Context: an optimization exercise on an open-source flow, tuned for small area, a short achievable clock period and few clock cycles. The choices shown serve that exercise and are no tape-out recipe.
At most, simulation tests tie the RTL to the original design; equivalence was not proved.
The series may have gaps, and a smaller design here may also do less where the tests do not look.
The RTL of runs 2, 3, 10 and 11 was laid out without a check of its function.

<file path="design/flow/run.sh">
#!/bin/bash
# synth_recipe.tcl (not shown) runs the flow's synth.tcl, then flattens the netlist and writes it again
# the make line also repeats each setting of config.mk as NAME=value (left out here)
make -C /OpenROAD-flow-scripts/flow DESIGN_CONFIG=/design/flow/config.mk WORK_HOME=/design/flow/orfs CLKGATE_MAP_FILE= SYNTH_SCRIPT=/design/flow/synth_recipe.tcl finish
</file>
<file path="design/flow/config.mk">
export PLATFORM = sky130hd
export DESIGN_NAME = mdu_top
export DESIGN_NICKNAME = mdu_top
export VERILOG_FILES = /design/flow/design.v
export SDC_FILE = /design/flow/constraint.sdc
export NUM_CORES = 4
export LEC_CHECK = 0
export CAP_MARGIN = 20
export CORE_MARGIN = 2
export CORE_UTILIZATION = 40
export PLACE_DENSITY = 0.6
export SLEW_MARGIN = 20
</file>
<file path="design/flow/constraint.sdc">
create_clock -name core_clock -period 7.0 [get_ports {clk}]
set_input_delay 1.4000 -clock core_clock [delete_from_list [all_inputs] [get_ports {clk}]]
set_output_delay 1.4000 -clock core_clock [all_outputs]
set_load 0.01 [all_outputs]
</file>
<file path="design/flow/design.v">
module mdu_top(
    input           clk,
    input           rst_n,
    input           in_valid,
    input           in_div,
    input  [1:0]    in_signed,
    input  [63:0]   a,
    input  [63:0]   b,
    output          in_ready,
    output          out_valid,
    output [63:0]   out_hi,
    output [63:0]   out_lo
);
    reg         busy;
    reg         ov;
    reg         isdiv;
    reg         swap;       
    reg         rneg;       
    reg         dsub;       
    reg         qneg;       
    reg [4:0]   cnt;
    reg         align;      
    reg [63:0]  H;
    reg [6:0]   TZ;         
    reg [63:0]  L;
    reg [65:0]  X;
    reg [11:0]  DG;         
    reg [1:0]   KR;         
    assign in_ready  = !busy;
    assign out_valid = ov;
    wire start = in_valid && !busy;
    wire        sa = in_signed[1] & a[63];
    wire        sb = (in_div ? in_signed[1] : in_signed[0]) & b[63];
    wire [6:0]  bla, blb;      
    lzc64 u_lza(.x(a ^ {64{sa}}), .bl(bla));
    lzc64 u_lzb(.x(b ^ {64{sb}}), .bl(blb));
    wire [63:0] am = a ^ {64{sa}};
    wire [63:0] bm = b ^ {64{sb}};
    wire [8:0]  ta, tb;
    assign ta[0] = 1'b1;
    assign tb[0] = 1'b1;
    genvar gg;
    generate
        for (gg = 1; gg <= 8; gg = gg + 1) begin : therm
            assign ta[gg] = |am[63:8*gg-1];
            assign tb[gg] = |bm[63:8*gg-1];
        end
    endgenerate
    wire [8:0]  oha = ta & ~{1'b0, ta[8:1]};
    wire [8:0]  ohb = tb & ~{1'b0, tb[8:1]};
    wire        swap_n = |(tb & ~ta);
    wire [72:0] ax     = {{8{sa}}, a, 1'b0};
    wire [72:0] bx     = {{8{sb}}, b, 1'b0};
    reg  [8:0]  ga0, gb0;
    reg  [3:0]  gna, gnb;
    integer k;
    always @(*) begin
        ga0 = 9'd0; gb0 = 9'd0; gna = 4'd0; gnb = 4'd0;
        for (k = 0; k <= 8; k = k + 1) begin
            ga0 = ga0 | ({9{oha[k]}} & ax[8*k +: 9]);
            gb0 = gb0 | ({9{ohb[k]}} & bx[8*k +: 9]);
            gna = gna | ({4{oha[k]}} & k[3:0]);
            gnb = gnb | ({4{ohb[k]}} & k[3:0]);
        end
    end
    wire [72:0] mx     = swap ? ax : bx;
    wire [8:0]  gi     = mx[{cnt[3:0] - 4'd1, 3'b000} +: 9];
    wire [3:0]  g0     = swap_n ? gna : gnb;
    wire [8:0]  grp    = start ? (swap_n ? ga0 : gb0) : gi;
    reg  [11:0] dg_next;
    integer n;
    always @(*) begin
        for (n = 0; n < 4; n = n + 1) begin : enc
            reg y1, y0, ym;
            y1 = grp[2*n+2]; y0 = grp[2*n+1]; ym = grp[2*n];
            dg_next[n]     = y0 ^ ym;
            dg_next[4+n]   = (y1 & ~y0 & ~ym) | (~y1 & y0 & ym);
            dg_next[8+n]   = y1 & ~(y0 & ym);
        end
    end
    wire [65:0] xe = X;
    reg  [73:0] rows [0:3];
    reg  [3:0]  negs;
    integer m;
    always @(*) begin
        for (m = 0; m < 4; m = m + 1) begin : booth
            reg one, two, ng;
            reg [65:0] pp;
            one = DG[m]; two = DG[4+m]; ng = DG[8+m];
            pp  = ({66{one}} & xe) | ({66{two}} & {xe[64:0], 1'b0});
            pp  = pp ^ {66{ng}};
            negs[m] = ng;
            rows[m] = {8'b0, ~pp[65], pp[64:0]} << (2*m);
        end
    end
    localparam [73:0] CB = (74'd1 << 65) + (74'd1 << 67) + (74'd1 << 69) + (74'd1 << 71);
    localparam [73:0] CK = ~CB + 74'd1;
    wire [73:0] accw = {2'b0, L, 8'b0} | {67'b0, negs[3], 1'b0, negs[2], 1'b0, negs[1], 1'b0, negs[0]};
    function [147:0] csa(input [73:0] x, input [73:0] y, input [73:0] z);
        csa = {x ^ y ^ z, ((x & y) | (x & z) | (y & z)) << 1};
    endfunction
    wire [73:0] s1, c1, s2, c2, s3, c3, s4, c4;
    assign {s1, c1} = csa(accw, rows[0], rows[1]);
    assign {s2, c2} = csa(rows[2], rows[3], CK);
    assign {s3, c3} = csa(s1, c1, s2);
    assign {s4, c4} = csa(s3, c3, c2);
    wire [73:0] V = s4 + c4;
    wire [55:0] hk = {H[63:8] + {{54{KR[1]}}, KR}};
    wire [55:0] up = {hk[47:0], H[7:0]};
    wire pa, pb;
    onehot64 u_pa(.v(a ^ {a[62:0], 1'b0}), .oh(pa));
    onehot64 u_pb(.v(b ^ {b[62:0], 1'b0}), .oh(pb));
    wire [6:0] la = bla + {6'b0, sa & pa};
    wire [6:0] lb = blb + {6'b0, sb & pb};
    wire       qz = la < lb;
    wire       q2 = (la <= lb + 7'd1);
    wire       bz = (b == 64'd0);
    wire [6:0] sdiff = la - lb;
    wire [4:0] dcnt = cnt;
    wire [65:0] Xs = (X << {dcnt, 1'b0}) | ({66{dsub}} & ~({66{1'b1}} << {dcnt, 1'b0}));
    wire [63:0] R   = H;
    wire [66:0] r0  = {{3{rneg & R[63]}}, R};
    wire [66:0] xa  = {X[65], X};
    wire [66:0] xb  = {{2{X[65]}}, X[65:1]};
    wire [66:0] t1  = r0 + xa + {66'b0, dsub};
    wire [66:0] t2b = r0 + xb + {66'b0, dsub};
    wire [66:0] cs_s = r0 ^ xa ^ xb;
    wire [66:0] cs_c = {(r0[65:0] & xa[65:0]) | (r0[65:0] & xb[65:0]) | (xa[65:0] & xb[65:0]), dsub};
    wire [66:0] t2a = cs_s + cs_c + {66'b0, dsub};
    function zsum(input [66:0] p, input [66:0] q, input c);
        zsum = c ? &(p ^ q) : ((p ^ q) == {p[65:0] | q[65:0], 1'b0});
    endfunction
    wire z1   = zsum(r0, xa, dsub);
    wire z2a  = zsum(cs_s, cs_c, dsub);
    wire z2b  = zsum(r0, xb, dsub);
    wire ok1  = rneg ? (t1[66]  | z1)  : ~t1[66];
    wire ok2a = rneg ? (t2a[66] | z2a) : ~t2a[66];
    wire ok2b = rneg ? (t2b[66] | z2b) : ~t2b[66];
    wire ok2  = ok1 ? ok2a : ok2b;
    always @(posedge clk) begin
        if (!rst_n) begin
            busy <= 1'b0;
            ov   <= 1'b0;
        end else if (start) begin
            busy <= 1'b1;
            ov   <= in_div & (bz | qz);
        end else if (ov) begin
            busy <= 1'b0;
            ov   <= 1'b0;
        end else if (busy) begin
            ov   <= (cnt == 5'd0) & ~align;
        end
    end
    always @(posedge clk) begin
        if (start) begin
            isdiv <= in_div;
            swap  <= swap_n;
            rneg  <= sa;
            dsub  <= ~(sa ^ sb);
            qneg  <= in_div & (sa ^ sb) & ~bz & ~qz;
        end
    end
    always @(posedge clk) begin
        DG <= dg_next;
        if (start) begin
            if (in_div) begin
                H   <= a;
                KR  <= 2'b00;
                TZ  <= 7'd64;
                L   <= bz ? (sa ? 64'd1 : {64{1'b1}}) : 64'd0;
                X   <= {sb, b, 1'b0} ^ {66{~(sa ^ sb)}};
                align <= ~(bz | q2);
                cnt   <= sdiff[5:1];
            end else begin
                H   <= 64'd0;
                KR  <= 2'b00;
                L   <= 64'd0;
                X   <= swap_n ? {{2{sb}}, b} : {{2{sa}}, a};
                align <= 1'b0;
                cnt <= {1'b0, g0};
            end
        end else if (align) begin
            align <= 1'b0;
            X     <= Xs;
        end else begin
            cnt <= cnt - 5'd1;
            if (isdiv) begin
                H  <= ok2 ? (ok1 ? t2a[63:0] : t2b[63:0]) : (ok1 ? t1[63:0] : R);
                KR <= 2'b00;
                L  <= {L[61:0], ok1, ok2};
                TZ <= ok2 ? 7'd0 : ok1 ? 7'd1 : (TZ[6] ? TZ : TZ + 7'd2);
                X <= {{2{X[65]}}, X[65:2]};
            end else begin
                H  <= {up, V[71:64]};
                KR <= V[73:72];
                L <= V[63:0];
            end
        end
    end
    wire [63:0] above = ({64{1'b1}} << TZ[5:0]) << 1;
    assign out_hi = {hk, H[7:0]};
    assign out_lo = L ^ ({64{qneg & ~TZ[6]}} & above);
endmodule
module lzc64(input [63:0] x, output [6:0] bl);
    wire [31:0] v1; wire [31:0] c1;
    wire [15:0] v2; wire [31:0] c2;
    wire [7:0]  v3; wire [23:0] c3;
    wire [3:0]  v4; wire [15:0] c4;
    wire [1:0]  v5; wire [9:0]  c5;
    wire        v6; wire [5:0]  c6;
    genvar i;
    generate
        for (i = 0; i < 32; i = i + 1) begin : l1
            assign v1[i] = x[2*i+1] | x[2*i];
            assign c1[i] = x[2*i+1];
        end
        for (i = 0; i < 16; i = i + 1) begin : l2
            assign v2[i] = v1[2*i+1] | v1[2*i];
            assign c2[2*i +: 2] = v1[2*i+1] ? {1'b1, c1[2*i+1]} : {1'b0, c1[2*i]};
        end
        for (i = 0; i < 8; i = i + 1) begin : l3
            assign v3[i] = v2[2*i+1] | v2[2*i];
            assign c3[3*i +: 3] = v2[2*i+1] ? {1'b1, c2[2*(2*i+1) +: 2]} : {1'b0, c2[2*(2*i) +: 2]};
        end
        for (i = 0; i < 4; i = i + 1) begin : l4
            assign v4[i] = v3[2*i+1] | v3[2*i];
            assign c4[4*i +: 4] = v3[2*i+1] ? {1'b1, c3[3*(2*i+1) +: 3]} : {1'b0, c3[3*(2*i) +: 3]};
        end
        for (i = 0; i < 2; i = i + 1) begin : l5
            assign v5[i] = v4[2*i+1] | v4[2*i];
            assign c5[5*i +: 5] = v4[2*i+1] ? {1'b1, c4[4*(2*i+1) +: 4]} : {1'b0, c4[4*(2*i) +: 4]};
        end
    endgenerate
    assign v6 = v5[1] | v5[0];
    assign c6 = v5[1] ? {1'b1, c5[9:5]} : {1'b0, c5[4:0]};
    assign bl = v6 ? ({1'b0, c6} + 7'd1) : 7'd0;
endmodule
module onehot64(input [63:0] v, output oh);
    wire [31:0] a1, m1; wire [15:0] a2, m2; wire [7:0] a3, m3;
    wire [3:0] a4, m4; wire [1:0] a5, m5;
    genvar i;
    generate
        for (i = 0; i < 32; i = i + 1) begin : l1
            assign a1[i] = v[2*i] | v[2*i+1];
            assign m1[i] = v[2*i] & v[2*i+1];
        end
        for (i = 0; i < 16; i = i + 1) begin : l2
            assign a2[i] = a1[2*i] | a1[2*i+1];
            assign m2[i] = m1[2*i] | m1[2*i+1] | (a1[2*i] & a1[2*i+1]);
        end
        for (i = 0; i < 8; i = i + 1) begin : l3
            assign a3[i] = a2[2*i] | a2[2*i+1];
            assign m3[i] = m2[2*i] | m2[2*i+1] | (a2[2*i] & a2[2*i+1]);
        end
        for (i = 0; i < 4; i = i + 1) begin : l4
            assign a4[i] = a3[2*i] | a3[2*i+1];
            assign m4[i] = m3[2*i] | m3[2*i+1] | (a3[2*i] & a3[2*i+1]);
        end
        for (i = 0; i < 2; i = i + 1) begin : l5
            assign a5[i] = a4[2*i] | a4[2*i+1];
            assign m5[i] = m4[2*i] | m4[2*i+1] | (a4[2*i] & a4[2*i+1]);
        end
    endgenerate
    assign oh = (a5[0] | a5[1]) & ~(m5[0] | m5[1] | (a5[0] & a5[1]));
endmodule
</file>
### Wiring by layer, run 1

Bar = 100 um.
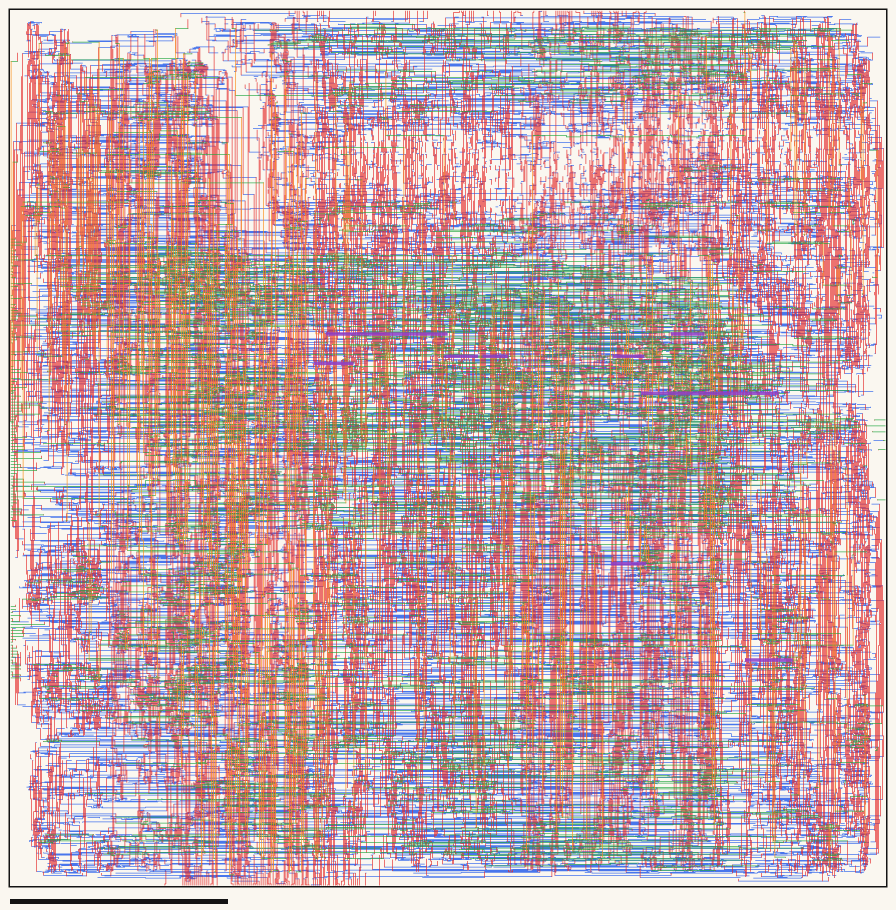
legend:
  metal 5:
    color: purple
    wire_length: 218 um
  metal 2:
    color: red
    wire_length: 148 mm
  metal 4:
    color: orange
    wire_length: 26.4 mm
  metal 3:
    color: green
    wire_length: 49.5 mm
  metal 1:
    color: blue
    wire_length: 149 mm

### Cell sizes after repair, run 1

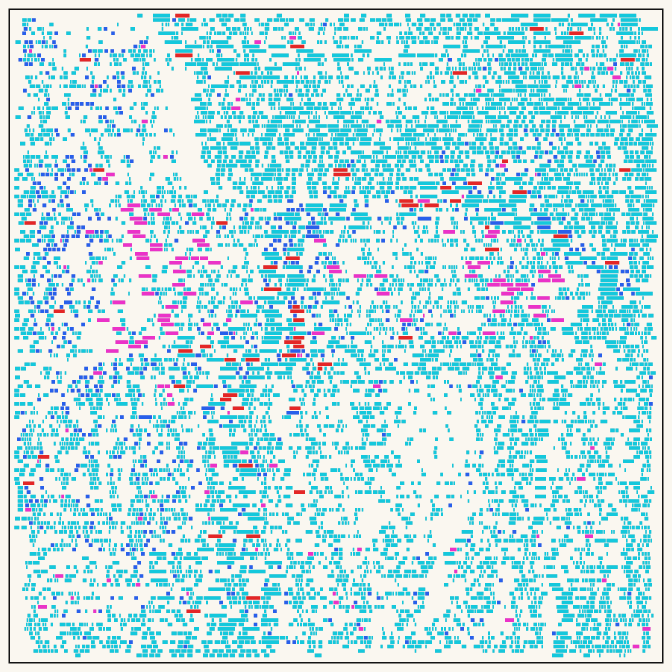
legend:
  _2 cells:
    color: magenta
    cells: 162
    share: 1.9%
  _0 and _1 cells:
    color: cyan
    cells: 7842
    share: 90%
  _6 and larger:
    color: red
    cells: 58
    share: 0.66%
  _3 and _4 cells:
    color: blue
    cells: 670
    share: 7.7%

==> flow_summary.toml, run 1 <==
[outcome]
status = "timing/DRC/antenna clean"

[setup_path]
cp-start-kind = "flip-flop"
crit_family = "compound AO/OA/AOI/OAI gates"
setup.worst_path.end = "out_hi[63]"
rr_endpoint = "H[37]"
cp_max_fo = 19
critical_path_depth = 16
cp_slowest_stage_delay_ns = 0.63
cp_slowest_cell = "a2111oi_2"
cp.arrival_ns = 5.45
path_buf_inv = 3

[clocking]
numCtsBuffers = 29
cts.clk_slew.worst_paths_ns = 0.06
cts.sinks = 228
ctsHoldBuffers = 0
cts_max_level = 1
clock-root-buffer = "clkbuf_16"

[route]
drt-pass1-iter-count = 10
postRouteAntennaNets = 0
drtIter0Drc = 10864
vias_per_cell = 6.587

[sta]
final.setup.tns_ns = 0
post-route-min-period_ns = 6.848

[cells_and_area]
multi_input_area_mm2 = 0.05082
area_growth_pct = 14.10
drive_gt1_share_pct = 10.19
finish.utilization_pct = 45.79
design_area_mm2 = 0.07228
fin_cells = 10815

[synthesis]
synth_top_area_share_pct = 13.02
synth_top_cell_by_area = "ha_1"
synth_edf_count = 211
synth_warnings = 2
synth.area.top_cells = "ha_1, edfxtp_1, xnor2_1, fa_1, inv_1"
synthFlopType = "edfxtp_1"
ys_seq_elements = 228
synth_area_per_cell_um2 = 7.492

[place]
dpl.cell_count = 10749
io_buffers = 263
dp.final_hpwl_mm = 308.4

[die]
die_width_um = 402.0
start_util_pct = 40.14
die_area_mm2 = 0.1616
core_area_mm2 = 0.1578

[global_route]
grt_pass1_wl_mm = 511.7
antenna_found_initial = 21
first_global_vias = 66755

[run]
cap_violations = 0

[hold_path]
min_path_type = "flip-flop to flip-flop"

[power_and_ir_drop]
Testbench counts for the RTL of run 1, summed over its fixed seeds: cycles 35,761.
### The metal 1 layer, run 1

Bar = 100 um. Supply wires on this layer in gray.
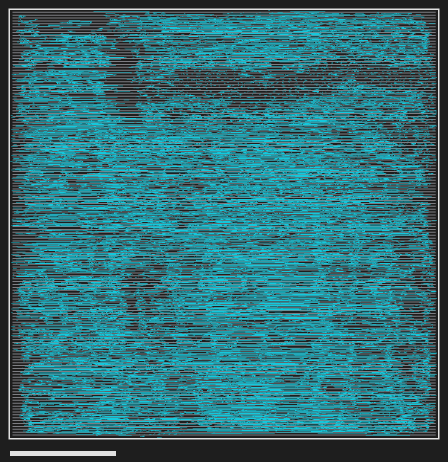
share of all routed wire: 40%
wire length on this layer: 149 mm
longest straight run: 117 um
main direction: horizontal
nets with wire on the layer: 9110

### Wires at chosen ports, followed through buffers, run 1

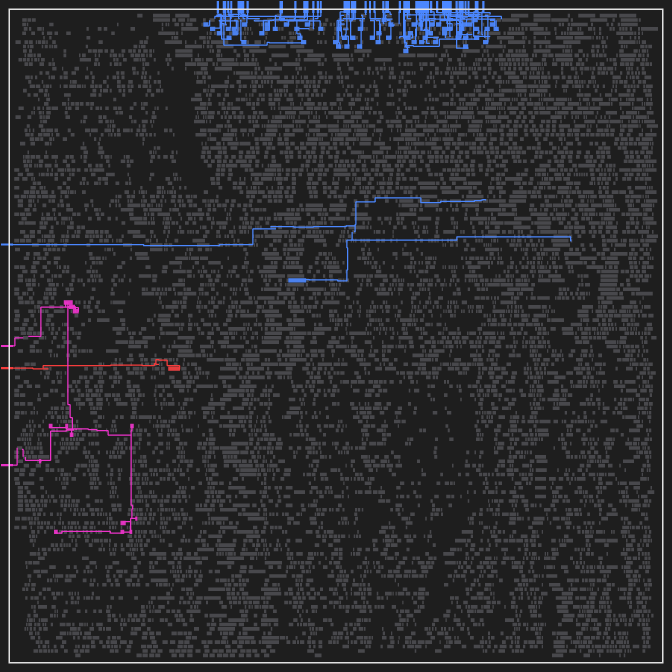
legend:
  out_valid:
    color: red
    bits: 1
    direction: output
    edge: left
    end_cells: 1
    buffers: 1
    wire: 123 um
  in_signed:
    color: magenta
    bits: 2
    direction: input
    edge: left
    end_cells: 13
    buffers: 4
    wire: 415 um
  out_lo:
    color: blue
    bits: 64
    direction: output
    edge: 63 top, 1 left
    end_cells: 64
    buffers: 65
    wire: 2120 um

==> run 1: cells by family after synthesis <==
group / share of synthesized area (%)
XOR/XNOR: 12.33
adder cells (fa/ha/maj): 21.33
multiplexers: 4.002
AND/OR/NAND/NOR: 15.13
flip-flops: 10.54
buffers and inverters: 9.484
AO/OA/AOI/OAI: 27.19
==> run 1: registers in the layout, summed over array words and instances, names as in the netlist, 2 cells and up <==
signal	count
KR	2
cnt	5
L	64
DG	12
H	64
X	66
TZ	7
==> run 1: cell type report <==
type	instances	area share (%)
antenna	11	0.03808
clock buffer	36	1.054
clock inverter	18	0.3133
inverter	858	4.459
multi-input combinational	6659	70.31
sequential	228	9.292
tap	2072	3.587
timing repair buffer	933	10.95
==> run 1: how the worst min path moves through the flow <==
stage                      from    end  slack, ns
after floorplan           KR[0]  KR[0]       0.47
after global placement     busy   busy       0.50
after detailed placement   busy   busy       0.51
after CTS                 KR[0]  KR[0]       0.53
after global routing       busy   busy       0.55
final                     KR[0]  KR[0]       0.54
==> run 1: metal layers <==
metal / routed length, um / track usage [%] / vias up
met5: 218 / 0 / -
met4: 26420 / 25.14 / 18
met3: 49510 / 14.52 / 997
met2: 148400 / 62.70 / 5036
met1: 148800 / 58.70 / 34682
li1: - / - / 30508
==> run 1: synth_stat cells (33+ instances only) <==
master,n
inv_1,845
nand2_1,706
ha_1,659
xnor2_1,633
a21oi_1,617
clkbuf_1,563
o21ai_0,514
nor2_1,498
a22oi_1,306
fa_1,262
xor2_1,255
a21o_1,217
edfxtp_1,211
o211ai_1,157
nand3_1,144
nand4_1,141
nor3_1,137
mux2i_1,98
a31oi_1,92
nor4_1,84
buf_1,80
o21ai_1,77
o21bai_1,76
mux4_2,65
a211oi_1,64
nand2b_1,61
nor2b_1,60
o22ai_1,58
buf_2,53
a221oi_1,50
and2_1,42
o21a_1,41
and3_1,40
or3_1,38
o2111ai_1,33
==> run 1: repair_timing <==
item	4_1_cts	5_1_grt
pin swaps	0	2
cloned	0	0
gates resized for setup	3	15
endpoints found under the hold margin	0	0
endpoints found under the setup margin	6	12
setup buffers	0	1
==> run 1: cells in the final DEF, fill, tap and decap left out, types with 134 or more instances in the layout <==
master / synthesis / final
a21o_1: 217 / 217
a21oi_1: 617 / 615
a22oi_1: 306 / 305
buf_4: 13 / 650
clkdlybuf4s50_1: 0 / 262
edfxtp_1: 211 / 211
fa_1: 262 / 262
ha_1: 659 / 659
inv_1: 845 / 844
nand2_1: 706 / 704
nand3_1: 144 / 144
nand4_1: 141 / 141
nor2_1: 498 / 494
nor3_1: 137 / 134
o211ai_1: 157 / 157
o21ai_0: 514 / 513
xnor2_1: 633 / 632
xor2_1: 255 / 254
--- run 2 (diff from run 1) ---
--- a/design/flow/design.v
+++ b/design/flow/design.v
@@ -20,7 +20,11 @@
     reg         qneg;       
     reg [4:0]   cnt;
     reg         align;      
+    reg [6:0]   LA;
+    reg [6:0]   LB;
     reg [63:0]  H;
+    reg [63:0]  HB;         
+    reg         F;          
     reg [6:0]   TZ;         
     reg [63:0]  L;
     reg [65:0]  X;
@@ -115,10 +119,10 @@
     wire       qz = la < lb;
     wire       q2 = (la <= lb + 7'd1);
     wire       bz = (b == 64'd0);
-    wire [6:0] sdiff = la - lb;
-    wire [4:0] dcnt = cnt;
+    wire [6:0] sdiff = LA - LB;
+    wire [4:0] dcnt = sdiff[5:1];
     wire [65:0] Xs = (X << {dcnt, 1'b0}) | ({66{dsub}} & ~({66{1'b1}} << {dcnt, 1'b0}));
-    wire [63:0] R   = H;
+    wire [63:0] R   = F ? H : HB;
     wire [66:0] r0  = {{3{rneg & R[63]}}, R};
     wire [66:0] xa  = {X[65], X};
     wire [66:0] xb  = {{2{X[65]}}, X[65:1]};
@@ -166,14 +170,18 @@
             if (in_div) begin
                 H   <= a;
                 KR  <= 2'b00;
+                F   <= 1'b1;
                 TZ  <= 7'd64;
                 L   <= bz ? (sa ? 64'd1 : {64{1'b1}}) : 64'd0;
                 X   <= {sb, b, 1'b0} ^ {66{~(sa ^ sb)}};
+                LA  <= la;
+                LB  <= lb;
                 align <= ~(bz | q2);
-                cnt   <= sdiff[5:1];
+                cnt   <= 5'd0;
             end else begin
                 H   <= 64'd0;
                 KR  <= 2'b00;
+                F   <= 1'b1;
                 L   <= 64'd0;
                 X   <= swap_n ? {{2{sb}}, b} : {{2{sa}}, a};
                 align <= 1'b0;
@@ -181,12 +189,15 @@
             end
         end else if (align) begin
             align <= 1'b0;
+            cnt   <= dcnt;
             X     <= Xs;
         end else begin
             cnt <= cnt - 5'd1;
             if (isdiv) begin
-                H  <= ok2 ? (ok1 ? t2a[63:0] : t2b[63:0]) : (ok1 ? t1[63:0] : R);
+                H  <= ok1 ? t2a[63:0] : t2b[63:0];
                 KR <= 2'b00;
+                HB <= ok1 ? t1[63:0] : R;
+                F  <= ok2;
                 L  <= {L[61:0], ok1, ok2};
                 TZ <= ok2 ? 7'd0 : ok1 ? 7'd1 : (TZ[6] ? TZ : TZ + 7'd2);
                 X <= {{2{X[65]}}, X[65:2]};
@@ -198,7 +209,7 @@
         end
     end
     wire [63:0] above = ({64{1'b1}} << TZ[5:0]) << 1;
-    assign out_hi = {hk, H[7:0]};
+    assign out_hi = F ? {hk, H[7:0]} : HB;
     assign out_lo = L ^ ({64{qneg & ~TZ[6]}} & above);
 endmodule
 module lzc64(input [63:0] x, output [6:0] bl);
### Wiring by layer, run 2

Bar = 100 um.
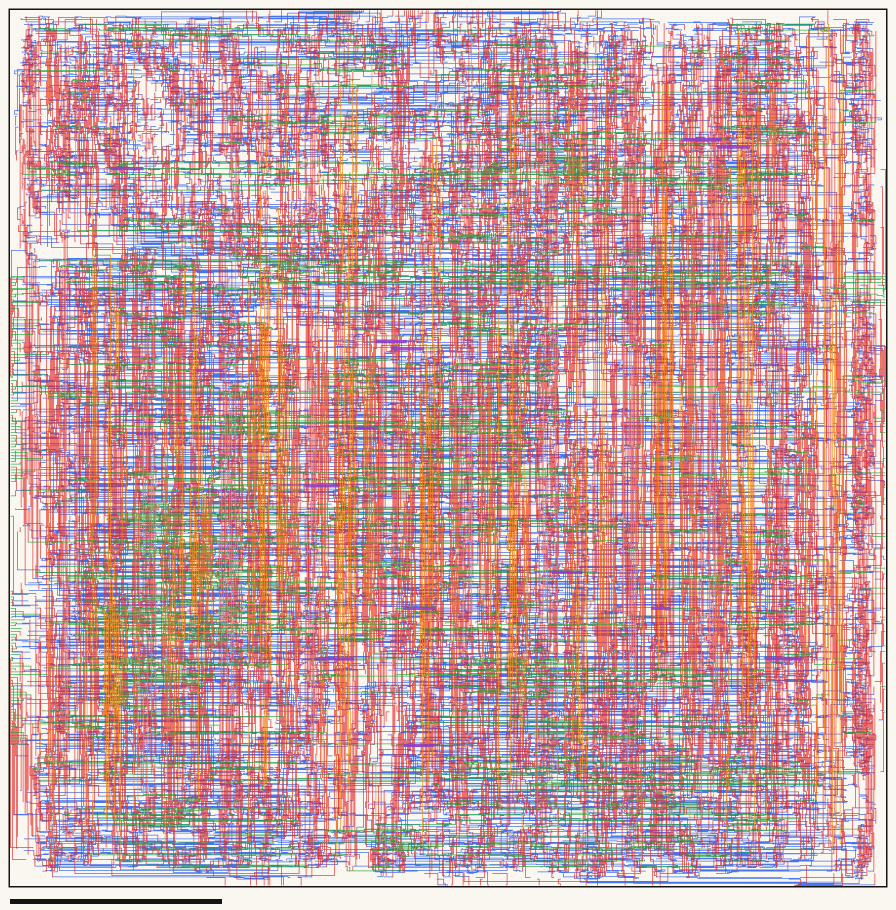
via count: 73.89k
GR Util All Layers: 45.30%
WL/cell: 35.39 um

### Clock nets, run 2

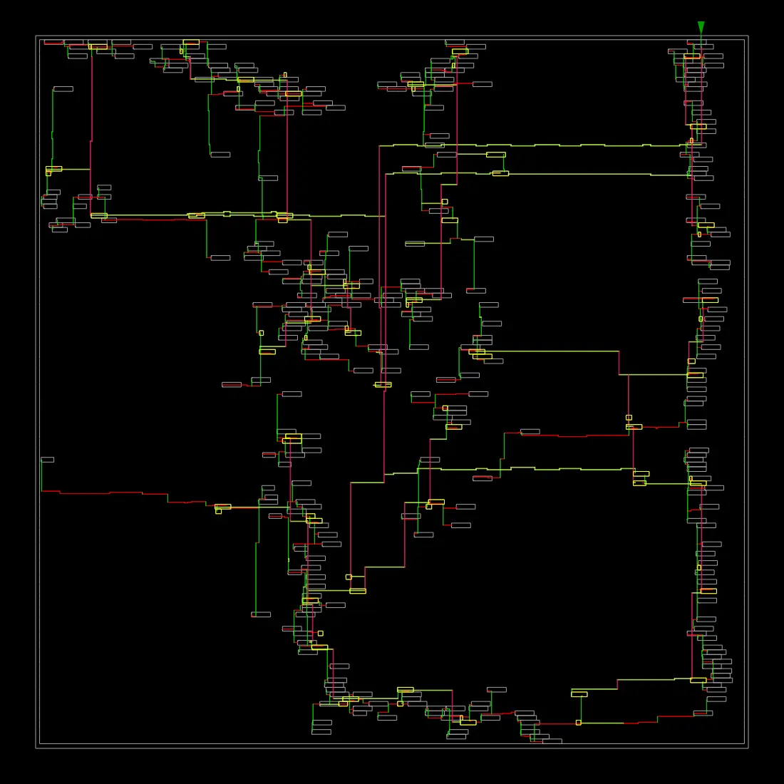
final sequential cell count: 305
clk_skew: 0.03607 ns

### The metal 1 layer, run 2

Bar = 100 um. Supply wires on this layer in gray.
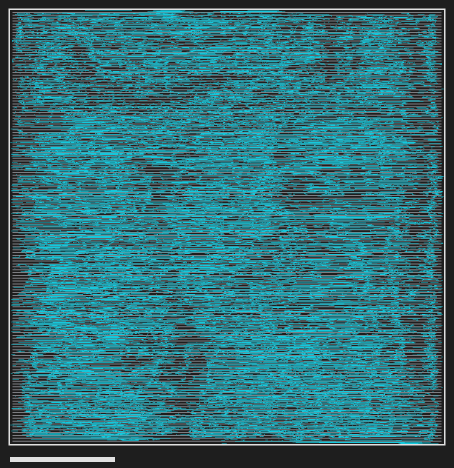
GR met1 Demand/Resource: 56.53%
total routed wirelength: 400.0 mm

==> run 2 against run 1 <==
Against the previous run:
- largest cell class unchanged
- first-iteration DRC count decreased by 6.3%
- highest routed layer unchanged
- synthesized area increased by 5.7%
- global-route usage increased by 1.0 points
- final cell count increased by 4.5%
- worst setup slack about the same
- clock-buffer cell count increased by 17
- register-to-register slack about the same
==> flow_summary.toml, run 2 <==
[outcome]
status = "timing/DRC/antenna clean"

[place]
dp.final_hpwl_mm = 332.2

[setup_path]
cp_slowest_stage_delay_ns = 0.54
cp-start-kind = "flip-flop"

[clocking]
clock-root-buffer = "clkbuf_16"
cts.clk_slew.worst_paths_ns = 0.06
cts_max_level = 2
ctsHoldBuffers = 0
cts.sinks = 305

[synthesis]
synth_top_area_share_pct = 12.65
synth_top_cell_by_area = "edfxtp_1"
synth_area_per_cell_um2 = 7.663

[cells_and_area]
top_register = "X"
final_common_cell = "inv_1"
drive_gt1_share_pct = 10.67

[run]
cap_violations = 0

[die]
die_width_um = 413.1
start_util_pct = 40.16
die_area_mm2 = 0.1706
core_area_mm2 = 0.1667

[global_route]
first_global_vias = 69763
grt_pass1_wl_mm = 545.8

[route]
postRouteAntennaNets = 0
drtIter0Drc = 10177
drt-pass1-iter-count = 9
## run 2: cell types whose count changed after synthesis, moves of 45 or more
cell and delta:
nand2_1 -127, nand3_1 +75, mux2i_1 +102, a21oi_1 +121, nor2b_1 +57, edfxtp_1 +71, a21o_1 +45, o211ai_1 -70
o21ai_1 -66, nor2_1 +77
## run 2: what timing repair did
item	CTS	global route
setup endpoints to repair	6	16
pin swaps	0	1
gates cloned	0	0
setup buffers	0	11
gates resized for setup	5	11
## run 2: cells by family (layout without fill, tap and decap cells)
| logic type | Yosys count | after routing | synth area share, % |
|---|---|---|---|
| AOI/OAI and AO/OA | 2672 | 2672 | 26.06 |
| xor gates and xnor gates | 897 | 897 | 11.75 |
| adders and majority gates | 923 | 923 | 20.19 |
| buffers and inverters | 1559 | 1905 | 8.890 |
| DFF | 305 | 305 | 13.34 |
| muxes | 251 | 251 | 4.505 |
| other | 0 | 18 | 0 |
| and+or+nand+nor | 2128 | 2128 | 15.27 |
## run 2: final cells by class
type / instances / area [um^2]
Antenna cell: 18 / 45.04
Clock buffer: 53 / 1122
Clock inverter: 25 / 250.2
Fill cell: 16860 / 89600
Inverter: 840 / 3158
Multi-Input combinational cell: 6871 / 52290
Sequential cell: 305 / 8962
Tap cell: 2204 / 2758
Timing Repair Buffer: 987 / 8478
## run 2: metrics by stage
stage               util [%]  setup WS [ns]  hold slack (ns)  area [um^2]
detailed placement     45.27      -0.009687           0.5796        75450
finish                 46.24         0.1520           0.6057        77060
global route           46.21        0.01508           0.6325        77010
CTS                    46.10       0.002135           0.5984        76840
floorplan                  -         0.7937           0.4571        66940
global placement       45.27      -0.008654           0.5772        75440
## run 2: worst paths after layout
kind | endpoint | slack (ns) | cells after the start
worst max register to register | H[30] | 0.25 | 22
worst max-delay path | out_hi[47] | 0.15 | 14
worst min register to register | cnt[4] | 0.61 | 2
worst min-delay path | cnt[4] | 0.61 | 2
## run 2: per-layer routing
layer,vias to the layer above,wire [um],global-route usage [%],share of wire (%)
li1,31712,-,-,-
met3,1073,42000,11.50,10
met2,4757,170800,68.60,43
met5,-,195,0,0.049
met4,30,32420,30.59,8.1
met1,36317,154600,56.53,39
## run 2: critical path, delay by kind of cell, from the launching register on
kind | cells | cell delay, ns
buffers and inverters | 2 | 0.75
DFF | 1 | 0.42
AOI/OAI and AO/OA | 10 | 3.01
xor gates and xnor gates | 1 | 0.20
adders and majority gates | 1 | 0.33
--- run 3 (diff from run 2) ---
--- a/design/flow/design.v
+++ b/design/flow/design.v
@@ -117,7 +117,6 @@
     wire [6:0] la = bla + {6'b0, sa & pa};
     wire [6:0] lb = blb + {6'b0, sb & pb};
     wire       qz = la < lb;
-    wire       q2 = (la <= lb + 7'd1);
     wire       bz = (b == 64'd0);
     wire [6:0] sdiff = LA - LB;
     wire [4:0] dcnt = sdiff[5:1];
@@ -131,15 +130,9 @@
     wire [66:0] cs_s = r0 ^ xa ^ xb;
     wire [66:0] cs_c = {(r0[65:0] & xa[65:0]) | (r0[65:0] & xb[65:0]) | (xa[65:0] & xb[65:0]), dsub};
     wire [66:0] t2a = cs_s + cs_c + {66'b0, dsub};
-    function zsum(input [66:0] p, input [66:0] q, input c);
-        zsum = c ? &(p ^ q) : ((p ^ q) == {p[65:0] | q[65:0], 1'b0});
-    endfunction
-    wire z1   = zsum(r0, xa, dsub);
-    wire z2a  = zsum(cs_s, cs_c, dsub);
-    wire z2b  = zsum(r0, xb, dsub);
-    wire ok1  = rneg ? (t1[66]  | z1)  : ~t1[66];
-    wire ok2a = rneg ? (t2a[66] | z2a) : ~t2a[66];
-    wire ok2b = rneg ? (t2b[66] | z2b) : ~t2b[66];
+    wire ok1  = rneg ? (t1[66]  | (t1  == 67'd0)) : ~t1[66];
+    wire ok2a = rneg ? (t2a[66] | (t2a == 67'd0)) : ~t2a[66];
+    wire ok2b = rneg ? (t2b[66] | (t2b == 67'd0)) : ~t2b[66];
     wire ok2  = ok1 ? ok2a : ok2b;
     always @(posedge clk) begin
         if (!rst_n) begin
@@ -176,8 +169,7 @@
                 X   <= {sb, b, 1'b0} ^ {66{~(sa ^ sb)}};
                 LA  <= la;
                 LB  <= lb;
-                align <= ~(bz | q2);
-                cnt   <= 5'd0;
+                align <= ~(bz | qz);
             end else begin
                 H   <= 64'd0;
                 KR  <= 2'b00;
### Wiring by layer, run 3

Bar = 100 um.
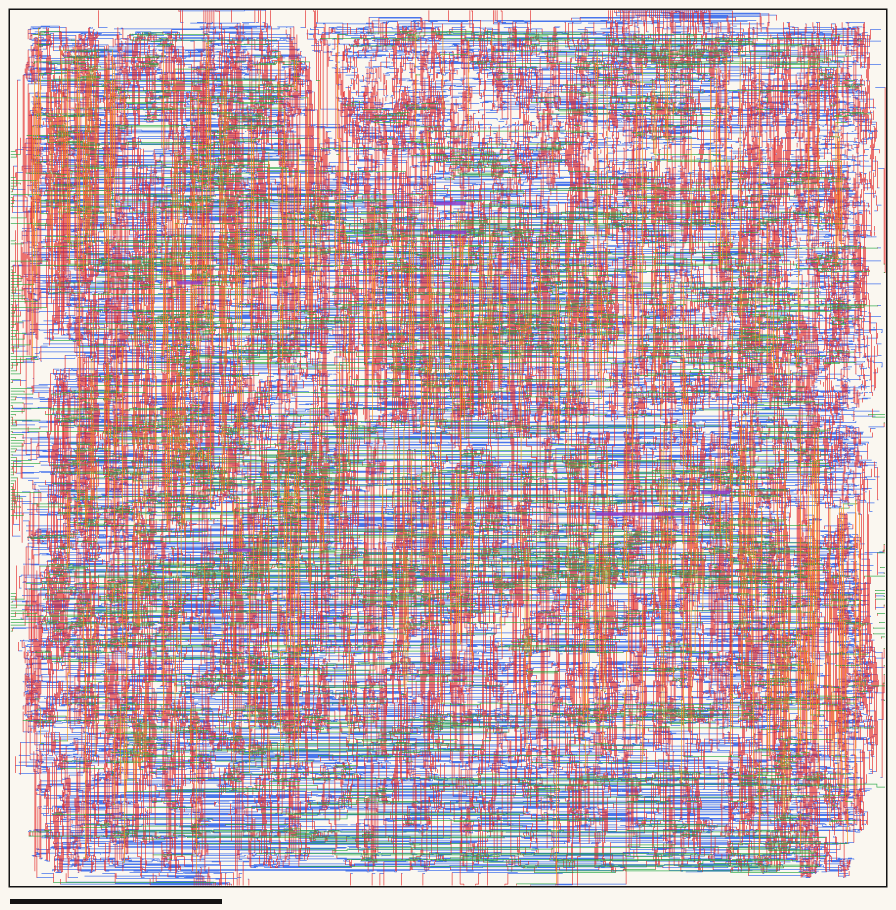
via count: 77.99k
WL/cell: 33.12 um
GR Util All Layers: 43.68%

### The metal 1 layer, run 3

Bar = 100 um. Supply wires on this layer in gray.
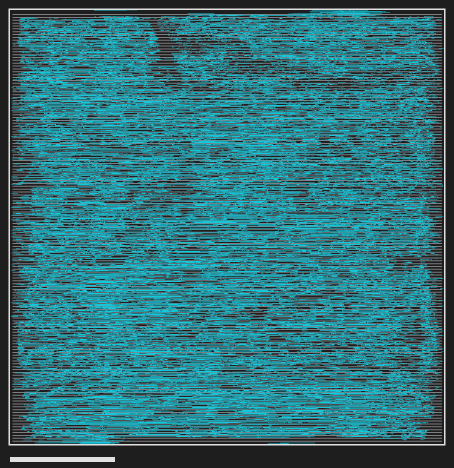
longest straight run: 136 um
share of all routed wire: 42%
nets with wire on the layer: 9841

### Wires at chosen ports, followed through buffers, run 3

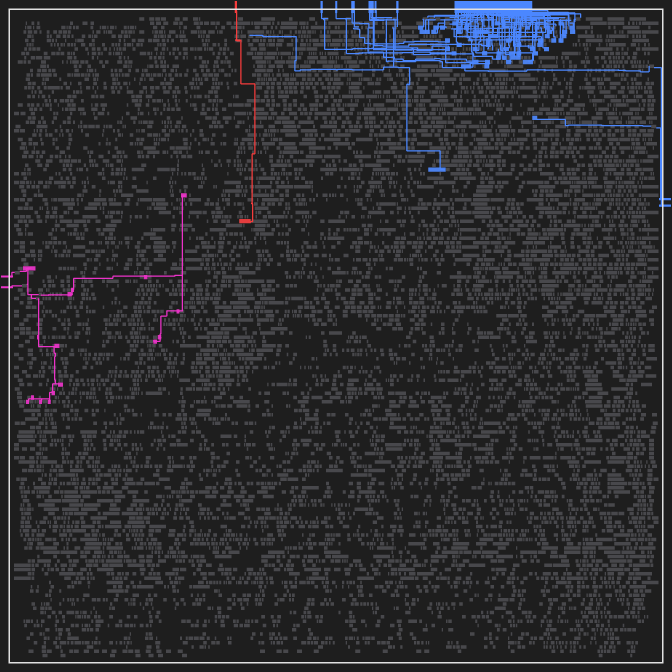
legend:
  in_signed:
    color: magenta
    bits: 2
    direction: input
    edge: left
    end_cells: 17
    buffers: 4
    wire: 372 um
  out_lo:
    color: blue
    bits: 64
    direction: output
    edge: 62 top, 2 right
    end_cells: 64
    buffers: 64
    wire: 3620 um
  out_valid:
    color: red
    bits: 1
    direction: output
    edge: top
    end_cells: 1
    buffers: 1
    wire: 153 um

==> run 3 against run 2 <==
Against the previous run:
- the layout now fails its checks (setup timing)
- register-to-register slack lost 0.27 ns
- first-iteration DRC count is 19% higher
- synthesized cell count increased by 1.4%
- highest routed layer unchanged
- maximum frequency shrank 2.5%
- global-route usage shrank 1.6 points
- critical path type is now flip-flop to flip-flop
- synthesized area decreased by 0.37%
- critical endpoint is now TZ[3]
- clock-buffer cell count decreased by 4
- core utilization up 1.6 points
==> flow_summary.toml, run 3 <==
[clocking]
ctsHoldBuffers = 0
cts.clk_slew.worst_paths_ns = 0.07
numCtsBuffers = 45

[setup_path]
rr_worst_depth = 19
cp_max_fo = 18

[synthesis]
ys_seq_elements = 305
synth_top_cell_by_area = "edfxtp_1"
synth_compound_area_share_pct = 28.11
synthFlopType = "edfxtp_1"
synth_top_area_share_pct = 12.92
synth_simple_gate_area_share_pct = 18.47
synth.area.top_cells = "edfxtp_1, ha_1, fa_1, xnor2_1, a21oi_1"
post_synth_mux_area_share_pct = 6.822
synth_warnings = 2
synthTopCellsByCount = "nand2_1, a21oi_1, nor2_1"
synth_most_common_cell = "nand2_1"
synth_xor_area_share_pct = 9.193

[sta]
fin_ws_ns = -0.02230
setup_violations = 6

[cells_and_area]
fillers = 16607
design_area_mm2 = 0.07910
area_growth_pct = 18.61
final_common_cell = "buf_4"
mostFrequentLayoutCells = "buf_4, nand2_1, a21oi_1"

[die]
core_area_mm2 = 0.1654
die_width_um = 412.3
die_area_mm2 = 0.1700

[place]
pre_cts_ws_ns = -0.2271
dp.final_hpwl_mm = 317.3
placed_cell_area_mm2 = 0.07717

[outcome]
status = "complete, but fails checks"
so_faults = "setup timing"

[hold_path]
min_path_cells = 2

[global_route]
first_global_vias = 71851
antenna_found_initial = 22
grt_pass1_wl_mm = 537.5

[route]
wl_mm = 386.9
drtIter0Drc = 12090

[run]
cap_violations = 0
## run 3: worst paths after layout
| path | slack, ns | to |
|---|---|---|
| worst max register to register | -0.02 | TZ[3] |
| worst max-delay path | -0.02 | TZ[3] |
| worst min-delay path | 0.59 | KR[0] |
| worst min register to register | 0.59 | KR[0] |
## run 3: logic make-up (layout without fill, tap and decap cells)
kind of cell    Yosys count  in the layout
compound gates         2865           2865
xor+xnor                700            700
fa+ha+maj               720            720
buf+inv                1299           1930
flops                   305            305
mux                     389            389
other cells               0              6
simple gates           2577           2577
## run 3: routing by layer
metal | up-vias | track usage (%)
met5 | - | 0
met4 | 14 | 21.10
met3 | 1050 | 12.29
met2 | 5424 | 60.74
met1 | 37885 | 61.38
li1 | 33621 | -
## run 3: what timing repair did
action,4_1_cts,5_1_grt
buffers inserted,9,5
pin swaps,4,6
gates resized for setup,22,40
setup endpoints to repair,12,103
## run 3: cell type report
class | instances | share of cell area (%)
inverter | 612 | 2.913
timing repair buffer | 1235 | 13.14
tap | 2189 | 3.462
antenna | 6 | 0.01898
sequential | 305 | 11.41
clock buffer | 49 | 1.469
multi-input combinational | 7251 | 67.17
clock inverter | 34 | 0.4112
## run 3: worst max-delay path, delay by kind of cell, from the launching register on
family / cells / cell delay [ns]
buffers and inverters: 5 / 0.82
adder cells (fa/ha/maj): 1 / 0.43
XOR/XNOR: 1 / 0.54
multiplexers: 1 / 0.46
flip-flops: 1 / 0.41
AND/OR/NAND/NOR: 5 / 2.21
AO/OA/AOI/OAI: 6 / 1.78
## run 3: metrics by stage
stage	cells	TNS, ns
detailed placement	11577	-0.3533
finish	11681	-0.1266
CTS	11669	0
floorplan	8855	0
global route	11676	-0.007991
global placement	11577	-0.4965
--- run 4 (diff from run 3) ---
--- a/design/flow/design.v
+++ b/design/flow/design.v
@@ -20,11 +20,7 @@
     reg         qneg;       
     reg [4:0]   cnt;
     reg         align;      
-    reg [6:0]   LA;
-    reg [6:0]   LB;
     reg [63:0]  H;
-    reg [63:0]  HB;         
-    reg         F;          
     reg [6:0]   TZ;         
     reg [63:0]  L;
     reg [65:0]  X;
@@ -109,20 +105,21 @@
     assign {s3, c3} = csa(s1, c1, s2);
     assign {s4, c4} = csa(s3, c3, c2);
     wire [73:0] V = s4 + c4;
-    wire [55:0] hk = {H[63:8] + {{54{KR[1]}}, KR}};
-    wire [55:0] up = {hk[47:0], H[7:0]};
+    wire [63:0] hk = H + {{54{KR[1]}}, KR, 8'b0} + {63'b0, isdiv & rneg};
+    wire [55:0] up = {hk[55:8], H[7:0]};
     wire pa, pb;
     onehot64 u_pa(.v(a ^ {a[62:0], 1'b0}), .oh(pa));
     onehot64 u_pb(.v(b ^ {b[62:0], 1'b0}), .oh(pb));
     wire [6:0] la = bla + {6'b0, sa & pa};
     wire [6:0] lb = blb + {6'b0, sb & pb};
     wire       qz = la < lb;
+    wire       q2 = (la <= lb + 7'd1);
     wire       bz = (b == 64'd0);
-    wire [6:0] sdiff = LA - LB;
-    wire [4:0] dcnt = sdiff[5:1];
+    wire [6:0] sdiff = la - lb;
+    wire [4:0] dcnt = cnt;
     wire [65:0] Xs = (X << {dcnt, 1'b0}) | ({66{dsub}} & ~({66{1'b1}} << {dcnt, 1'b0}));
-    wire [63:0] R   = F ? H : HB;
-    wire [66:0] r0  = {{3{rneg & R[63]}}, R};
+    wire [63:0] R   = H;
+    wire [66:0] r0  = {{3{rneg}}, R};
     wire [66:0] xa  = {X[65], X};
     wire [66:0] xb  = {{2{X[65]}}, X[65:1]};
     wire [66:0] t1  = r0 + xa + {66'b0, dsub};
@@ -130,9 +127,9 @@
     wire [66:0] cs_s = r0 ^ xa ^ xb;
     wire [66:0] cs_c = {(r0[65:0] & xa[65:0]) | (r0[65:0] & xb[65:0]) | (xa[65:0] & xb[65:0]), dsub};
     wire [66:0] t2a = cs_s + cs_c + {66'b0, dsub};
-    wire ok1  = rneg ? (t1[66]  | (t1  == 67'd0)) : ~t1[66];
-    wire ok2a = rneg ? (t2a[66] | (t2a == 67'd0)) : ~t2a[66];
-    wire ok2b = rneg ? (t2b[66] | (t2b == 67'd0)) : ~t2b[66];
+    wire ok1  = t1[66]  ^ ~rneg;
+    wire ok2a = t2a[66] ^ ~rneg;
+    wire ok2b = t2b[66] ^ ~rneg;
     wire ok2  = ok1 ? ok2a : ok2b;
     always @(posedge clk) begin
         if (!rst_n) begin
@@ -161,19 +158,16 @@
         DG <= dg_next;
         if (start) begin
             if (in_div) begin
-                H   <= a;
+                H   <= a - {63'b0, sa};
                 KR  <= 2'b00;
-                F   <= 1'b1;
                 TZ  <= 7'd64;
                 L   <= bz ? (sa ? 64'd1 : {64{1'b1}}) : 64'd0;
                 X   <= {sb, b, 1'b0} ^ {66{~(sa ^ sb)}};
-                LA  <= la;
-                LB  <= lb;
-                align <= ~(bz | qz);
+                align <= ~(bz | q2);
+                cnt   <= sdiff[5:1];
             end else begin
                 H   <= 64'd0;
                 KR  <= 2'b00;
-                F   <= 1'b1;
                 L   <= 64'd0;
                 X   <= swap_n ? {{2{sb}}, b} : {{2{sa}}, a};
                 align <= 1'b0;
@@ -181,15 +175,12 @@
             end
         end else if (align) begin
             align <= 1'b0;
-            cnt   <= dcnt;
             X     <= Xs;
         end else begin
             cnt <= cnt - 5'd1;
             if (isdiv) begin
-                H  <= ok1 ? t2a[63:0] : t2b[63:0];
+                H  <= ok2 ? (ok1 ? t2a[63:0] : t2b[63:0]) : (ok1 ? t1[63:0] : R);
                 KR <= 2'b00;
-                HB <= ok1 ? t1[63:0] : R;
-                F  <= ok2;
                 L  <= {L[61:0], ok1, ok2};
                 TZ <= ok2 ? 7'd0 : ok1 ? 7'd1 : (TZ[6] ? TZ : TZ + 7'd2);
                 X <= {{2{X[65]}}, X[65:2]};
@@ -201,7 +192,7 @@
         end
     end
     wire [63:0] above = ({64{1'b1}} << TZ[5:0]) << 1;
-    assign out_hi = F ? {hk, H[7:0]} : HB;
+    assign out_hi = hk;
     assign out_lo = L ^ ({64{qneg & ~TZ[6]}} & above);
 endmodule
 module lzc64(input [63:0] x, output [6:0] bl);
### Wires at chosen ports, followed through buffers, run 4

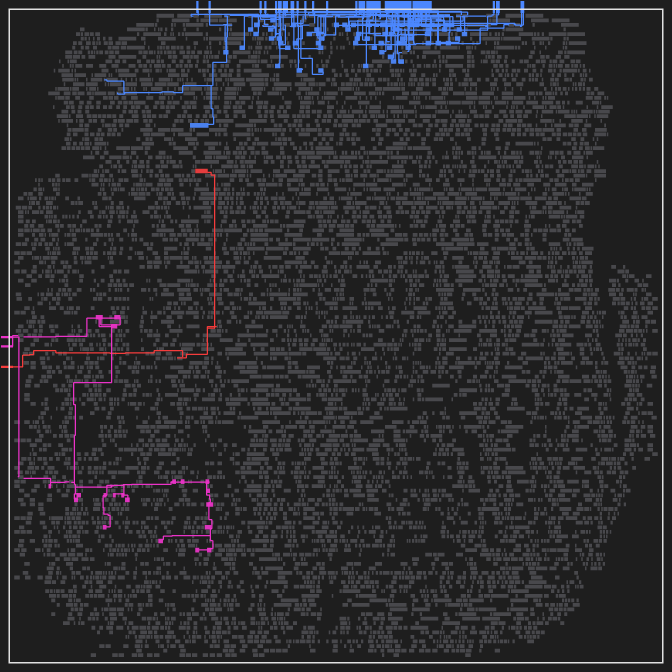
I/O Pins: 264
PortBufs: 263

### Cell sizes after repair, run 4

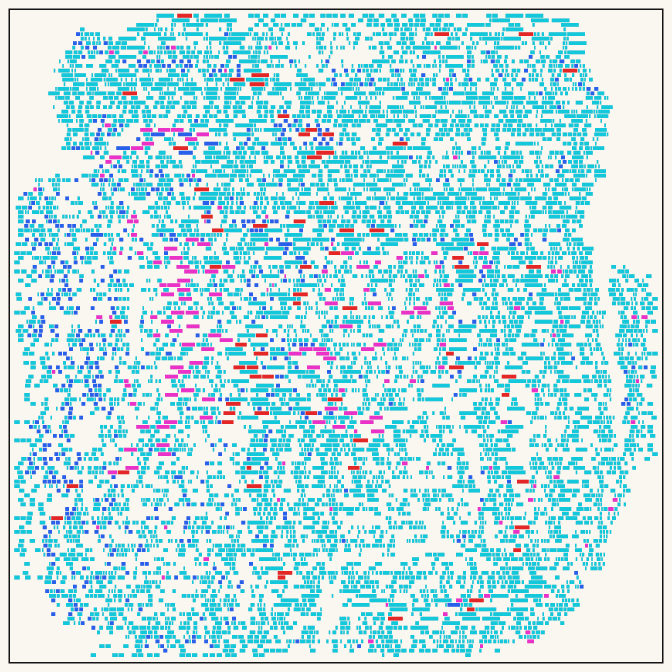
legend:
  _3 and _4 cells:
    color: blue
    cells: 642
    share: 8.0%
  _0 and _1 cells:
    color: cyan
    cells: 7186
    share: 89%
  _6 and larger:
    color: red
    cells: 67
    share: 0.83%
  _2 cells:
    color: magenta
    cells: 168
    share: 2.1%

### Clock nets, run 4

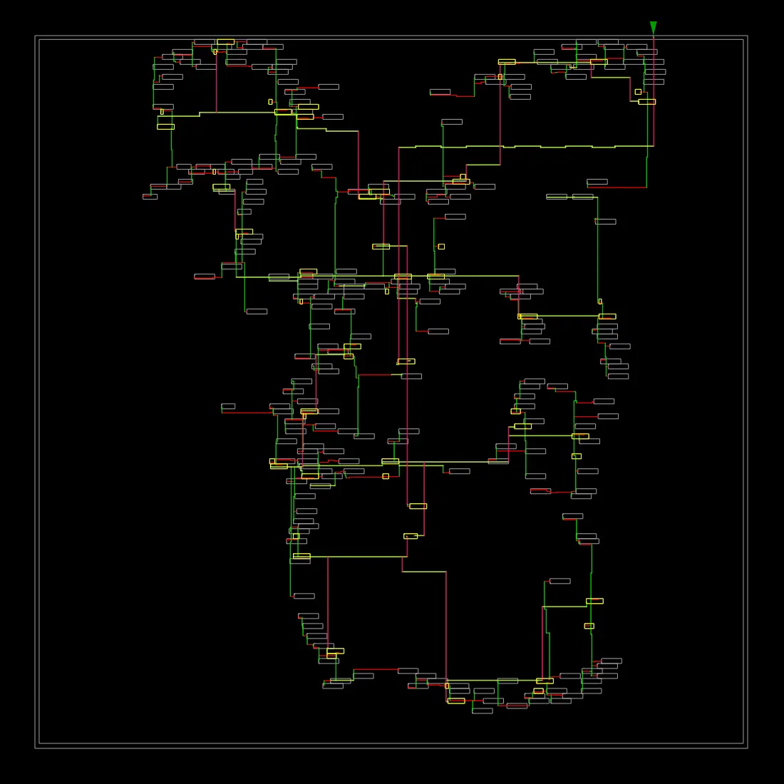
Sink Count: 228
final sequential cell count: 228
Skew-Pair Late Insertion Delay: 0.66 ns
Num CTS Buffers: 31
clk_skew: 0.02864 ns

==> run 4 against run 3 <==
Against the previous run:
- die area is 11% lower
- sequential share of layout area is 1.6 points lower
- final cell count is 14% lower
- clock-buffer cell count is 8 lower
- first-iteration DRC count is 34% lower
- now clean on timing, DRC and antenna
- worst hold slack worse by 0.0026 ns
- non-clock buffer count is 326 lower
- worst setup slack better by 0.22 ns
- synthesized area is 11% lower
- design area is 14% lower
==> flow_summary.toml, run 4 <==
[cells_and_area]
largest_registers = "X (66), H (64), L (64)"
fillers = 14938
largest_reg_flops = 66
finish.utilization_pct = 46.35
area_growth_pct = 15.45
mostFrequentLayoutCells = "a21oi_1, inv_1, buf_4"

[setup_path]
critical_path_depth = 17
rrSetupSlack_ns = 0.26
rr_endpoint = "H[6]"
cp_slowest_cell = "clkdlybuf4s50_1"
cp.arrival_ns = 5.40

[run]
cap_violations = 0

[die]
core_area_mm2 = 0.1471
die_width_um = 388.3
start_util_pct = 40.15

[route]
wl_mm = 285.3

[place]
dp.final_hpwl_mm = 234.3

[outcome]
status = "timing/DRC/antenna clean"

[clocking]
clock-root-buffer = "clkbuf_16"
cts.clk_slew.worst_paths_ns = 0.07

[sta]
fin_ws_ns = 0.2011

[synthesis]
synth.area.top_cells = "ha_1, edfxtp_1, xnor2_1, fa_1, a21oi_1"
synth_warnings = 2
synthFlopType = "edfxtp_1"
Testbench counts for the RTL of run 4, summed over its fixed seeds: cycles 35,761.
-- run 4: cell types whose count changed after synthesis, moves of 58 or more --
cell and delta:
ha_1 +74, mux2i_1 -86, edfxtp_1 -76, nor2_1 -113
nor3_1 -58, xnor2_1 +112, nand2_1 -271, clkbuf_1 -82
a21oi_1 -65, o21ai_0 -145
-- run 4: cell families (layout without fill, tap and decap cells) --
family / count (synthesis) / in the layout / synth area share (%)
compound gates: 2535 / 2535 / 28.14
xor+xnor: 801 / 801 / 11.88
simple gates: 1831 / 1831 / 14.62
buf+inv: 1210 / 1597 / 7.881
other cells: 0 / 3 / 0
mux: 279 / 279 / 6.098
fa+ha+maj: 792 / 792 / 20.09
flops: 228 / 228 / 11.30
-- run 4: worst min path at each step --
stage / start / endpoint / slack, ns / cells after the start
after detailed placement: busy / busy / 0.56 / 2
after floorplan: KR[0] / KR[0] / 0.46 / 2
after global placement: busy / busy / 0.55 / 2
after global routing: KR[0] / KR[0] / 0.60 / 2
final: busy / busy / 0.59 / 2
after CTS: busy / busy / 0.57 / 2
-- run 4: timing repair --
action	in CTS	in global routing
resized for setup	7	4
endpoints found under the hold margin	0	0
pin swaps	0	1
buffers inserted	0	3
setup endpoints to repair	8	6
-- run 4: worst reg2reg max path, delay by kind of cell, from the launching register on --
family,cells,cell delay [ns]
adders and majority gates,4,1.76
buffers and inverters,6,0.90
xor gates and xnor gates,2,0.36
DFF,1,0.54
AOI/OAI and AO/OA,12,2.89
-- run 4: area by class of cell --
class | count | area share, %
Multi-Input combinational cell | 6238 | 70.20
Sequential cell | 228 | 9.837
Antenna cell | 3 | 0.01101
Tap cell | 1930 | 3.541
Inverter | 630 | 3.467
Clock buffer | 41 | 1.281
Clock inverter | 17 | 0.2422
Timing Repair Buffer | 909 | 11.43
-- run 4: routing by layer --
layer  track usage, %  up-vias  wire length, um
li1                 -    28686                -
met1            48.05    30846           116300
met2            54.58     3536           119200
met3            8.677      650            30640
met4            19.89       16            18970
met5           0.1276        -              111
-- run 4: per-stage QoR --
step	setup TNS [ns]	hold slack [ns]	instance area, um^2	std cells
after floorplan	0	0.4571	59070	7676
after global placement	-0.3884	0.5506	67080	9932
after detailed placement	-0.1313	0.5557	67080	9932
after CTS	0	0.5740	68140	9990
after global routing	0	0.6023	68190	9993
final	0	0.5862	68200	9996
--- run 5 (diff from run 4) ---
--- a/design/flow/config.mk
+++ b/design/flow/config.mk
@@ -9,4 +9,5 @@
 export CORE_MARGIN = 2
 export CORE_UTILIZATION = 40
 export PLACE_DENSITY = 0.6
+export SETUP_SLACK_MARGIN = 0.4
 export SLEW_MARGIN = 20
### The metal 1 layer, run 5

Bar = 100 um. Supply wires on this layer in gray.
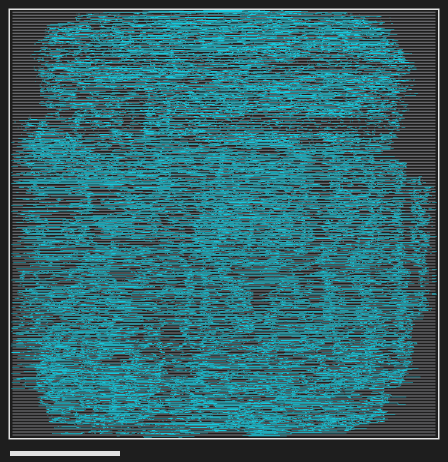
nets with wire on the layer: 8564
share of all routed wire: 42%

### Clock nets, run 5

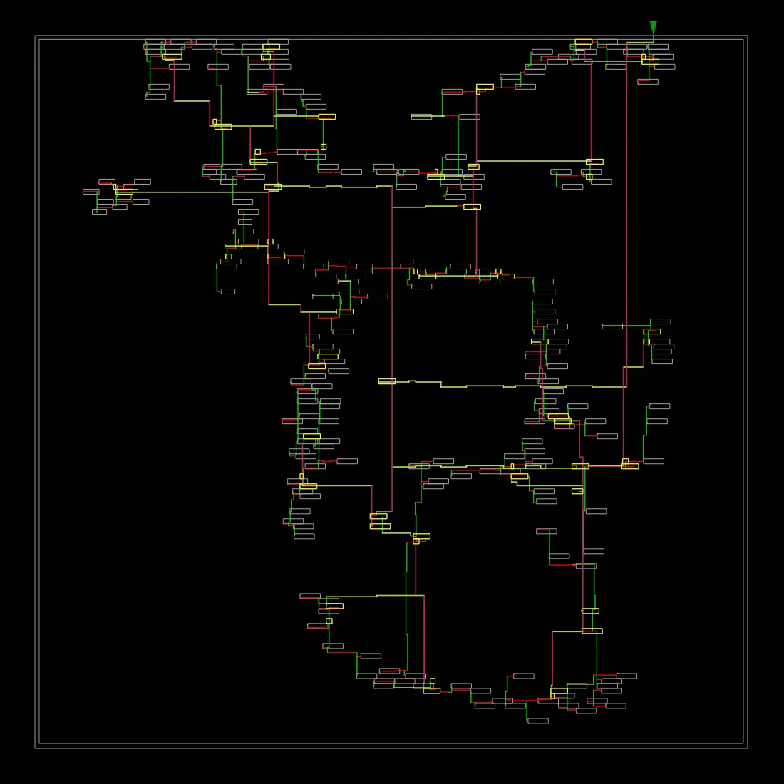
Num CTS Buffers: 34

### Cell sizes after repair, run 5

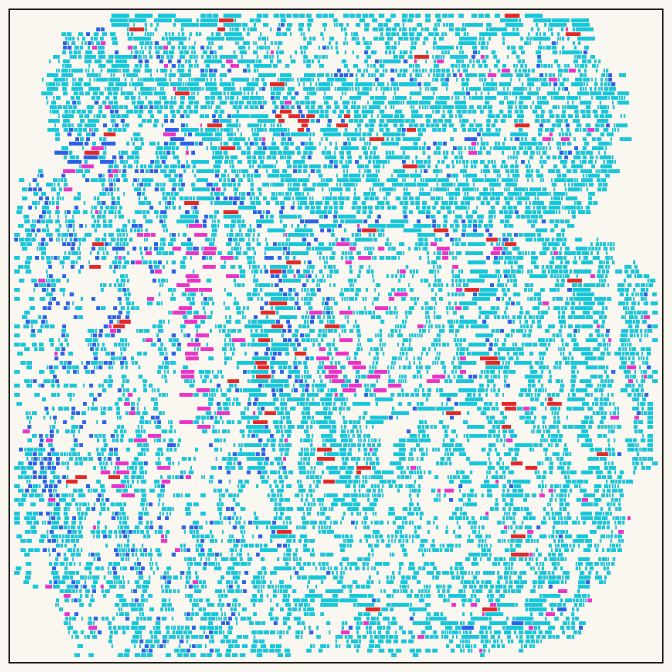
legend:
  _3 and _4 cells:
    color: blue
    cells: 665
    share: 8.2%
  _2 cells:
    color: magenta
    cells: 199
    share: 2.5%
  _6 and larger:
    color: red
    cells: 76
    share: 0.94%
  _0 and _1 cells:
    color: cyan
    cells: 7144
    share: 88%

==> run 5 against run 4 <==
Against the previous run:
- worst setup slack better by 0.27 ns
- worst hold slack worse by 0.019 ns
- core utilization up 0.35 points
- global-route usage up 0.81 points
- sequential share of layout area down 0.059 points
- non-clock buffer count up 17
- via count up 0.97%
- critical path type unchanged
- highest routed layer unchanged
==> flow_summary.toml, run 5 <==
[cells_and_area]
fin_cells = 10016
finish.utilization_pct = 46.70
area_growth_pct = 16.32
final_common_cell = "buf_4"
top_register = "X"
largest_registers = "X (66), H (64), L (64)"
mostFrequentLayoutCells = "buf_4, a21oi_1, inv_1"

[sta]
final.setup.tns_ns = 0
skew_ns = 0.03558

[synthesis]
synthAdderAreaFrac_pct = 20.09
synth_xor_area_share_pct = 11.88
synth_simple_gate_area_share_pct = 14.62
synth_compound_area_share_pct = 28.14
post_synth_mux_area_share_pct = 6.098
synth_most_common_cell = "a21oi_1"

[clocking]
cts.clk_slew.worst_paths_ns = 0.06
clock-root-buffer = "clkbuf_16"
cts_max_level = 2

[global_route]
antenna_found_initial = 16
first_global_vias = 60267
grt_pass1_wl_mm = 418.6
grt_use_total_pct = 37.22

[outcome]
status = "timing/DRC/antenna clean"

[route]
wl_per_cell_um = 29.07

[die]
die_width_um = 388.3
-- run 5: cell counts after synthesis --
No cell type changed its count.
-- run 5: critical path, delay by kind of cell (launching register included) --
family	cells	cell delay [ns]
simple gates	1	0.24
fa+ha+maj	1	0.32
compound gates	8	2.32
flops	1	0.48
buf+inv	3	0.95
xor+xnor	1	0.17
-- run 5: per-stage QoR --
stage                     setup slack, ns  area (um^2)
after global placement            -0.1896        66990
after CTS                          0.3955        68240
after detailed placement          -0.1112        66990
final                              0.4721        68720
after global routing               0.3955        68710
after floorplan                    0.6551        59080
-- run 5: cell type report --
cell class / instances / area (um^2)
Multi-Input combinational cell: 6238 / 48090
Timing Repair Buffer: 926 / 7971
Antenna cell: 2 / 5.005
Clock buffer: 37 / 872.1
Sequential cell: 228 / 6719
Clock inverter: 25 / 280.3
Inverter: 630 / 2365
Tap cell: 1930 / 2415
Fill cell: 14837 / 78420
-- run 5: path summary, 6_finish.rpt --
path                            start         end  slack [ns]  cells after the start
worst min register to register   busy        busy        0.57                      2
worst max register to register  X[17]       L[57]        0.56                     24
worst max-delay path            KR[1]  out_hi[60]        0.47                     14
worst min-delay path             busy        busy        0.57                      2
-- run 5: kinds of logic (layout without fill, tap and decap cells) --
logic type / count (synthesis) / in the layout
XOR/XNOR: 801 / 801
other: 0 / 2
adder cells (fa/ha/maj): 792 / 792
flip-flops: 228 / 228
buffers and inverters: 1210 / 1618
multiplexers: 279 / 279
AND/OR/NAND/NOR: 1831 / 1831
AO/OA/AOI/OAI: 2535 / 2535
-- run 5: per-layer routing --
| layer | global-route usage [%] | routed length [um] | vias up |
|---|---|---|---|
| met5 | 0 | 122 | - |
| met4 | 18.41 | 17670 | 20 |
| met3 | 6.523 | 28540 | 590 |
| met2 | 55.94 | 122600 | 3641 |
| met1 | 51.22 | 122200 | 31382 |
| li1 | - | - | 28720 |
-- run 5: timing repair --
action / CTS / global route
endpoints found under the setup margin: 22 / 54
gates cloned: 0 / 0
pin swaps: 2 / 5
buffers inserted: 5 / 20
hold buffers: 0 / 0
gates resized for setup: 16 / 60
--- run 6 (diff from run 5) ---
--- a/design/flow/config.mk
+++ b/design/flow/config.mk
@@ -9,5 +9,5 @@
 export CORE_MARGIN = 2
 export CORE_UTILIZATION = 40
 export PLACE_DENSITY = 0.6
-export SETUP_SLACK_MARGIN = 0.4
+export SETUP_SLACK_MARGIN = 0.7
 export SLEW_MARGIN = 20
### Wires at chosen ports, followed through buffers, run 6

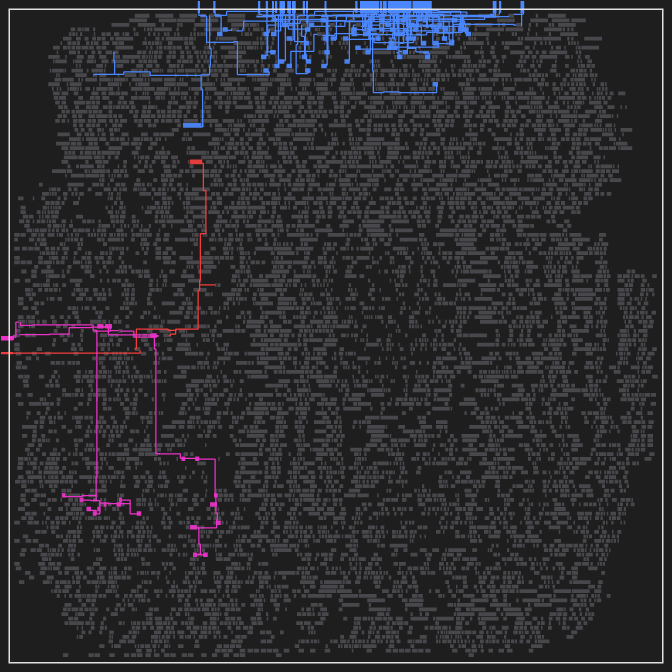
legend:
  out_valid:
    color: red
    bits: 1
    direction: output
    edge: left
    end_cells: 1
    buffers: 1
    wire: 252 um
  in_signed:
    color: magenta
    bits: 2
    direction: input
    edge: left
    end_cells: 20
    buffers: 5
    wire: 589 um
  out_lo:
    color: blue
    bits: 64
    direction: output
    edge: top
    end_cells: 64
    buffers: 64
    wire: 2800 um

### Clock nets, run 6

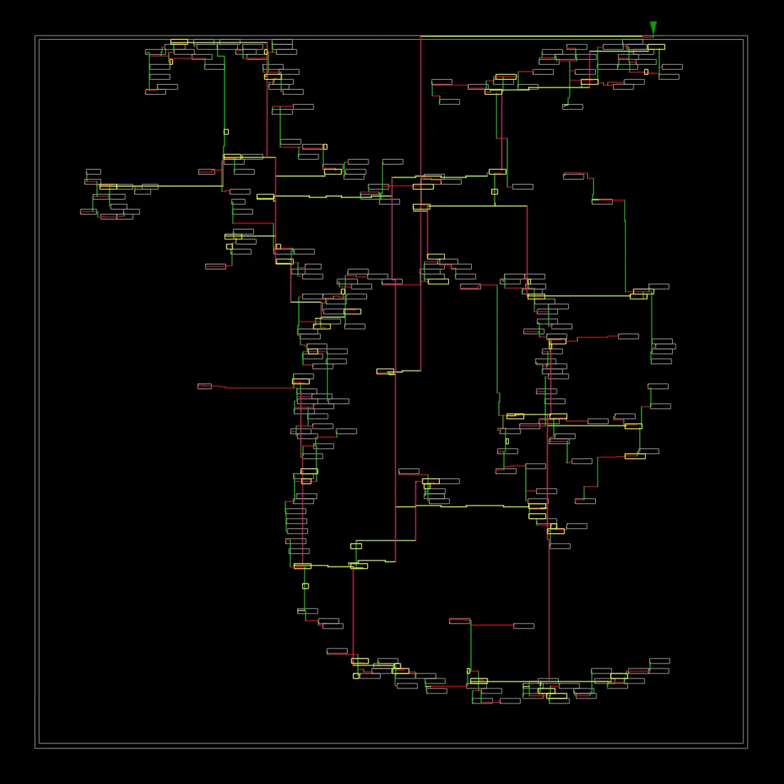
clock buffer count: 42
Num CTS Buffers: 35

### Cell sizes after repair, run 6

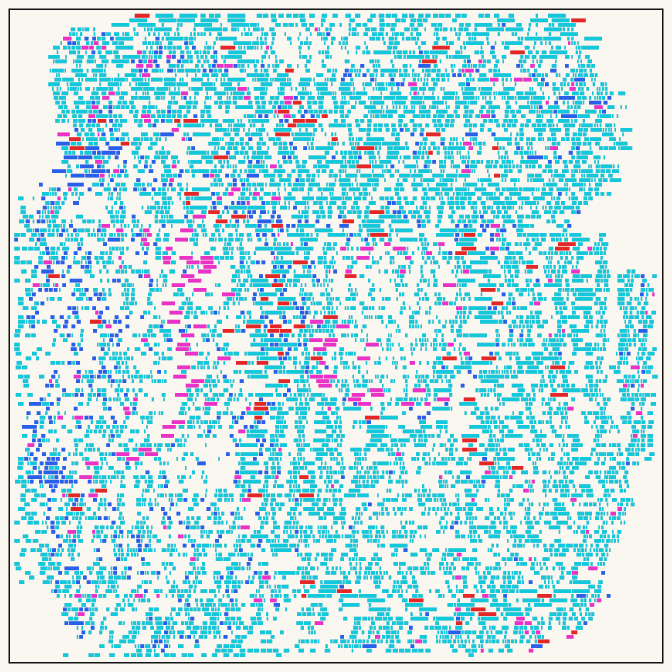
legend:
  _2 cells:
    color: magenta
    cells: 247
    share: 3.0%
  _0 and _1 cells:
    color: cyan
    cells: 7064
    share: 87%
  _3 and _4 cells:
    color: blue
    cells: 700
    share: 8.6%
  _6 and larger:
    color: red
    cells: 95
    share: 1.2%

==> run 6 against run 5 <==
Against the previous run:
- still clean
- clock skew is 0.0021 ns lower
- wire length hardly changed
- maximum frequency is 5.2% higher
- worst hold slack better by 0.033 ns
- synthesized cell count stayed put
==> flow_summary.toml, run 6 <==
[outcome]
status = "timing/DRC/antenna clean"

[cells_and_area]
largest_reg_flops = 66
largest_registers = "X (66), H (64), L (64)"
final_common_cell = "buf_4"
mostFrequentLayoutCells = "buf_4, inv_1, a21oi_1"
area_growth_pct = 17.92
design_area_mm2 = 0.06966
fin_cells = 10041

[place]
placed_cell_area_mm2 = 0.06693
dp.final_hpwl_mm = 238.3
dpl.cell_count = 9915

[route]
drt-pass1-iter-count = 9
wl_mm = 291.4
wl_per_cell_um = 29.02
postRouteAntennaNets = 0
drtIter0Drc = 7556
via_count = 64267

[setup_path]
cp_max_fo = 7
cp.arrival_ns = 6.52
path_buf_inv = 8
critical_path_depth = 26
cp_slowest_cell = "edfxtp_1"
cp-start-kind = "flip-flop"

[synthesis]
synthTopCellsByCount = "a21oi_1, inv_1, xnor2_1"
synth.area.top_cells = "ha_1, edfxtp_1, xnor2_1, fa_1, a21oi_1"
synthFlopType = "edfxtp_1"
ys_seq_elements = 228
synth_top_cell_by_area = "ha_1"
synth_top_area_share_pct = 11.23

[hold_path]
min_path_cells = 2
min_path_type = "flip-flop to flip-flop"

[global_route]
first_global_vias = 60783
antenna_found_initial = 15
grt_use_total_pct = 37.04

[run]
cap_violations = 0

[clocking]
ctsHoldBuffers = 0
cts.clk_slew.worst_paths_ns = 0.06
clock-root-buffer = "clkbuf_16"
cts_max_level = 2

[sta]
skew_ns = 0.03349
setup_violations = 0
final.setup.tns_ns = 0

[die]
die_width_um = 388.3
ios = 264
core_area_mm2 = 0.1471
die_area_mm2 = 0.1508
## run 6: cell counts after synthesis
Identical to the previous run, type by type.
## run 6: tightest hold or removal path: stages (launching register included)
cell and delay, ns:
dfxtp_1 0.37, nand2_1 0.08, o211a_1 0.12
## run 6: through the flow
step / util, % / hold WS (ns)
6_report: 47.34 / 0.6009
5_1_grt: 47.33 / 0.6264
4_1_cts: 46.73 / 0.5892
3_5_place_dp: 45.49 / 0.5721
3_3_place_gp: 45.48 / 0.5731
2_1_floorplan: - / 0.4571
## run 6: path summary, 6_finish.rpt
path	slack [ns]	start	to
min reg2reg	0.60	busy	busy
min	0.60	busy	busy
max reg2reg	0.79	X[18]	H[7]
max	0.79	X[18]	H[7]
## run 6: repair_timing
action	4_1_cts	5_1_grt
pin swaps	15	45
gates cloned	0	0
buffers inserted	31	27
setup endpoints to repair	61	133
gates resized for setup	76	147
## run 6: cell families after synthesis
group           after synthesis  synth area share (%)
xor+xnor                    801                 11.88
buf+inv                    1210                 7.881
flops                       228                 11.30
fa+ha+maj                   792                 20.09
mux                         279                 6.098
simple gates               1831                 14.62
compound gates             2535                 28.14
## run 6: area by class of cell
cell class | count | area (um^2) | area share [%]
flip-flops and latches | 228 | 6726 | 9.656
clock buffers | 42 | 943.4 | 1.354
multi-input cells | 6238 | 48650 | 69.85
inverters | 630 | 2365 | 3.395
repair buffers | 947 | 8249 | 11.84
clock inverters | 21 | 292.8 | 0.4203
well taps | 1930 | 2415 | 3.467
diodes | 5 | 12.51 | 0.01796
## run 6: per-layer routing
layer	vias up	global-route usage, %	part of all wire (%)
li1	28763	-	-
met1	31307	48.95	41
met2	3526	54.75	42
met3	659	9.286	10
met4	12	21.03	6.7
met5	-	0	0.027
--- run 7 (diff from run 6) ---
--- a/design/flow/config.mk
+++ b/design/flow/config.mk
@@ -9,5 +9,5 @@
 export CORE_MARGIN = 2
 export CORE_UTILIZATION = 40
 export PLACE_DENSITY = 0.6
-export SETUP_SLACK_MARGIN = 0.7
+export SETUP_SLACK_MARGIN = 1.0
 export SLEW_MARGIN = 20
### Clock nets, run 7

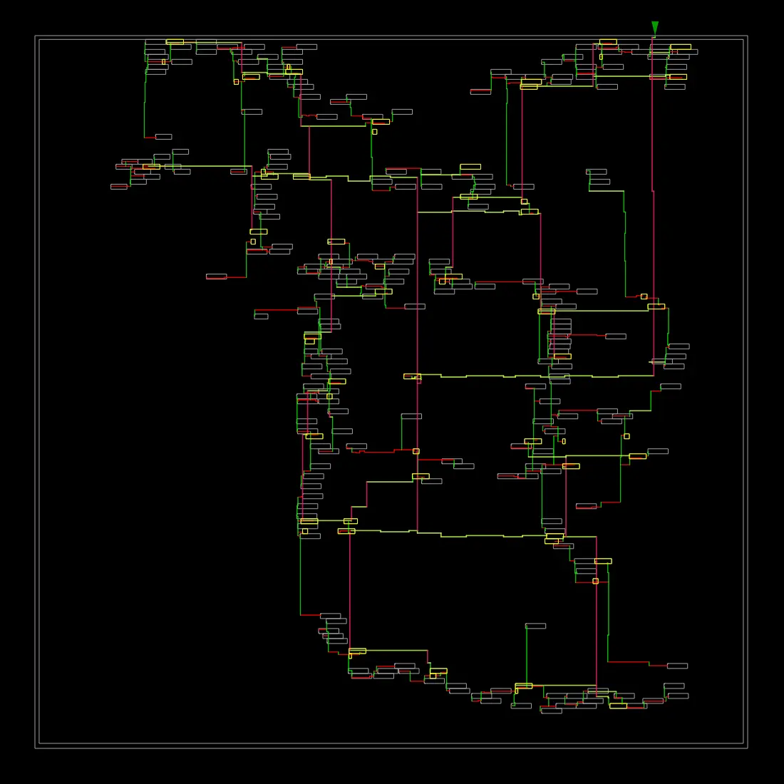
clk_skew: 0.03721 ns
Skew-Pair Late Insertion Delay: 0.63 ns
clock buffer count: 41

### Cell sizes after repair, run 7

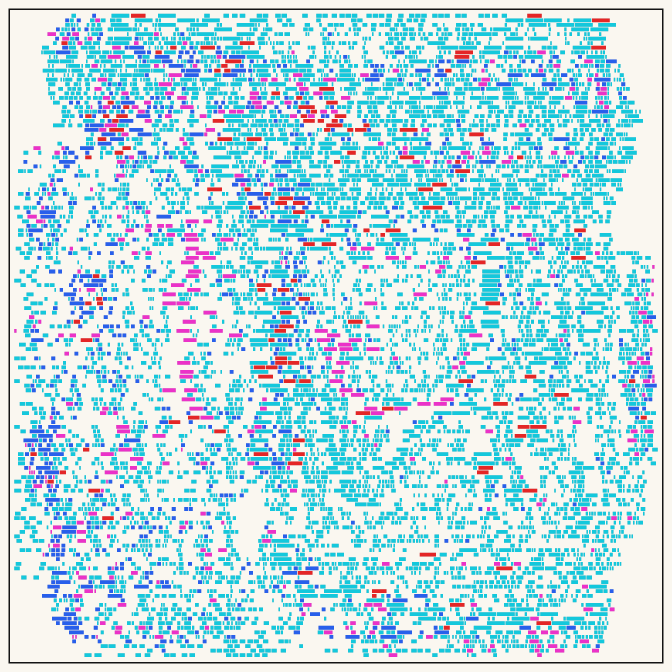
Design Area, Final: 0.07225 mm^2
Signal buffers: 1036

### Wiring by layer, run 7

Bar = 100 um.
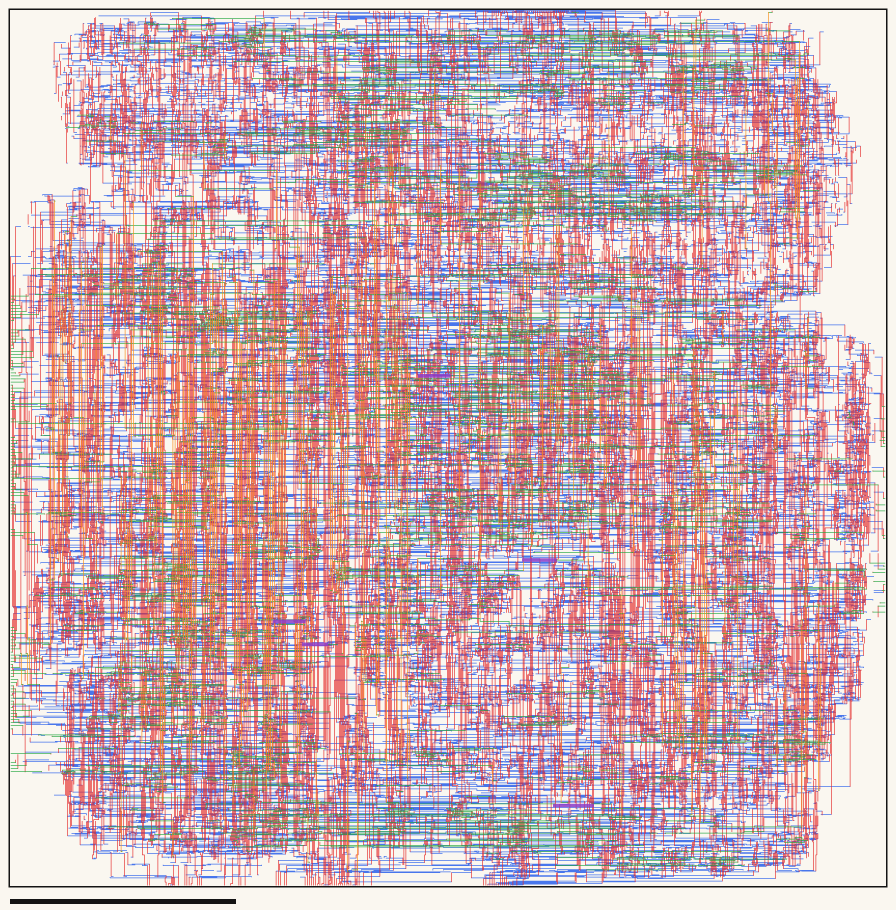
total routed wirelength: 300.6 mm
GR Util All Layers: 37.93%

==> run 7 against run 6 <==
Against the previous run:
- maximum frequency grew 0.73%
- sequential share of layout area shrank 0.35 points
- clock skew grew 0.0037 ns
- clock-buffer cell count shrank 1
- synthesized area is the same
- register-to-register slack gained 0.05 ns
- flip-flop and latch count is the same
- via count grew 1.2%
==> flow_summary.toml, run 7 <==
[global_route]
grt-busiest-layer = "met2"
gr-usage-met2_pct = 57.04
grt_util_met1_pct = 51.95

[route]
vias_per_cell = 6.423
drtIter0Drc = 8143
postRouteAntennaNets = 0

[hold_path]
worstHoldEndpoint = "busy"
min_path_cells = 2

[synthesis]
ys_seq_elements = 228
synth_area_per_cell_um2 = 7.696
synth_top_area_share_pct = 11.23
synth.area.top_cells = "ha_1, edfxtp_1, xnor2_1, fa_1, a21oi_1"
synth_edf_count = 211
synth_warnings = 2

[die]
die_area_mm2 = 0.1508
die_width_um = 388.3

[cells_and_area]
finish.utilization_pct = 49.11
area_growth_pct = 22.31
largest_registers = "X (66), H (64), L (64)"
final_common_cell = "buf_4"
drive_gt1_share_pct = 16.79

[setup_path]
path_buf_inv = 9
cp_slowest_cell = "fa_1"
critPathLaunch = "X[11]"

[place]
io_buffers = 263
pre_cts_ws_ns = 0.07020

[outcome]
status = "timing/DRC/antenna clean"

[clocking]
numCtsBuffers = 35
## run 7: cell counts after synthesis
Identical to the previous run, type by type.
## run 7: cell families after synthesis
family	after synthesis	share of synthesized area [%]
muxes	279	6.098
and+or+nand+nor	1831	14.62
adders and majority gates	792	20.09
DFF	228	11.30
xor gates and xnor gates	801	11.88
buffers and inverters	1210	7.881
AOI/OAI and AO/OA	2535	28.14
## run 7: worst max path at each step
stage | to | slack [ns] | depth (start not counted)
3_3_place_gp | L[53] | 0.006 | 24
6_report | H[5] | 0.84 | 27
2_1_floorplan | qneg | 1.05 | 22
5_1_grt | H[6] | 0.70 | 25
4_1_cts | H[2] | 0.79 | 25
3_5_place_dp | L[53] | 0.07 | 24
## run 7: area by class of cell
type	count	area, um^2
Inverter	630	2371
Fill cell	14654	74880
Multi-Input combinational cell	6238	50300
Timing Repair Buffer	1036	9269
Antenna cell	3	7.507
Clock buffer	41	918.4
Clock inverter	22	249.0
Tap cell	1930	2415
Sequential cell	228	6726
## run 7: what timing repair did
item,in CTS,in global routing
setup endpoints to repair,140,195
pin swaps,72,148
gates resized for setup,225,392
buffers inserted,74,53
endpoints found under the hold margin,0,0
cloned,3,3
## run 7: metal layers
layer  up-vias  wire, um
met5         -        66
met4        10     18160
met3       628     29550
met2      3563    127800
met1     31888    125000
li1      28966         -
## run 7: worst register-to-register path, cell delays in order (launching register included)
cell       delay (ns)
edfxtp_1         0.44
buf_12           0.18
buf_4            0.16
a22oi_2          0.13
xnor2_1          0.10
fa_1             0.50
inv_1            0.05
fa_1             0.47
inv_1            0.05
fa_1             0.52
ha_4             0.22
a211oi_4         0.28
o21bai_4         0.11
a2111oi_4        0.37
buf_4            0.21
a21oi_4          0.07
buf_6            0.13
o2111ai_2        0.15
buf_4            0.16
a31oi_4          0.12
a211o_1          0.30
o211ai_1         0.22
buf_4            0.22
o211ai_1         0.13
xor2_1           0.18
buf_4            0.18
a22oi_2          0.15
o21ai_1          0.08
--- run 8 (diff from run 7) ---
--- a/design/flow/config.mk
+++ b/design/flow/config.mk
@@ -9,5 +9,5 @@
 export CORE_MARGIN = 2
 export CORE_UTILIZATION = 40
 export PLACE_DENSITY = 0.6
-export SETUP_SLACK_MARGIN = 1.0
+export SETUP_SLACK_MARGIN = 0.8
 export SLEW_MARGIN = 20
### The metal 1 layer, run 8

Bar = 100 um. Supply wires on this layer in gray.
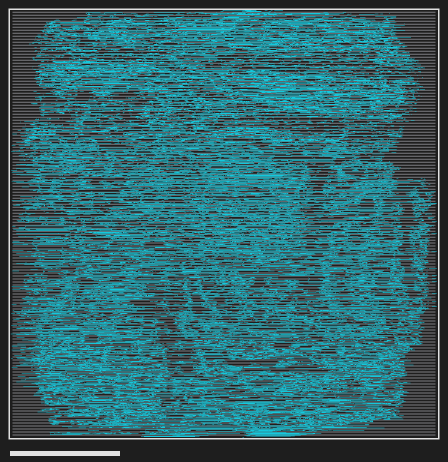
nets with wire on the layer: 8635
share of all routed wire: 41%
wire length on this layer: 122 mm

### Clock nets, run 8

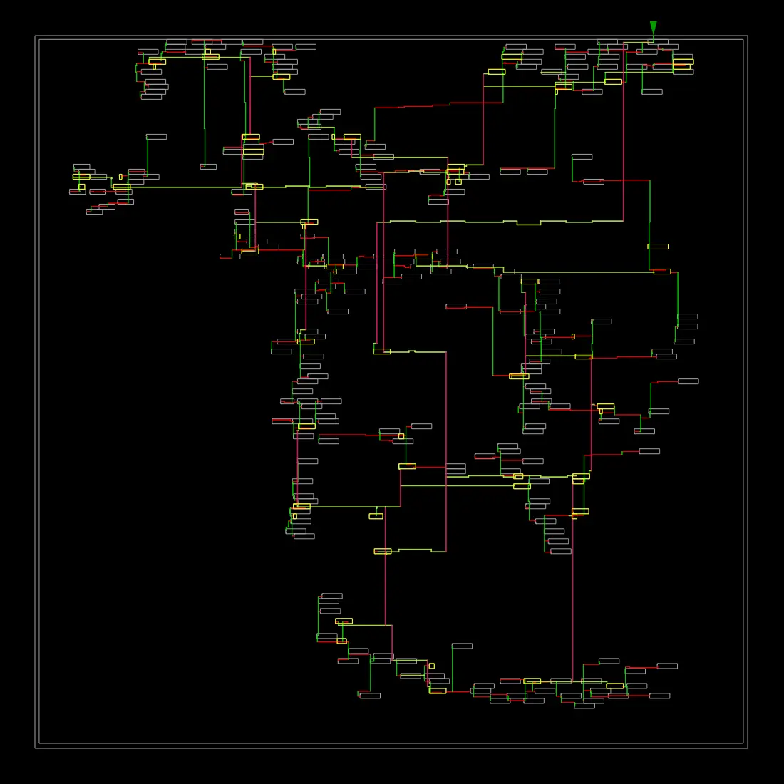
Num CTS Buffers: 36
Skew-Pair Late Insertion Delay: 0.64 ns

### Cell sizes after repair, run 8

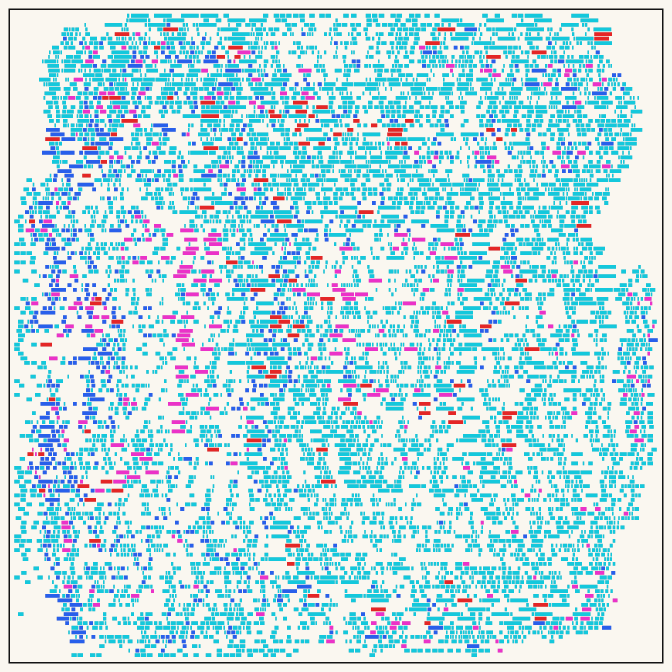
P&R area growth vs syn: 20.42%
Signal buffers: 1049
post-route setup slack: 0.7740 ns
Design Area, Final: 0.07113 mm^2

==> run 8 against run 7 <==
Against the previous run:
- via count rose by 0.45%
- critical path depth fell by 1
- die area did not move
- non-clock buffer count rose by 13
- highest routed layer unchanged
- worst hold slack improved by 0.038 ns
- critical endpoint unchanged
==> flow_summary.toml, run 8 <==
[hold_path]
min_path_type = "flip-flop to flip-flop"

[synthesis]
synthAdderAreaFrac_pct = 20.09
synth_simple_gate_area_share_pct = 14.62
post_synth_mux_area_share_pct = 6.098
synth_top_cell_by_area = "ha_1"
ys_seq_elements = 228
synthTopCellsByCount = "a21oi_1, inv_1, xnor2_1"
synth_top_area_share_pct = 11.23
synth_area_per_cell_um2 = 7.696
synth_compound_area_share_pct = 28.14
synth_xor_area_share_pct = 11.88
synth_edf_count = 211
synth.area.top_cells = "ha_1, edfxtp_1, xnor2_1, fa_1, a21oi_1"
synth_warnings = 2

[clocking]
cts_tree = "yes"
cts.clk_slew.worst_paths_ns = 0.06
clock-root-buffer = "clkbuf_16"
cts_max_level = 2

[setup_path]
setup.worst_path.end = "H[5]"
critPathLaunch = "DG[1]"
rrSetupSlack_ns = 0.77
rr_endpoint = "H[5]"
cp-start-kind = "flip-flop"
rr_worst_depth = 26
cp_max_fo = 6

[global_route]
grt_use_total_pct = 37.95
grt_pass1_wl_mm = 426.2
antenna_found_initial = 22
first_global_vias = 61724

[route]
vias_per_cell = 6.441
drt-pass1-iter-count = 10
postRouteAntennaNets = 0
wl_per_cell_um = 29.48
drtIter0Drc = 7830
wl_mm = 299.1
via_count = 65348

[cells_and_area]
finish.utilization_pct = 48.35
top_register = "X"
final_common_cell = "buf_4"
drive_gt1_share_pct = 14.97
mostFrequentLayoutCells = "buf_4, a21oi_1, inv_1, xnor2_1, nand2_1"
largest_registers = "X (66), H (64), L (64)"

[die]
core_area_mm2 = 0.1471
start_util_pct = 40.15
die_area_mm2 = 0.1508

[sta]
post-route-min-period_ns = 6.226
setup_violations = 0
skew_ns = 0.04112
hold_slack_ns = 0.5786

[place]
dp.final_hpwl_mm = 242.8
io_buffers = 263

[outcome]
status = "timing/DRC/antenna clean"

[run]
cap_violations = 0
[run 8: worst max-delay path, stage by stage (launching register included)]
cell and delay (ns):
dfxtp_4 0.41, buf_8 0.16, buf_12 0.13, a22oi_2 0.20
xnor2_2 0.11, fa_1 0.51, inv_1 0.05, fa_2 0.57
fa_1 0.47, inv_2 0.09, ha_4 0.20, and3_4 0.19
and3_4 0.20, a2111oi_4 0.37, buf_6 0.19, a21oi_4 0.07
o2111ai_2 0.26, a31oi_1 0.13, buf_4 0.18, a211o_1 0.26
o211ai_1 0.20, buf_4 0.20, o211ai_1 0.12, xor2_1 0.20
buf_4 0.19, a22oi_2 0.18, o21ai_1 0.08
[run 8: repair_timing]
| action | in CTS | in global routing |
|---|---|---|
| pin swaps | 28 | 99 |
| setup buffers | 64 | 60 |
| setup endpoints to repair | 90 | 163 |
| gates cloned | 0 | 1 |
| resized for setup | 104 | 276 |
| endpoints found under the hold margin | 0 | 0 |
[run 8: stage by stage]
step | instance area (um^2) | TNS (ns)
after floorplan | 59090 | 0
after global placement | 67140 | -0.8364
after detailed placement | 67140 | -0.6341
after CTS | 69320 | 0
after global routing | 71120 | 0
final | 71130 | 0
[run 8: kinds of logic (layout without fill, tap and decap cells)]
kind of cell | count (synthesis) | in the layout
compound gates | 2535 | 2535
simple gates | 1831 | 1832
buf+inv | 1210 | 1742
xor+xnor | 801 | 801
fa+ha+maj | 792 | 792
mux | 279 | 279
flops | 228 | 228
other cells | 0 | 6
[run 8: worst min-delay path by stage]
stage	from	cells past startpoint	slack, ns	end
detailed placement	busy	2	0.57	busy
global placement	busy	2	0.55	busy
CTS	busy	2	0.58	busy
floorplan	KR[0]	2	0.46	KR[0]
global route	busy	2	0.59	busy
finish	busy	2	0.58	busy
[run 8: area by class of cell]
class,instances,area [um^2]
antenna,6,15.01
inverter,630,2365
timing repair buffer,1049,9133
fill,14689,76000
clock inverter,20,241.5
clock buffer,43,947.2
tap,1930,2415
sequential,228,6729
multi-input combinational,6239,49290
[run 8: metal layers]
layer  share of wire (%)  vias up  wire length, um  track usage, %
met5               0.035        -              105               0
li1                    -    29007                -               -
met4                 6.9       16            20570           21.23
met2                  42     3751           124300           56.10
met1                  41    31825           122500           50.93
met3                  11      749            31640           8.463
--- run 9 (diff from run 8) ---
--- a/design/flow/config.mk
+++ b/design/flow/config.mk
@@ -7,7 +7,7 @@
 export LEC_CHECK = 0
 export CAP_MARGIN = 20
 export CORE_MARGIN = 2
-export CORE_UTILIZATION = 40
-export PLACE_DENSITY = 0.6
-export SETUP_SLACK_MARGIN = 0.8
+export CORE_UTILIZATION = 48
+export PLACE_DENSITY = 0.65
+export SETUP_SLACK_MARGIN = 0.7
 export SLEW_MARGIN = 20
### The metal 1 layer, run 9

Bar = 100 um. Supply wires on this layer in gray.
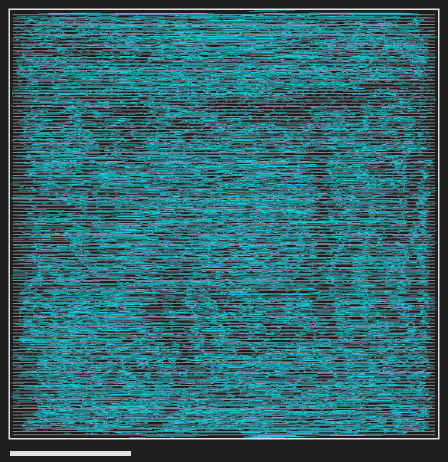
via count: 65.34k
GR met1 Demand/Resource: 57.32%
total routed wirelength: 288.5 mm

### Wires at chosen ports, followed through buffers, run 9

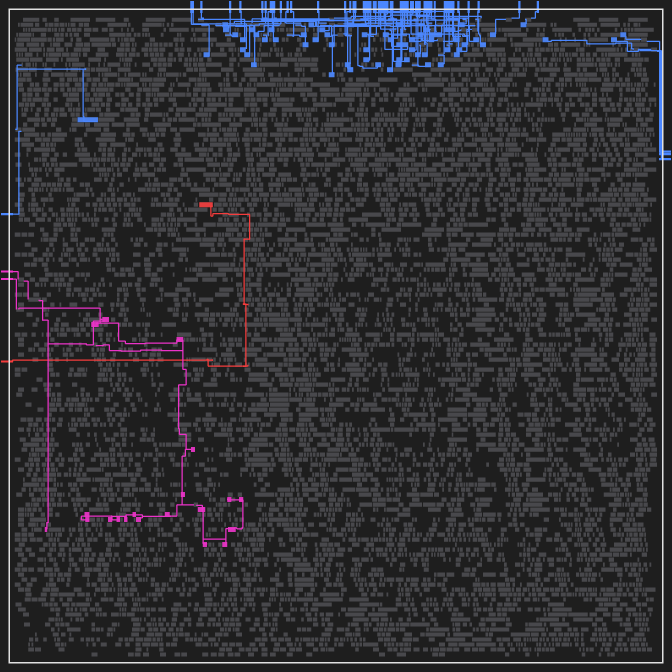
legend:
  out_lo:
    color: blue
    bits: 64
    direction: output
    edge: 60 top, 3 right, 1 left
    end_cells: 64
    buffers: 64
    wire: 2650 um
  out_valid:
    color: red
    bits: 1
    direction: output
    edge: left
    end_cells: 1
    buffers: 1
    wire: 258 um
  in_signed:
    color: magenta
    bits: 2
    direction: input
    edge: left
    end_cells: 20
    buffers: 5
    wire: 658 um

### Clock nets, run 9

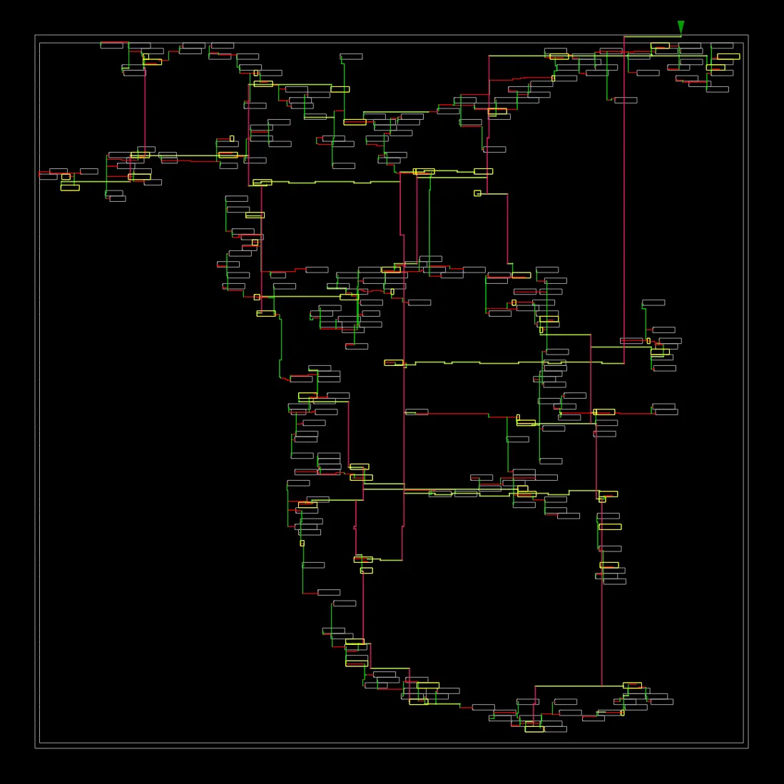
Skew-Pair Late Insertion Delay: 0.62 ns
clk_skew: 0.02323 ns
clock buffer count: 38

==> run 9 against run 8 <==
Against the previous run:
- design area fell by 2.2%
- highest routed layer unchanged
- still clean
- global-route usage is 6.0 points higher
- worst setup slack lost 0.11 ns
==> flow_summary.toml, run 9 <==
[outcome]
status = "timing/DRC/antenna clean"

[synthesis]
synth_area_per_cell_um2 = 7.696
synth_most_common_cell = "a21oi_1"
synth.area.top_cells = "ha_1, edfxtp_1, xnor2_1, fa_1, a21oi_1"
synth_top_area_share_pct = 11.23
synth_warnings = 2
synth_edf_count = 211

[route]
wl_per_cell_um = 29.65
drtIter0Drc = 9169
drt-pass1-iter-count = 7

[clocking]
cts.clk_slew.worst_paths_ns = 0.06
clock-root-buffer = "clkbuf_16"
cts_max_level = 2
cts.sinks = 228
cts_tree = "yes"
ctsHoldBuffers = 0

[cells_and_area]
mostFrequentLayoutCells = "a21oi_1, inv_1, buf_4"
area_growth_pct = 17.75
largest_registers = "X (66), H (64), L (64)"
top_register = "X"
fillers = 11476
largest_reg_flops = 66
drive_gt1_share_pct = 13.06

[global_route]
grt.met3_usage_pct = 13.42
grt_pass1_wl_mm = 411.8

[sta]
post-route-min-period_ns = 6.337
setup_violations = 0

[place]
dp.final_hpwl_mm = 233.6
pre_cts_ws_ns = -0.1142

[setup_path]
rr_startpoint = "X[19]"
critPathLaunch = "X[19]"
setup.worst_path.end = "H[5]"
cp_max_fo = 5
rr_worst_depth = 27
cp.arrival_ns = 6.67

[hold_path]
min_path_type = "flip-flop to flip-flop"

[run]
cap_violations = 0

[die]
die_area_mm2 = 0.1259
ios = 264
die_width_um = 354.8
## run 9: cell counts after synthesis
No cell type changed its count.
## run 9: area by class of cell
type,instances,share of cell area [%]
diodes,13,0.04677
multi-input cells,6238,70.26
clock buffers,38,1.259
well taps,1625,2.923
repair buffers,937,11.99
inverters,630,3.400
clock inverters,23,0.4551
flip-flops and latches,228,9.667
## run 9: what timing repair did
item,4_1_cts,5_1_grt
pin swaps,17,67
buffers inserted,42,31
gates resized for setup,59,210
setup endpoints to repair,78,127
## run 9: worst min-delay path by stage
stage          start     to  cells past startpoint
2_1_floorplan  KR[0]  KR[0]                      2
3_3_place_gp    busy   busy                      2
3_5_place_dp    busy   busy                      2
4_1_cts         busy   busy                      2
5_1_grt         busy   busy                      2
6_report        busy   busy                      2
## run 9: worst max-delay path, stage by stage (launching register included)
cell and delay (ns):
edfxtp_1 0.52, buf_6 0.18, a22oi_2 0.27, xnor2_2 0.12
fa_1 0.49, inv_1 0.06, fa_1 0.49, fa_1 0.58
inv_2 0.07, ha_4 0.21, and3_4 0.19, and3_4 0.18
buf_6 0.13, a2111oi_4 0.30, buf_6 0.18, a21oi_4 0.08
o2111ai_4 0.25, buf_6 0.16, a31oi_4 0.10, buf_6 0.15
a211o_1 0.24, o211ai_1 0.08, buf_4 0.19, o211ai_1 0.18
xor2_1 0.20, buf_4 0.18, a22oi_2 0.15, o21ai_1 0.08
## run 9: through the flow
step / cell area, um^2 / instances
final: 69560 / 9732
after global routing: 69530 / 9719
after CTS: 68290 / 9687
after detailed placement: 66410 / 9584
after global placement: 66410 / 9584
after floorplan: 59080 / 7676
## run 9: metal layers
metal	routed length (um)	vias up
li1	-	28781
met1	113400	31570
met2	118500	4213
met3	36380	778
met4	20250	2
met5	11	-
## run 9: cells by family (layout without fill, tap and decap cells)
logic type	Yosys count	count (layout)	synth area share (%)
AO/OA/AOI/OAI	2535	2535	28.14
XOR/XNOR	801	801	11.88
adder cells (fa/ha/maj)	792	792	20.09
buffers and inverters	1210	1628	7.881
flip-flops	228	228	11.30
multiplexers	279	279	6.098
other	0	13	0
AND/OR/NAND/NOR	1831	1831	14.62
==> run 10: a larger rewrite; changed files in full <==
==> design/flow/design.v <==
module mdu_top(
    input           clk,
    input           rst_n,
    input           in_valid,
    input           in_div,
    input  [1:0]    in_signed,
    input  [63:0]   a,
    input  [63:0]   b,
    output          in_ready,
    output          out_valid,
    output [63:0]   out_hi,
    output [63:0]   out_lo
);
    reg         busy;
    reg         ov;
    reg         isdiv;
    reg         swap;       
    reg         rneg;       
    reg         dsub;       
    reg         qneg;       
    reg [4:0]   cnt;
    reg         align;      
    reg [6:0]   LA;
    reg [6:0]   LB;
    reg [63:0]  H;
    reg [63:0]  HB;         
    reg         F;          
    reg [6:0]   TZ;         
    reg [63:0]  L;
    reg [65:0]  X;
    reg [8:0]   DG;
    assign in_ready  = !busy;
    assign out_valid = ov;
    wire start = in_valid && !busy;
    wire        sa = in_signed[1] & a[63];
    wire        sb = (in_div ? in_signed[1] : in_signed[0]) & b[63];
    wire [6:0]  bla, blb;      
    lzc64 u_lza(.x(a ^ {64{sa}}), .bl(bla));
    lzc64 u_lzb(.x(b ^ {64{sb}}), .bl(blb));
    wire        swap_n = bla < blb;
    wire        msel   = start ? swap_n : swap;
    wire        ms     = msel ? sa : sb;
    wire [63:0] mv     = msel ? a : b;
    wire [72:0] mx     = {{8{ms}}, mv, 1'b0};
    wire [3:0]  g0     = swap_n ? bla[6:3] : blb[6:3];
    wire [3:0]  gnext  = start ? g0 : (cnt[3:0] - 4'd1);
    wire [8:0]  dg_next = mx[{gnext, 3'b000} +: 9];
    wire [65:0] xe = X;
    reg  [73:0] rows [0:3];
    reg  [3:0]  negs;
    integer m;
    always @(*) begin
        for (m = 0; m < 4; m = m + 1) begin : booth
            reg y1, y0, ym;
            reg one, two, ng;
            reg [65:0] pp;
            y1 = DG[2*m+2]; y0 = DG[2*m+1]; ym = DG[2*m];
            one = y0 ^ ym;
            two = (y1 & ~y0 & ~ym) | (~y1 & y0 & ym);
            ng  = y1 & ~(y0 & ym);
            pp  = ({66{one}} & xe) | ({66{two}} & {xe[64:0], 1'b0});
            pp  = pp ^ {66{ng}};
            negs[m] = ng;
            rows[m] = {8'b0, ~pp[65], pp[64:0]} << (2*m);
        end
    end
    localparam [73:0] CB = (74'd1 << 65) + (74'd1 << 67) + (74'd1 << 69) + (74'd1 << 71);
    localparam [73:0] CK = ~CB + 74'd1;
    wire [73:0] accw = {2'b0, L, 8'b0} | {67'b0, negs[3], 1'b0, negs[2], 1'b0, negs[1], 1'b0, negs[0]};
    function [147:0] csa(input [73:0] x, input [73:0] y, input [73:0] z);
        csa = {x ^ y ^ z, ((x & y) | (x & z) | (y & z)) << 1};
    endfunction
    wire [73:0] s1, c1, s2, c2, s3, c3, s4, c4;
    assign {s1, c1} = csa(accw, rows[0], rows[1]);
    assign {s2, c2} = csa(rows[2], rows[3], CK);
    assign {s3, c3} = csa(s1, c1, s2);
    assign {s4, c4} = csa(s3, c3, c2);
    wire [73:0] V = s4 + c4;
    wire [55:0] up_inc = H[55:0] + 56'd1;
    wire [55:0] up_dec = H[55:0] - 56'd1;
    wire [55:0] up = V[73] ? up_dec : (V[72] ? up_inc : H[55:0]);
    wire pa, pb;
    onehot64 u_pa(.v(a ^ {a[62:0], 1'b0}), .oh(pa));
    onehot64 u_pb(.v(b ^ {b[62:0], 1'b0}), .oh(pb));
    wire [6:0] la = bla + {6'b0, sa & pa};
    wire [6:0] lb = blb + {6'b0, sb & pb};
    wire       qz = la < lb;
    wire       bz = (b == 64'd0);
    wire [6:0] sdiff = LA - LB;
    wire [4:0] dcnt = sdiff[5:1];
    wire [65:0] Xs = (X << {dcnt, 1'b0}) | ({66{dsub}} & ~({66{1'b1}} << {dcnt, 1'b0}));
    wire [63:0] R   = F ? H : HB;
    wire [66:0] r0  = {{3{rneg & R[63]}}, R};
    wire [66:0] xa  = {X[65], X};
    wire [66:0] xb  = {{2{X[65]}}, X[65:1]};
    wire [66:0] t1  = r0 + xa + {66'b0, dsub};
    wire [66:0] t2b = r0 + xb + {66'b0, dsub};
    wire [66:0] cs_s = r0 ^ xa ^ xb;
    wire [66:0] cs_c = {(r0[65:0] & xa[65:0]) | (r0[65:0] & xb[65:0]) | (xa[65:0] & xb[65:0]), dsub};
    wire [66:0] t2a = cs_s + cs_c + {66'b0, dsub};
    wire ok1  = rneg ? (t1[66]  | (t1  == 67'd0)) : ~t1[66];
    wire ok2a = rneg ? (t2a[66] | (t2a == 67'd0)) : ~t2a[66];
    wire ok2b = rneg ? (t2b[66] | (t2b == 67'd0)) : ~t2b[66];
    wire ok2  = ok1 ? ok2a : ok2b;
    always @(posedge clk) begin
        if (!rst_n) begin
            busy <= 1'b0;
            ov   <= 1'b0;
        end else if (start) begin
            busy <= 1'b1;
            ov   <= in_div & (bz | qz);
        end else if (ov) begin
            busy <= 1'b0;
            ov   <= 1'b0;
        end else if (busy) begin
            ov   <= (cnt == 5'd0) & ~align;
        end
    end
    always @(posedge clk) begin
        if (start) begin
            isdiv <= in_div;
            swap  <= swap_n;
            rneg  <= sa;
            dsub  <= ~(sa ^ sb);
            qneg  <= in_div & (sa ^ sb) & ~bz & ~qz;
        end
    end
    always @(posedge clk) begin
        DG <= dg_next;
        if (start) begin
            if (in_div) begin
                H   <= a;
                F   <= 1'b1;
                TZ  <= 7'd64;
                L   <= bz ? (sa ? 64'd1 : {64{1'b1}}) : 64'd0;
                X   <= {sb, b, 1'b0} ^ {66{~(sa ^ sb)}};
                LA  <= la;
                LB  <= lb;
                align <= ~(bz | qz);
            end else begin
                H   <= 64'd0;
                F   <= 1'b1;
                L   <= 64'd0;
                X   <= swap_n ? {{2{sb}}, b} : {{2{sa}}, a};
                align <= 1'b0;
                cnt <= {1'b0, g0};
            end
        end else if (align) begin
            align <= 1'b0;
            cnt   <= dcnt;
            X     <= Xs;
        end else begin
            cnt <= cnt - 5'd1;
            if (isdiv) begin
                H  <= ok1 ? t2a[63:0] : t2b[63:0];
                HB <= ok1 ? t1[63:0] : R;
                F  <= ok2;
                L  <= {L[61:0], ok1, ok2};
                TZ <= ok2 ? 7'd0 : ok1 ? 7'd1 : (TZ[6] ? TZ : TZ + 7'd2);
                X <= {{2{X[65]}}, X[65:2]};
            end else begin
                H <= {up, V[71:64]};
                L <= V[63:0];
            end
        end
    end
    wire [63:0] above = ({64{1'b1}} << TZ[5:0]) << 1;
    assign out_hi = F ? H : HB;
    assign out_lo = L ^ ({64{qneg & ~TZ[6]}} & above);
endmodule
module lzc64(input [63:0] x, output [6:0] bl);
    wire [31:0] v1; wire [31:0] c1;
    wire [15:0] v2; wire [31:0] c2;
    wire [7:0]  v3; wire [23:0] c3;
    wire [3:0]  v4; wire [15:0] c4;
    wire [1:0]  v5; wire [9:0]  c5;
    wire        v6; wire [5:0]  c6;
    genvar i;
    generate
        for (i = 0; i < 32; i = i + 1) begin : l1
            assign v1[i] = x[2*i+1] | x[2*i];
            assign c1[i] = x[2*i+1];
        end
        for (i = 0; i < 16; i = i + 1) begin : l2
            assign v2[i] = v1[2*i+1] | v1[2*i];
            assign c2[2*i +: 2] = v1[2*i+1] ? {1'b1, c1[2*i+1]} : {1'b0, c1[2*i]};
        end
        for (i = 0; i < 8; i = i + 1) begin : l3
            assign v3[i] = v2[2*i+1] | v2[2*i];
            assign c3[3*i +: 3] = v2[2*i+1] ? {1'b1, c2[2*(2*i+1) +: 2]} : {1'b0, c2[2*(2*i) +: 2]};
        end
        for (i = 0; i < 4; i = i + 1) begin : l4
            assign v4[i] = v3[2*i+1] | v3[2*i];
            assign c4[4*i +: 4] = v3[2*i+1] ? {1'b1, c3[3*(2*i+1) +: 3]} : {1'b0, c3[3*(2*i) +: 3]};
        end
        for (i = 0; i < 2; i = i + 1) begin : l5
            assign v5[i] = v4[2*i+1] | v4[2*i];
            assign c5[5*i +: 5] = v4[2*i+1] ? {1'b1, c4[4*(2*i+1) +: 4]} : {1'b0, c4[4*(2*i) +: 4]};
        end
    endgenerate
    assign v6 = v5[1] | v5[0];
    assign c6 = v5[1] ? {1'b1, c5[9:5]} : {1'b0, c5[4:0]};
    assign bl = v6 ? ({1'b0, c6} + 7'd1) : 7'd0;
endmodule
module onehot64(input [63:0] v, output oh);
    wire [31:0] a1, m1; wire [15:0] a2, m2; wire [7:0] a3, m3;
    wire [3:0] a4, m4; wire [1:0] a5, m5;
    genvar i;
    generate
        for (i = 0; i < 32; i = i + 1) begin : l1
            assign a1[i] = v[2*i] | v[2*i+1];
            assign m1[i] = v[2*i] & v[2*i+1];
        end
        for (i = 0; i < 16; i = i + 1) begin : l2
            assign a2[i] = a1[2*i] | a1[2*i+1];
            assign m2[i] = m1[2*i] | m1[2*i+1] | (a1[2*i] & a1[2*i+1]);
        end
        for (i = 0; i < 8; i = i + 1) begin : l3
            assign a3[i] = a2[2*i] | a2[2*i+1];
            assign m3[i] = m2[2*i] | m2[2*i+1] | (a2[2*i] & a2[2*i+1]);
        end
        for (i = 0; i < 4; i = i + 1) begin : l4
            assign a4[i] = a3[2*i] | a3[2*i+1];
            assign m4[i] = m3[2*i] | m3[2*i+1] | (a3[2*i] & a3[2*i+1]);
        end
        for (i = 0; i < 2; i = i + 1) begin : l5
            assign a5[i] = a4[2*i] | a4[2*i+1];
            assign m5[i] = m4[2*i] | m4[2*i+1] | (a4[2*i] & a4[2*i+1]);
        end
    endgenerate
    assign oh = (a5[0] | a5[1]) & ~(m5[0] | m5[1] | (a5[0] & a5[1]));
endmodule
==> design/flow/config.mk <==
export PLATFORM = sky130hd
export DESIGN_NAME = mdu_top
export DESIGN_NICKNAME = mdu_top
export VERILOG_FILES = /design/flow/design.v
export SDC_FILE = /design/flow/constraint.sdc
export NUM_CORES = 4
export LEC_CHECK = 0
export CAP_MARGIN = 20
export CORE_MARGIN = 2
export CORE_UTILIZATION = 40
export PLACE_DENSITY = 0.6
export SLEW_MARGIN = 20
### Cell sizes after repair, run 10

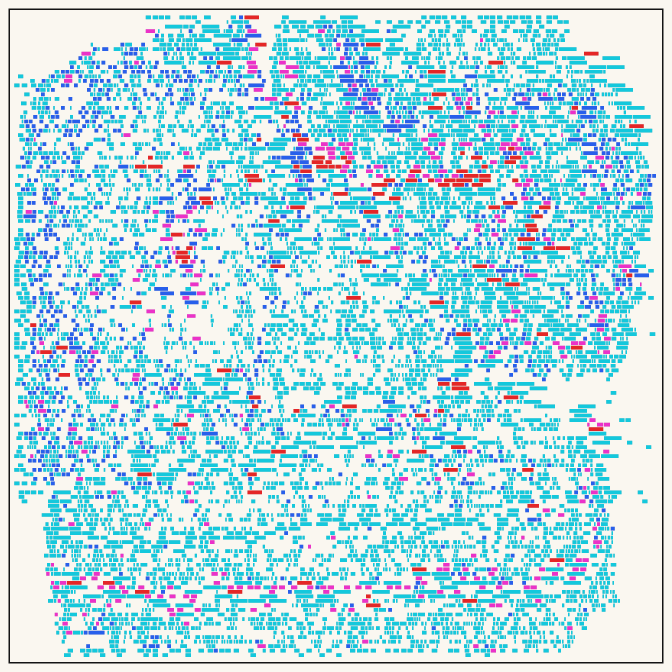
legend:
  _6 and larger:
    color: red
    cells: 125
    share: 1.4%
  _0 and _1 cells:
    color: cyan
    cells: 7032
    share: 81%
  _3 and _4 cells:
    color: blue
    cells: 1194
    share: 14%
  _2 cells:
    color: magenta
    cells: 347
    share: 4.0%

### Wiring by layer, run 10

Bar = 100 um.
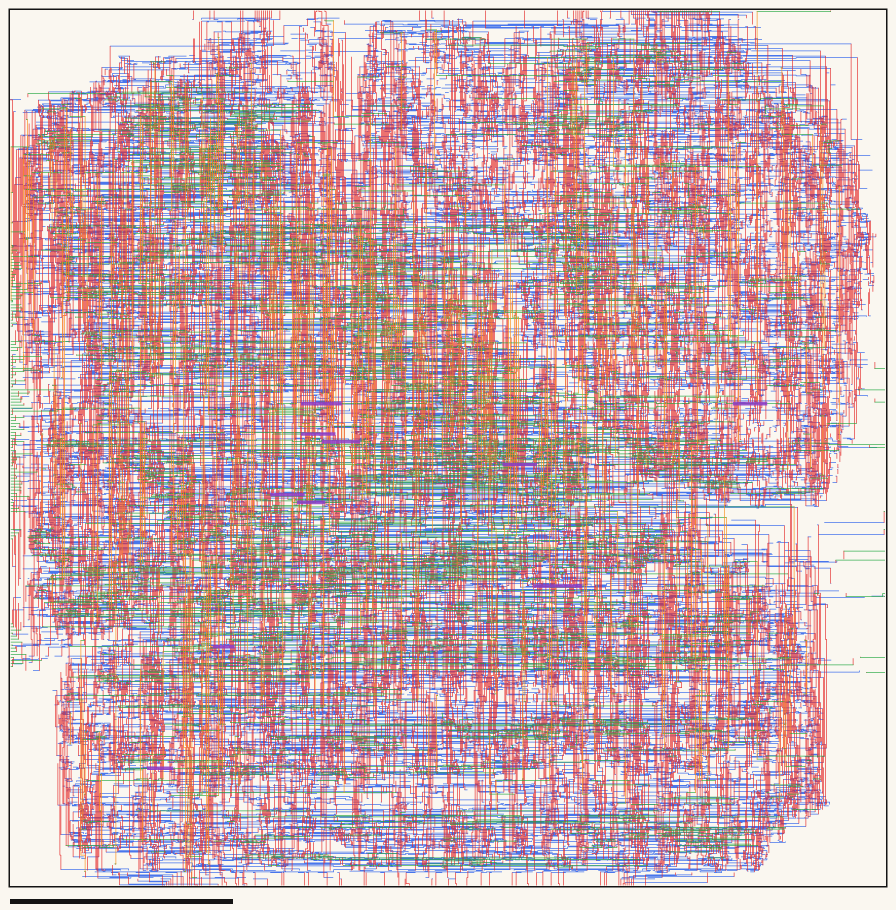
legend:
  metal 4:
    color: orange
    wire_length: 22.0 mm
  metal 3:
    color: green
    wire_length: 37.2 mm
  metal 1:
    color: blue
    wire_length: 131 mm
  metal 5:
    color: purple
    wire_length: 137 um
  metal 2:
    color: red
    wire_length: 132 mm

### Clock nets, run 10

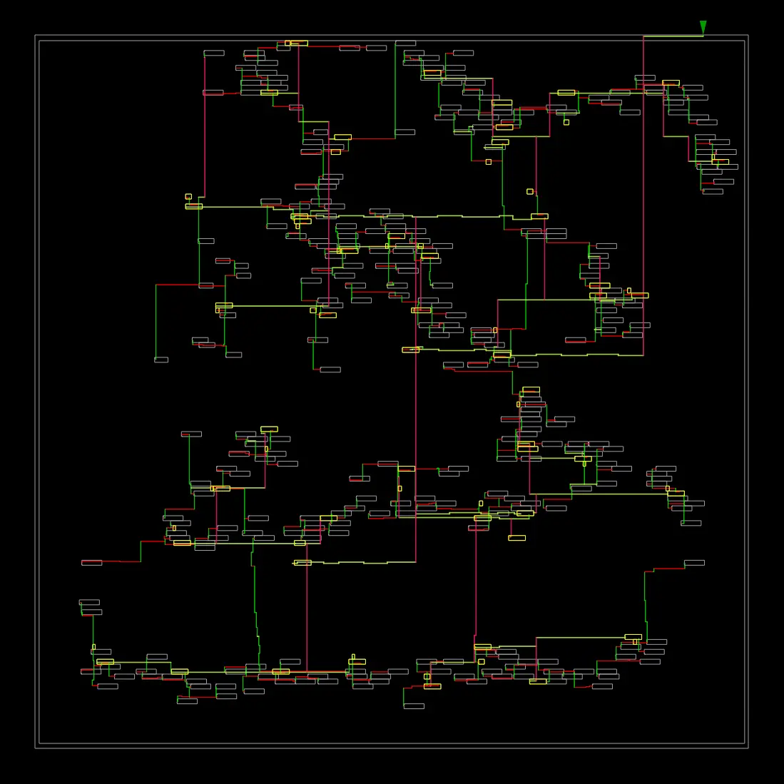
clk_skew: 0.03502 ns
clock buffer count: 51
Sink Count: 300

==> run 10 against run 9 <==
Against the previous run:
- sequential share of layout area increased by 2.1 points
- worst hold slack gained 0.0031 ns
- first-iteration DRC count shrank 1.9%
- now fails the layout checks on setup timing
- final cell count rose by 10%
- highest routed layer unchanged
- design area rose by 8.7%
- clock skew rose by 0.012 ns
- maximum frequency decreased by 12%
- flip-flop and latch count increased by 72
- largest cell class unchanged
==> flow_summary.toml, run 10 <==
[outcome]
status = "complete, but fails checks"
so_faults = "setup timing"

[setup_path]
cp.arrival_ns = 7.61
cp_slowest_stage_delay_ns = 0.51
cp_slowest_cell = "fa_1"
path_buf_inv = 7
cp-start-kind = "flip-flop"

[die]
die_area_mm2 = 0.1537
ios = 264
core_area_mm2 = 0.1498
die_width_um = 392.1
start_util_pct = 40.23

[clocking]
cts_tree = "yes"
cts_max_level = 2
numCtsBuffers = 43
ctsHoldBuffers = 0
cts.clk_slew.worst_paths_ns = 0.06

[global_route]
grt_pass1_wl_mm = 454.1
antenna_found_initial = 21
grt_use_total_pct = 40.34

[cells_and_area]
final_common_cell = "buf_4"
fillers = 14581
final-seq-area_mm2 = 0.008896
largest_reg_flops = 66
finish.utilization_pct = 50.50
mostFrequentLayoutCells = "buf_4, nand2_1, a21oi_1"
area_growth_pct = 25.55
top_register = "X"
multi_input_area_mm2 = 0.04847

[route]
postRouteAntennaNets = 0
wl_per_cell_um = 30.07
vias_per_cell = 6.396
wl_mm = 322.3
drtIter0Drc = 8996
via_count = 68555

[place]
io_buffers = 263
pre_cts_ws_ns = -1.199
dpl.cell_count = 10598
dp.final_hpwl_mm = 262.5

[sta]
setup_violations = 5
fin_ws_ns = -0.2189
final.setup.tns_ns = -0.4960

[synthesis]
synth_edf_count = 286
synth_most_common_cell = "nand2_1"
synth_simple_gate_area_share_pct = 16.79
synthAdderAreaFrac_pct = 17.16
synth_top_cell_by_area = "edfxtp_1"
post_synth_mux_area_share_pct = 6.847
synth_top_family_by_area = "compound AO/OA/AOI/OAI gates"
synth_top_area_share_pct = 14.25
synth.area.top_cells = "edfxtp_1, fa_1, ha_1, xor2_1, a21oi_1"
ys_seq_elements = 300
synth_compound_area_share_pct = 26.17
## run 10: cell count changes in the layout (fill, tap and decap cells not counted), sizes merged, moves of 65 or more
cell,before,now
edfxtp,211,286
xor2,177,406
nor2,512,447
ha,530,408
nand2,551,754
buf,676,1160
xnor2,624,325
mux2i,190,299
mux2,27,98
## run 10: timing repair
item	CTS	global route
pin swaps	59	120
cloned	0	3
gates resized for setup	133	219
endpoints found under the setup margin	70	125
buffers inserted	15	22
## run 10: worst paths after layout
check	end	startpoint	depth (start not counted)	slack, ns
worst max-delay path	H[43]	DG[7]	28	-0.22
worst min-delay path	busy	busy	2	0.59
worst max register to register	H[43]	DG[7]	28	-0.22
worst min register to register	busy	busy	2	0.59
## run 10: area by class of cell
cell class	instances	area share (%)
multi-input cells	6305	64.08
repair buffers	1426	16.05
flip-flops and latches	300	11.76
well taps	2016	3.335
inverters	590	2.936
clock buffers	51	1.504
clock inverters	26	0.3176
diodes	5	0.01654
## run 10: logic make-up after synthesis
| group | Yosys count |
|---|---|
| compound gates | 2390 |
| simple gates | 2117 |
| buf+inv | 1204 |
| xor+xnor | 731 |
| fa+ha+maj | 670 |
| mux | 397 |
| flops | 300 |
## run 10: stage by stage
stage	hold WS [ns]
2_1_floorplan	0.4811
3_3_place_gp	0.5783
3_5_place_dp	0.5900
4_1_cts	0.6024
5_1_grt	0.6246
6_report	0.5877
## run 10: tightest hold or removal path: stages (launching register included)
cell,delay [ns]
dfxtp_1,0.36
nand2_1,0.08
o211a_1,0.12
## run 10: layer usage
layer / global-route usage, % / up-vias / wire length (um)
met2: 58.95 / 4430 / 132500
met3: 10.01 / 929 / 37210
met5: 0 / - / 137
met4: 21.83 / 20 / 21970
met1: 54.29 / 33076 / 130500
li1: - / 30100 / -
--- run 11 (diff from run 10) ---
--- a/design/flow/design.v
+++ b/design/flow/design.v
@@ -23,9 +23,6 @@
     reg [6:0]   LA;
     reg [6:0]   LB;
     reg [63:0]  H;
-    reg [63:0]  HB;         
-    reg         F;          
-    reg [6:0]   TZ;         
     reg [63:0]  L;
     reg [65:0]  X;
     reg [8:0]   DG;
@@ -88,20 +85,23 @@
     wire       bz = (b == 64'd0);
     wire [6:0] sdiff = LA - LB;
     wire [4:0] dcnt = sdiff[5:1];
-    wire [65:0] Xs = (X << {dcnt, 1'b0}) | ({66{dsub}} & ~({66{1'b1}} << {dcnt, 1'b0}));
-    wire [63:0] R   = F ? H : HB;
-    wire [66:0] r0  = {{3{rneg & R[63]}}, R};
-    wire [66:0] xa  = {X[65], X};
-    wire [66:0] xb  = {{2{X[65]}}, X[65:1]};
-    wire [66:0] t1  = r0 + xa + {66'b0, dsub};
-    wire [66:0] t2b = r0 + xb + {66'b0, dsub};
-    wire [66:0] cs_s = r0 ^ xa ^ xb;
-    wire [66:0] cs_c = {(r0[65:0] & xa[65:0]) | (r0[65:0] & xb[65:0]) | (xa[65:0] & xb[65:0]), dsub};
-    wire [66:0] t2a = cs_s + cs_c + {66'b0, dsub};
-    wire ok1  = rneg ? (t1[66]  | (t1  == 67'd0)) : ~t1[66];
-    wire ok2a = rneg ? (t2a[66] | (t2a == 67'd0)) : ~t2a[66];
-    wire ok2b = rneg ? (t2b[66] | (t2b == 67'd0)) : ~t2b[66];
-    wire ok2  = ok1 ? ok2a : ok2b;
+    wire [65:0] Xs = X << {dcnt, 1'b0};
+    function [65:0] dstep(input [66:0] r, input [66:0] d, input sub, input neg);
+        reg [66:0] q, t;
+        reg        z, ok;
+        begin
+            q = d ^ {67{sub}};
+            t = r + q + {66'b0, sub};
+            z = sub ? (q == ~r) : ((r ^ q) == {r[65:0] | q[65:0], 1'b0});
+            ok = neg ? (t[66] | z) : ~t[66];
+            dstep = {ok, ok ? t[64:0] : r[64:0]};
+        end
+    endfunction
+    wire [66:0] r0 = {{3{rneg & H[63]}}, H};
+    wire [65:0] st1 = dstep(r0, {X[65], X}, dsub, rneg);
+    wire [66:0] r1 = {{2{st1[64]}}, st1[64:0]};
+    wire [66:0] r1x = {{3{rneg & st1[63]}}, st1[63:0]};
+    wire [65:0] st2 = dstep(r1x, {{2{X[65]}}, X[65:1]}, dsub, rneg);
     always @(posedge clk) begin
         if (!rst_n) begin
             busy <= 1'b0;
@@ -130,16 +130,13 @@
         if (start) begin
             if (in_div) begin
                 H   <= a;
-                F   <= 1'b1;
-                TZ  <= 7'd64;
                 L   <= bz ? (sa ? 64'd1 : {64{1'b1}}) : 64'd0;
-                X   <= {sb, b, 1'b0} ^ {66{~(sa ^ sb)}};
+                X   <= {sb, b, 1'b0};
                 LA  <= la;
                 LB  <= lb;
                 align <= ~(bz | qz);
             end else begin
                 H   <= 64'd0;
-                F   <= 1'b1;
                 L   <= 64'd0;
                 X   <= swap_n ? {{2{sb}}, b} : {{2{sa}}, a};
                 align <= 1'b0;
@@ -152,11 +149,8 @@
         end else begin
             cnt <= cnt - 5'd1;
             if (isdiv) begin
-                H  <= ok1 ? t2a[63:0] : t2b[63:0];
-                HB <= ok1 ? t1[63:0] : R;
-                F  <= ok2;
-                L  <= {L[61:0], ok1, ok2};
-                TZ <= ok2 ? 7'd0 : ok1 ? 7'd1 : (TZ[6] ? TZ : TZ + 7'd2);
+                H <= st2[63:0];
+                L <= {L[61:0], st1[65], st2[65]};
                 X <= {{2{X[65]}}, X[65:2]};
             end else begin
                 H <= {up, V[71:64]};
@@ -164,9 +158,8 @@
             end
         end
     end
-    wire [63:0] above = ({64{1'b1}} << TZ[5:0]) << 1;
-    assign out_hi = F ? H : HB;
-    assign out_lo = L ^ ({64{qneg & ~TZ[6]}} & above);
+    assign out_hi = H;
+    assign out_lo = qneg ? (~L + 64'd1) : L;
 endmodule
 module lzc64(input [63:0] x, output [6:0] bl);
     wire [31:0] v1; wire [31:0] c1;
### Wires at chosen ports, followed through buffers, run 11

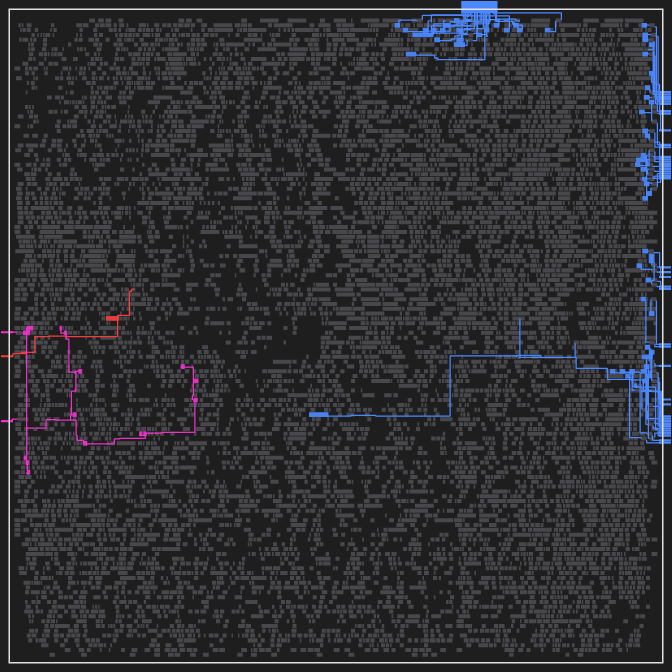
legend:
  out_lo:
    color: blue
    bits: 64
    direction: output
    edge: 42 right, 22 top
    end_cells: 64
    buffers: 65
    wire: 2050 um
  in_signed:
    color: magenta
    bits: 2
    direction: input
    edge: left
    end_cells: 15
    buffers: 4
    wire: 342 um
  out_valid:
    color: red
    bits: 1
    direction: output
    edge: left
    end_cells: 1
    buffers: 1
    wire: 112 um

### Cell sizes after repair, run 11

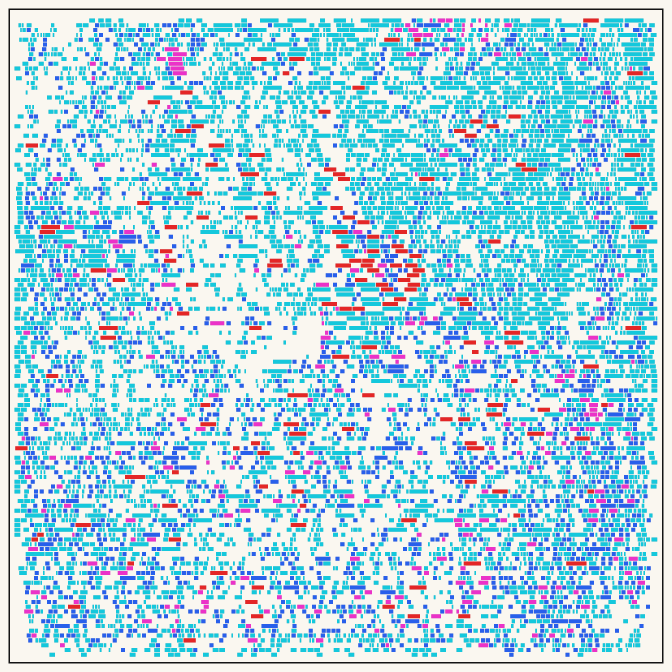
legend:
  _0 and _1 cells:
    color: cyan
    cells: 6392
    share: 73%
  _3 and _4 cells:
    color: blue
    cells: 1985
    share: 23%
  _6 and larger:
    color: red
    cells: 146
    share: 1.7%
  _2 cells:
    color: magenta
    cells: 278
    share: 3.2%

### The metal 1 layer, run 11

Bar = 100 um. Supply wires on this layer in gray.
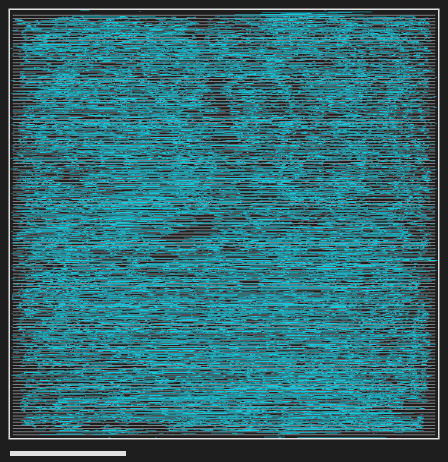
via count: 65.60k
total routed wirelength: 322.2 mm
GR met1 Demand/Resource: 61.96%

==> run 11 against run 10 <==
Against the previous run:
- the layout still fails its checks (setup timing)
- largest cell class unchanged
- global-route usage up 5.3 points
- critical path depth up 8
- die area shrank 11%
- sequential share of layout area decreased by 2.8 points
==> flow_summary.toml, run 11 <==
[synthesis]
ys_seq_elements = 228
synth_top_cell_by_area = "edfxtp_1"

[outcome]
so_faults = "setup timing"
status = "complete, but fails checks"

[cells_and_area]
final-seq-area_mm2 = 0.006718

[die]
die_width_um = 369.1

[setup_path]
cp_slowest_cell = "or3_1"

[sta]
setup_violations = 74
fin_ws_ns = -0.7113
-- run 11: changes by cell type in the layout (fill, tap and decap cells not counted), moves of 67 or more --
cell      before   now
buf_4       1092  1888
edfxtp_1     286   215
mux2_2        93    16
nand2_1      743   470
a22oi_1      239   306
o21ai_0      442   315
xnor2_1      315   402
inv_1        571   698
xor2_1       393   326
-- run 11: critical path: cells and delay by family, from the launching register on --
family	cells	cell delay [ns]
buffers and inverters	11	1.82
AOI/OAI and AO/OA	12	2.74
xor gates and xnor gates	1	0.19
DFF	1	0.38
and+or+nand+nor	9	1.52
muxes	1	0.19
adders and majority gates	2	0.52

separate check: timing with driven ports:
The results above use ideal ports. As a check the final layouts listed here were re-extracted and re-timed, cells and wires unchanged. Step 1 (the two cells are an assumption about what drives the block):
set clk [get_ports {clk}]
set_driving_cell -lib_cell sky130_fd_sc_hd__clkbuf_16 $clk
set_driving_cell -lib_cell sky130_fd_sc_hd__buf_2 [delete_from_list [all_inputs] $clk]
Step 2, shift: input delay + t, output delay - t, t = (earliest + latest rising clock arrival at the registers) / 2. This alone moves slack from input paths to output paths. Three values: ideal, step 1, step 2; two values: the first two.
| run | shift t [ns] | setup slack, ns | clock arrival spread, ns | worst data-port slew with drivers (ns) | pins driven straight from the clock port |
|---|---|---|---|---|---|
| run 1 | 0.693 | 0.152 / 0.077 / -0.298 | 0.064 / 0.064 | 0.13 | 1 |
| run 2 | 0.780 | 0.152 / 0.059 / -0.075 | 0.037 / 0.037 | 0.08 | 1 |
| run 3 | 0.752 | -0.022 / -0.022 / -0.234 | 0.069 / 0.069 | 0.07 | 1 |
| run 4 | 0.730 | 0.201 / 0.122 / -0.045 | 0.029 / 0.029 | 0.13 | 1 |
| run 5 | 0.694 | 0.472 / 0.386 / 0.052 | 0.036 / 0.036 | 0.18 | 1 |
| run 6 | 0.674 | 0.793 / 0.733 / 0.194 | 0.034 / 0.033 | 0.17 | 1 |
| run 7 | 0.698 | 0.838 / 0.838 / 0.475 | 0.037 / 0.038 | 0.13 | 1 |
| run 8 | 0.697 | 0.774 / 0.773 / 0.186 | 0.042 / 0.042 | 0.12 | 1 |
| run 9 | 0.687 | 0.663 / 0.621 / 0.161 | 0.024 / 0.024 | 0.17 | 1 |
| run 10 | 0.732 | -0.219 / -0.219 / -0.482 | 0.035 / 0.035 | 0.10 | 1 |
| run 11 | 0.700 | -0.711 / -0.711 / -0.711 | 0.044 / 0.044 | 0.16 | 1 |
With both steps, setup timing fails in run 1, run 2 and run 4, where it was met with ideal ports. The setup slack of run 6, which loses most, moves by -0.060 ns with the drivers and by -0.599 ns with both steps.
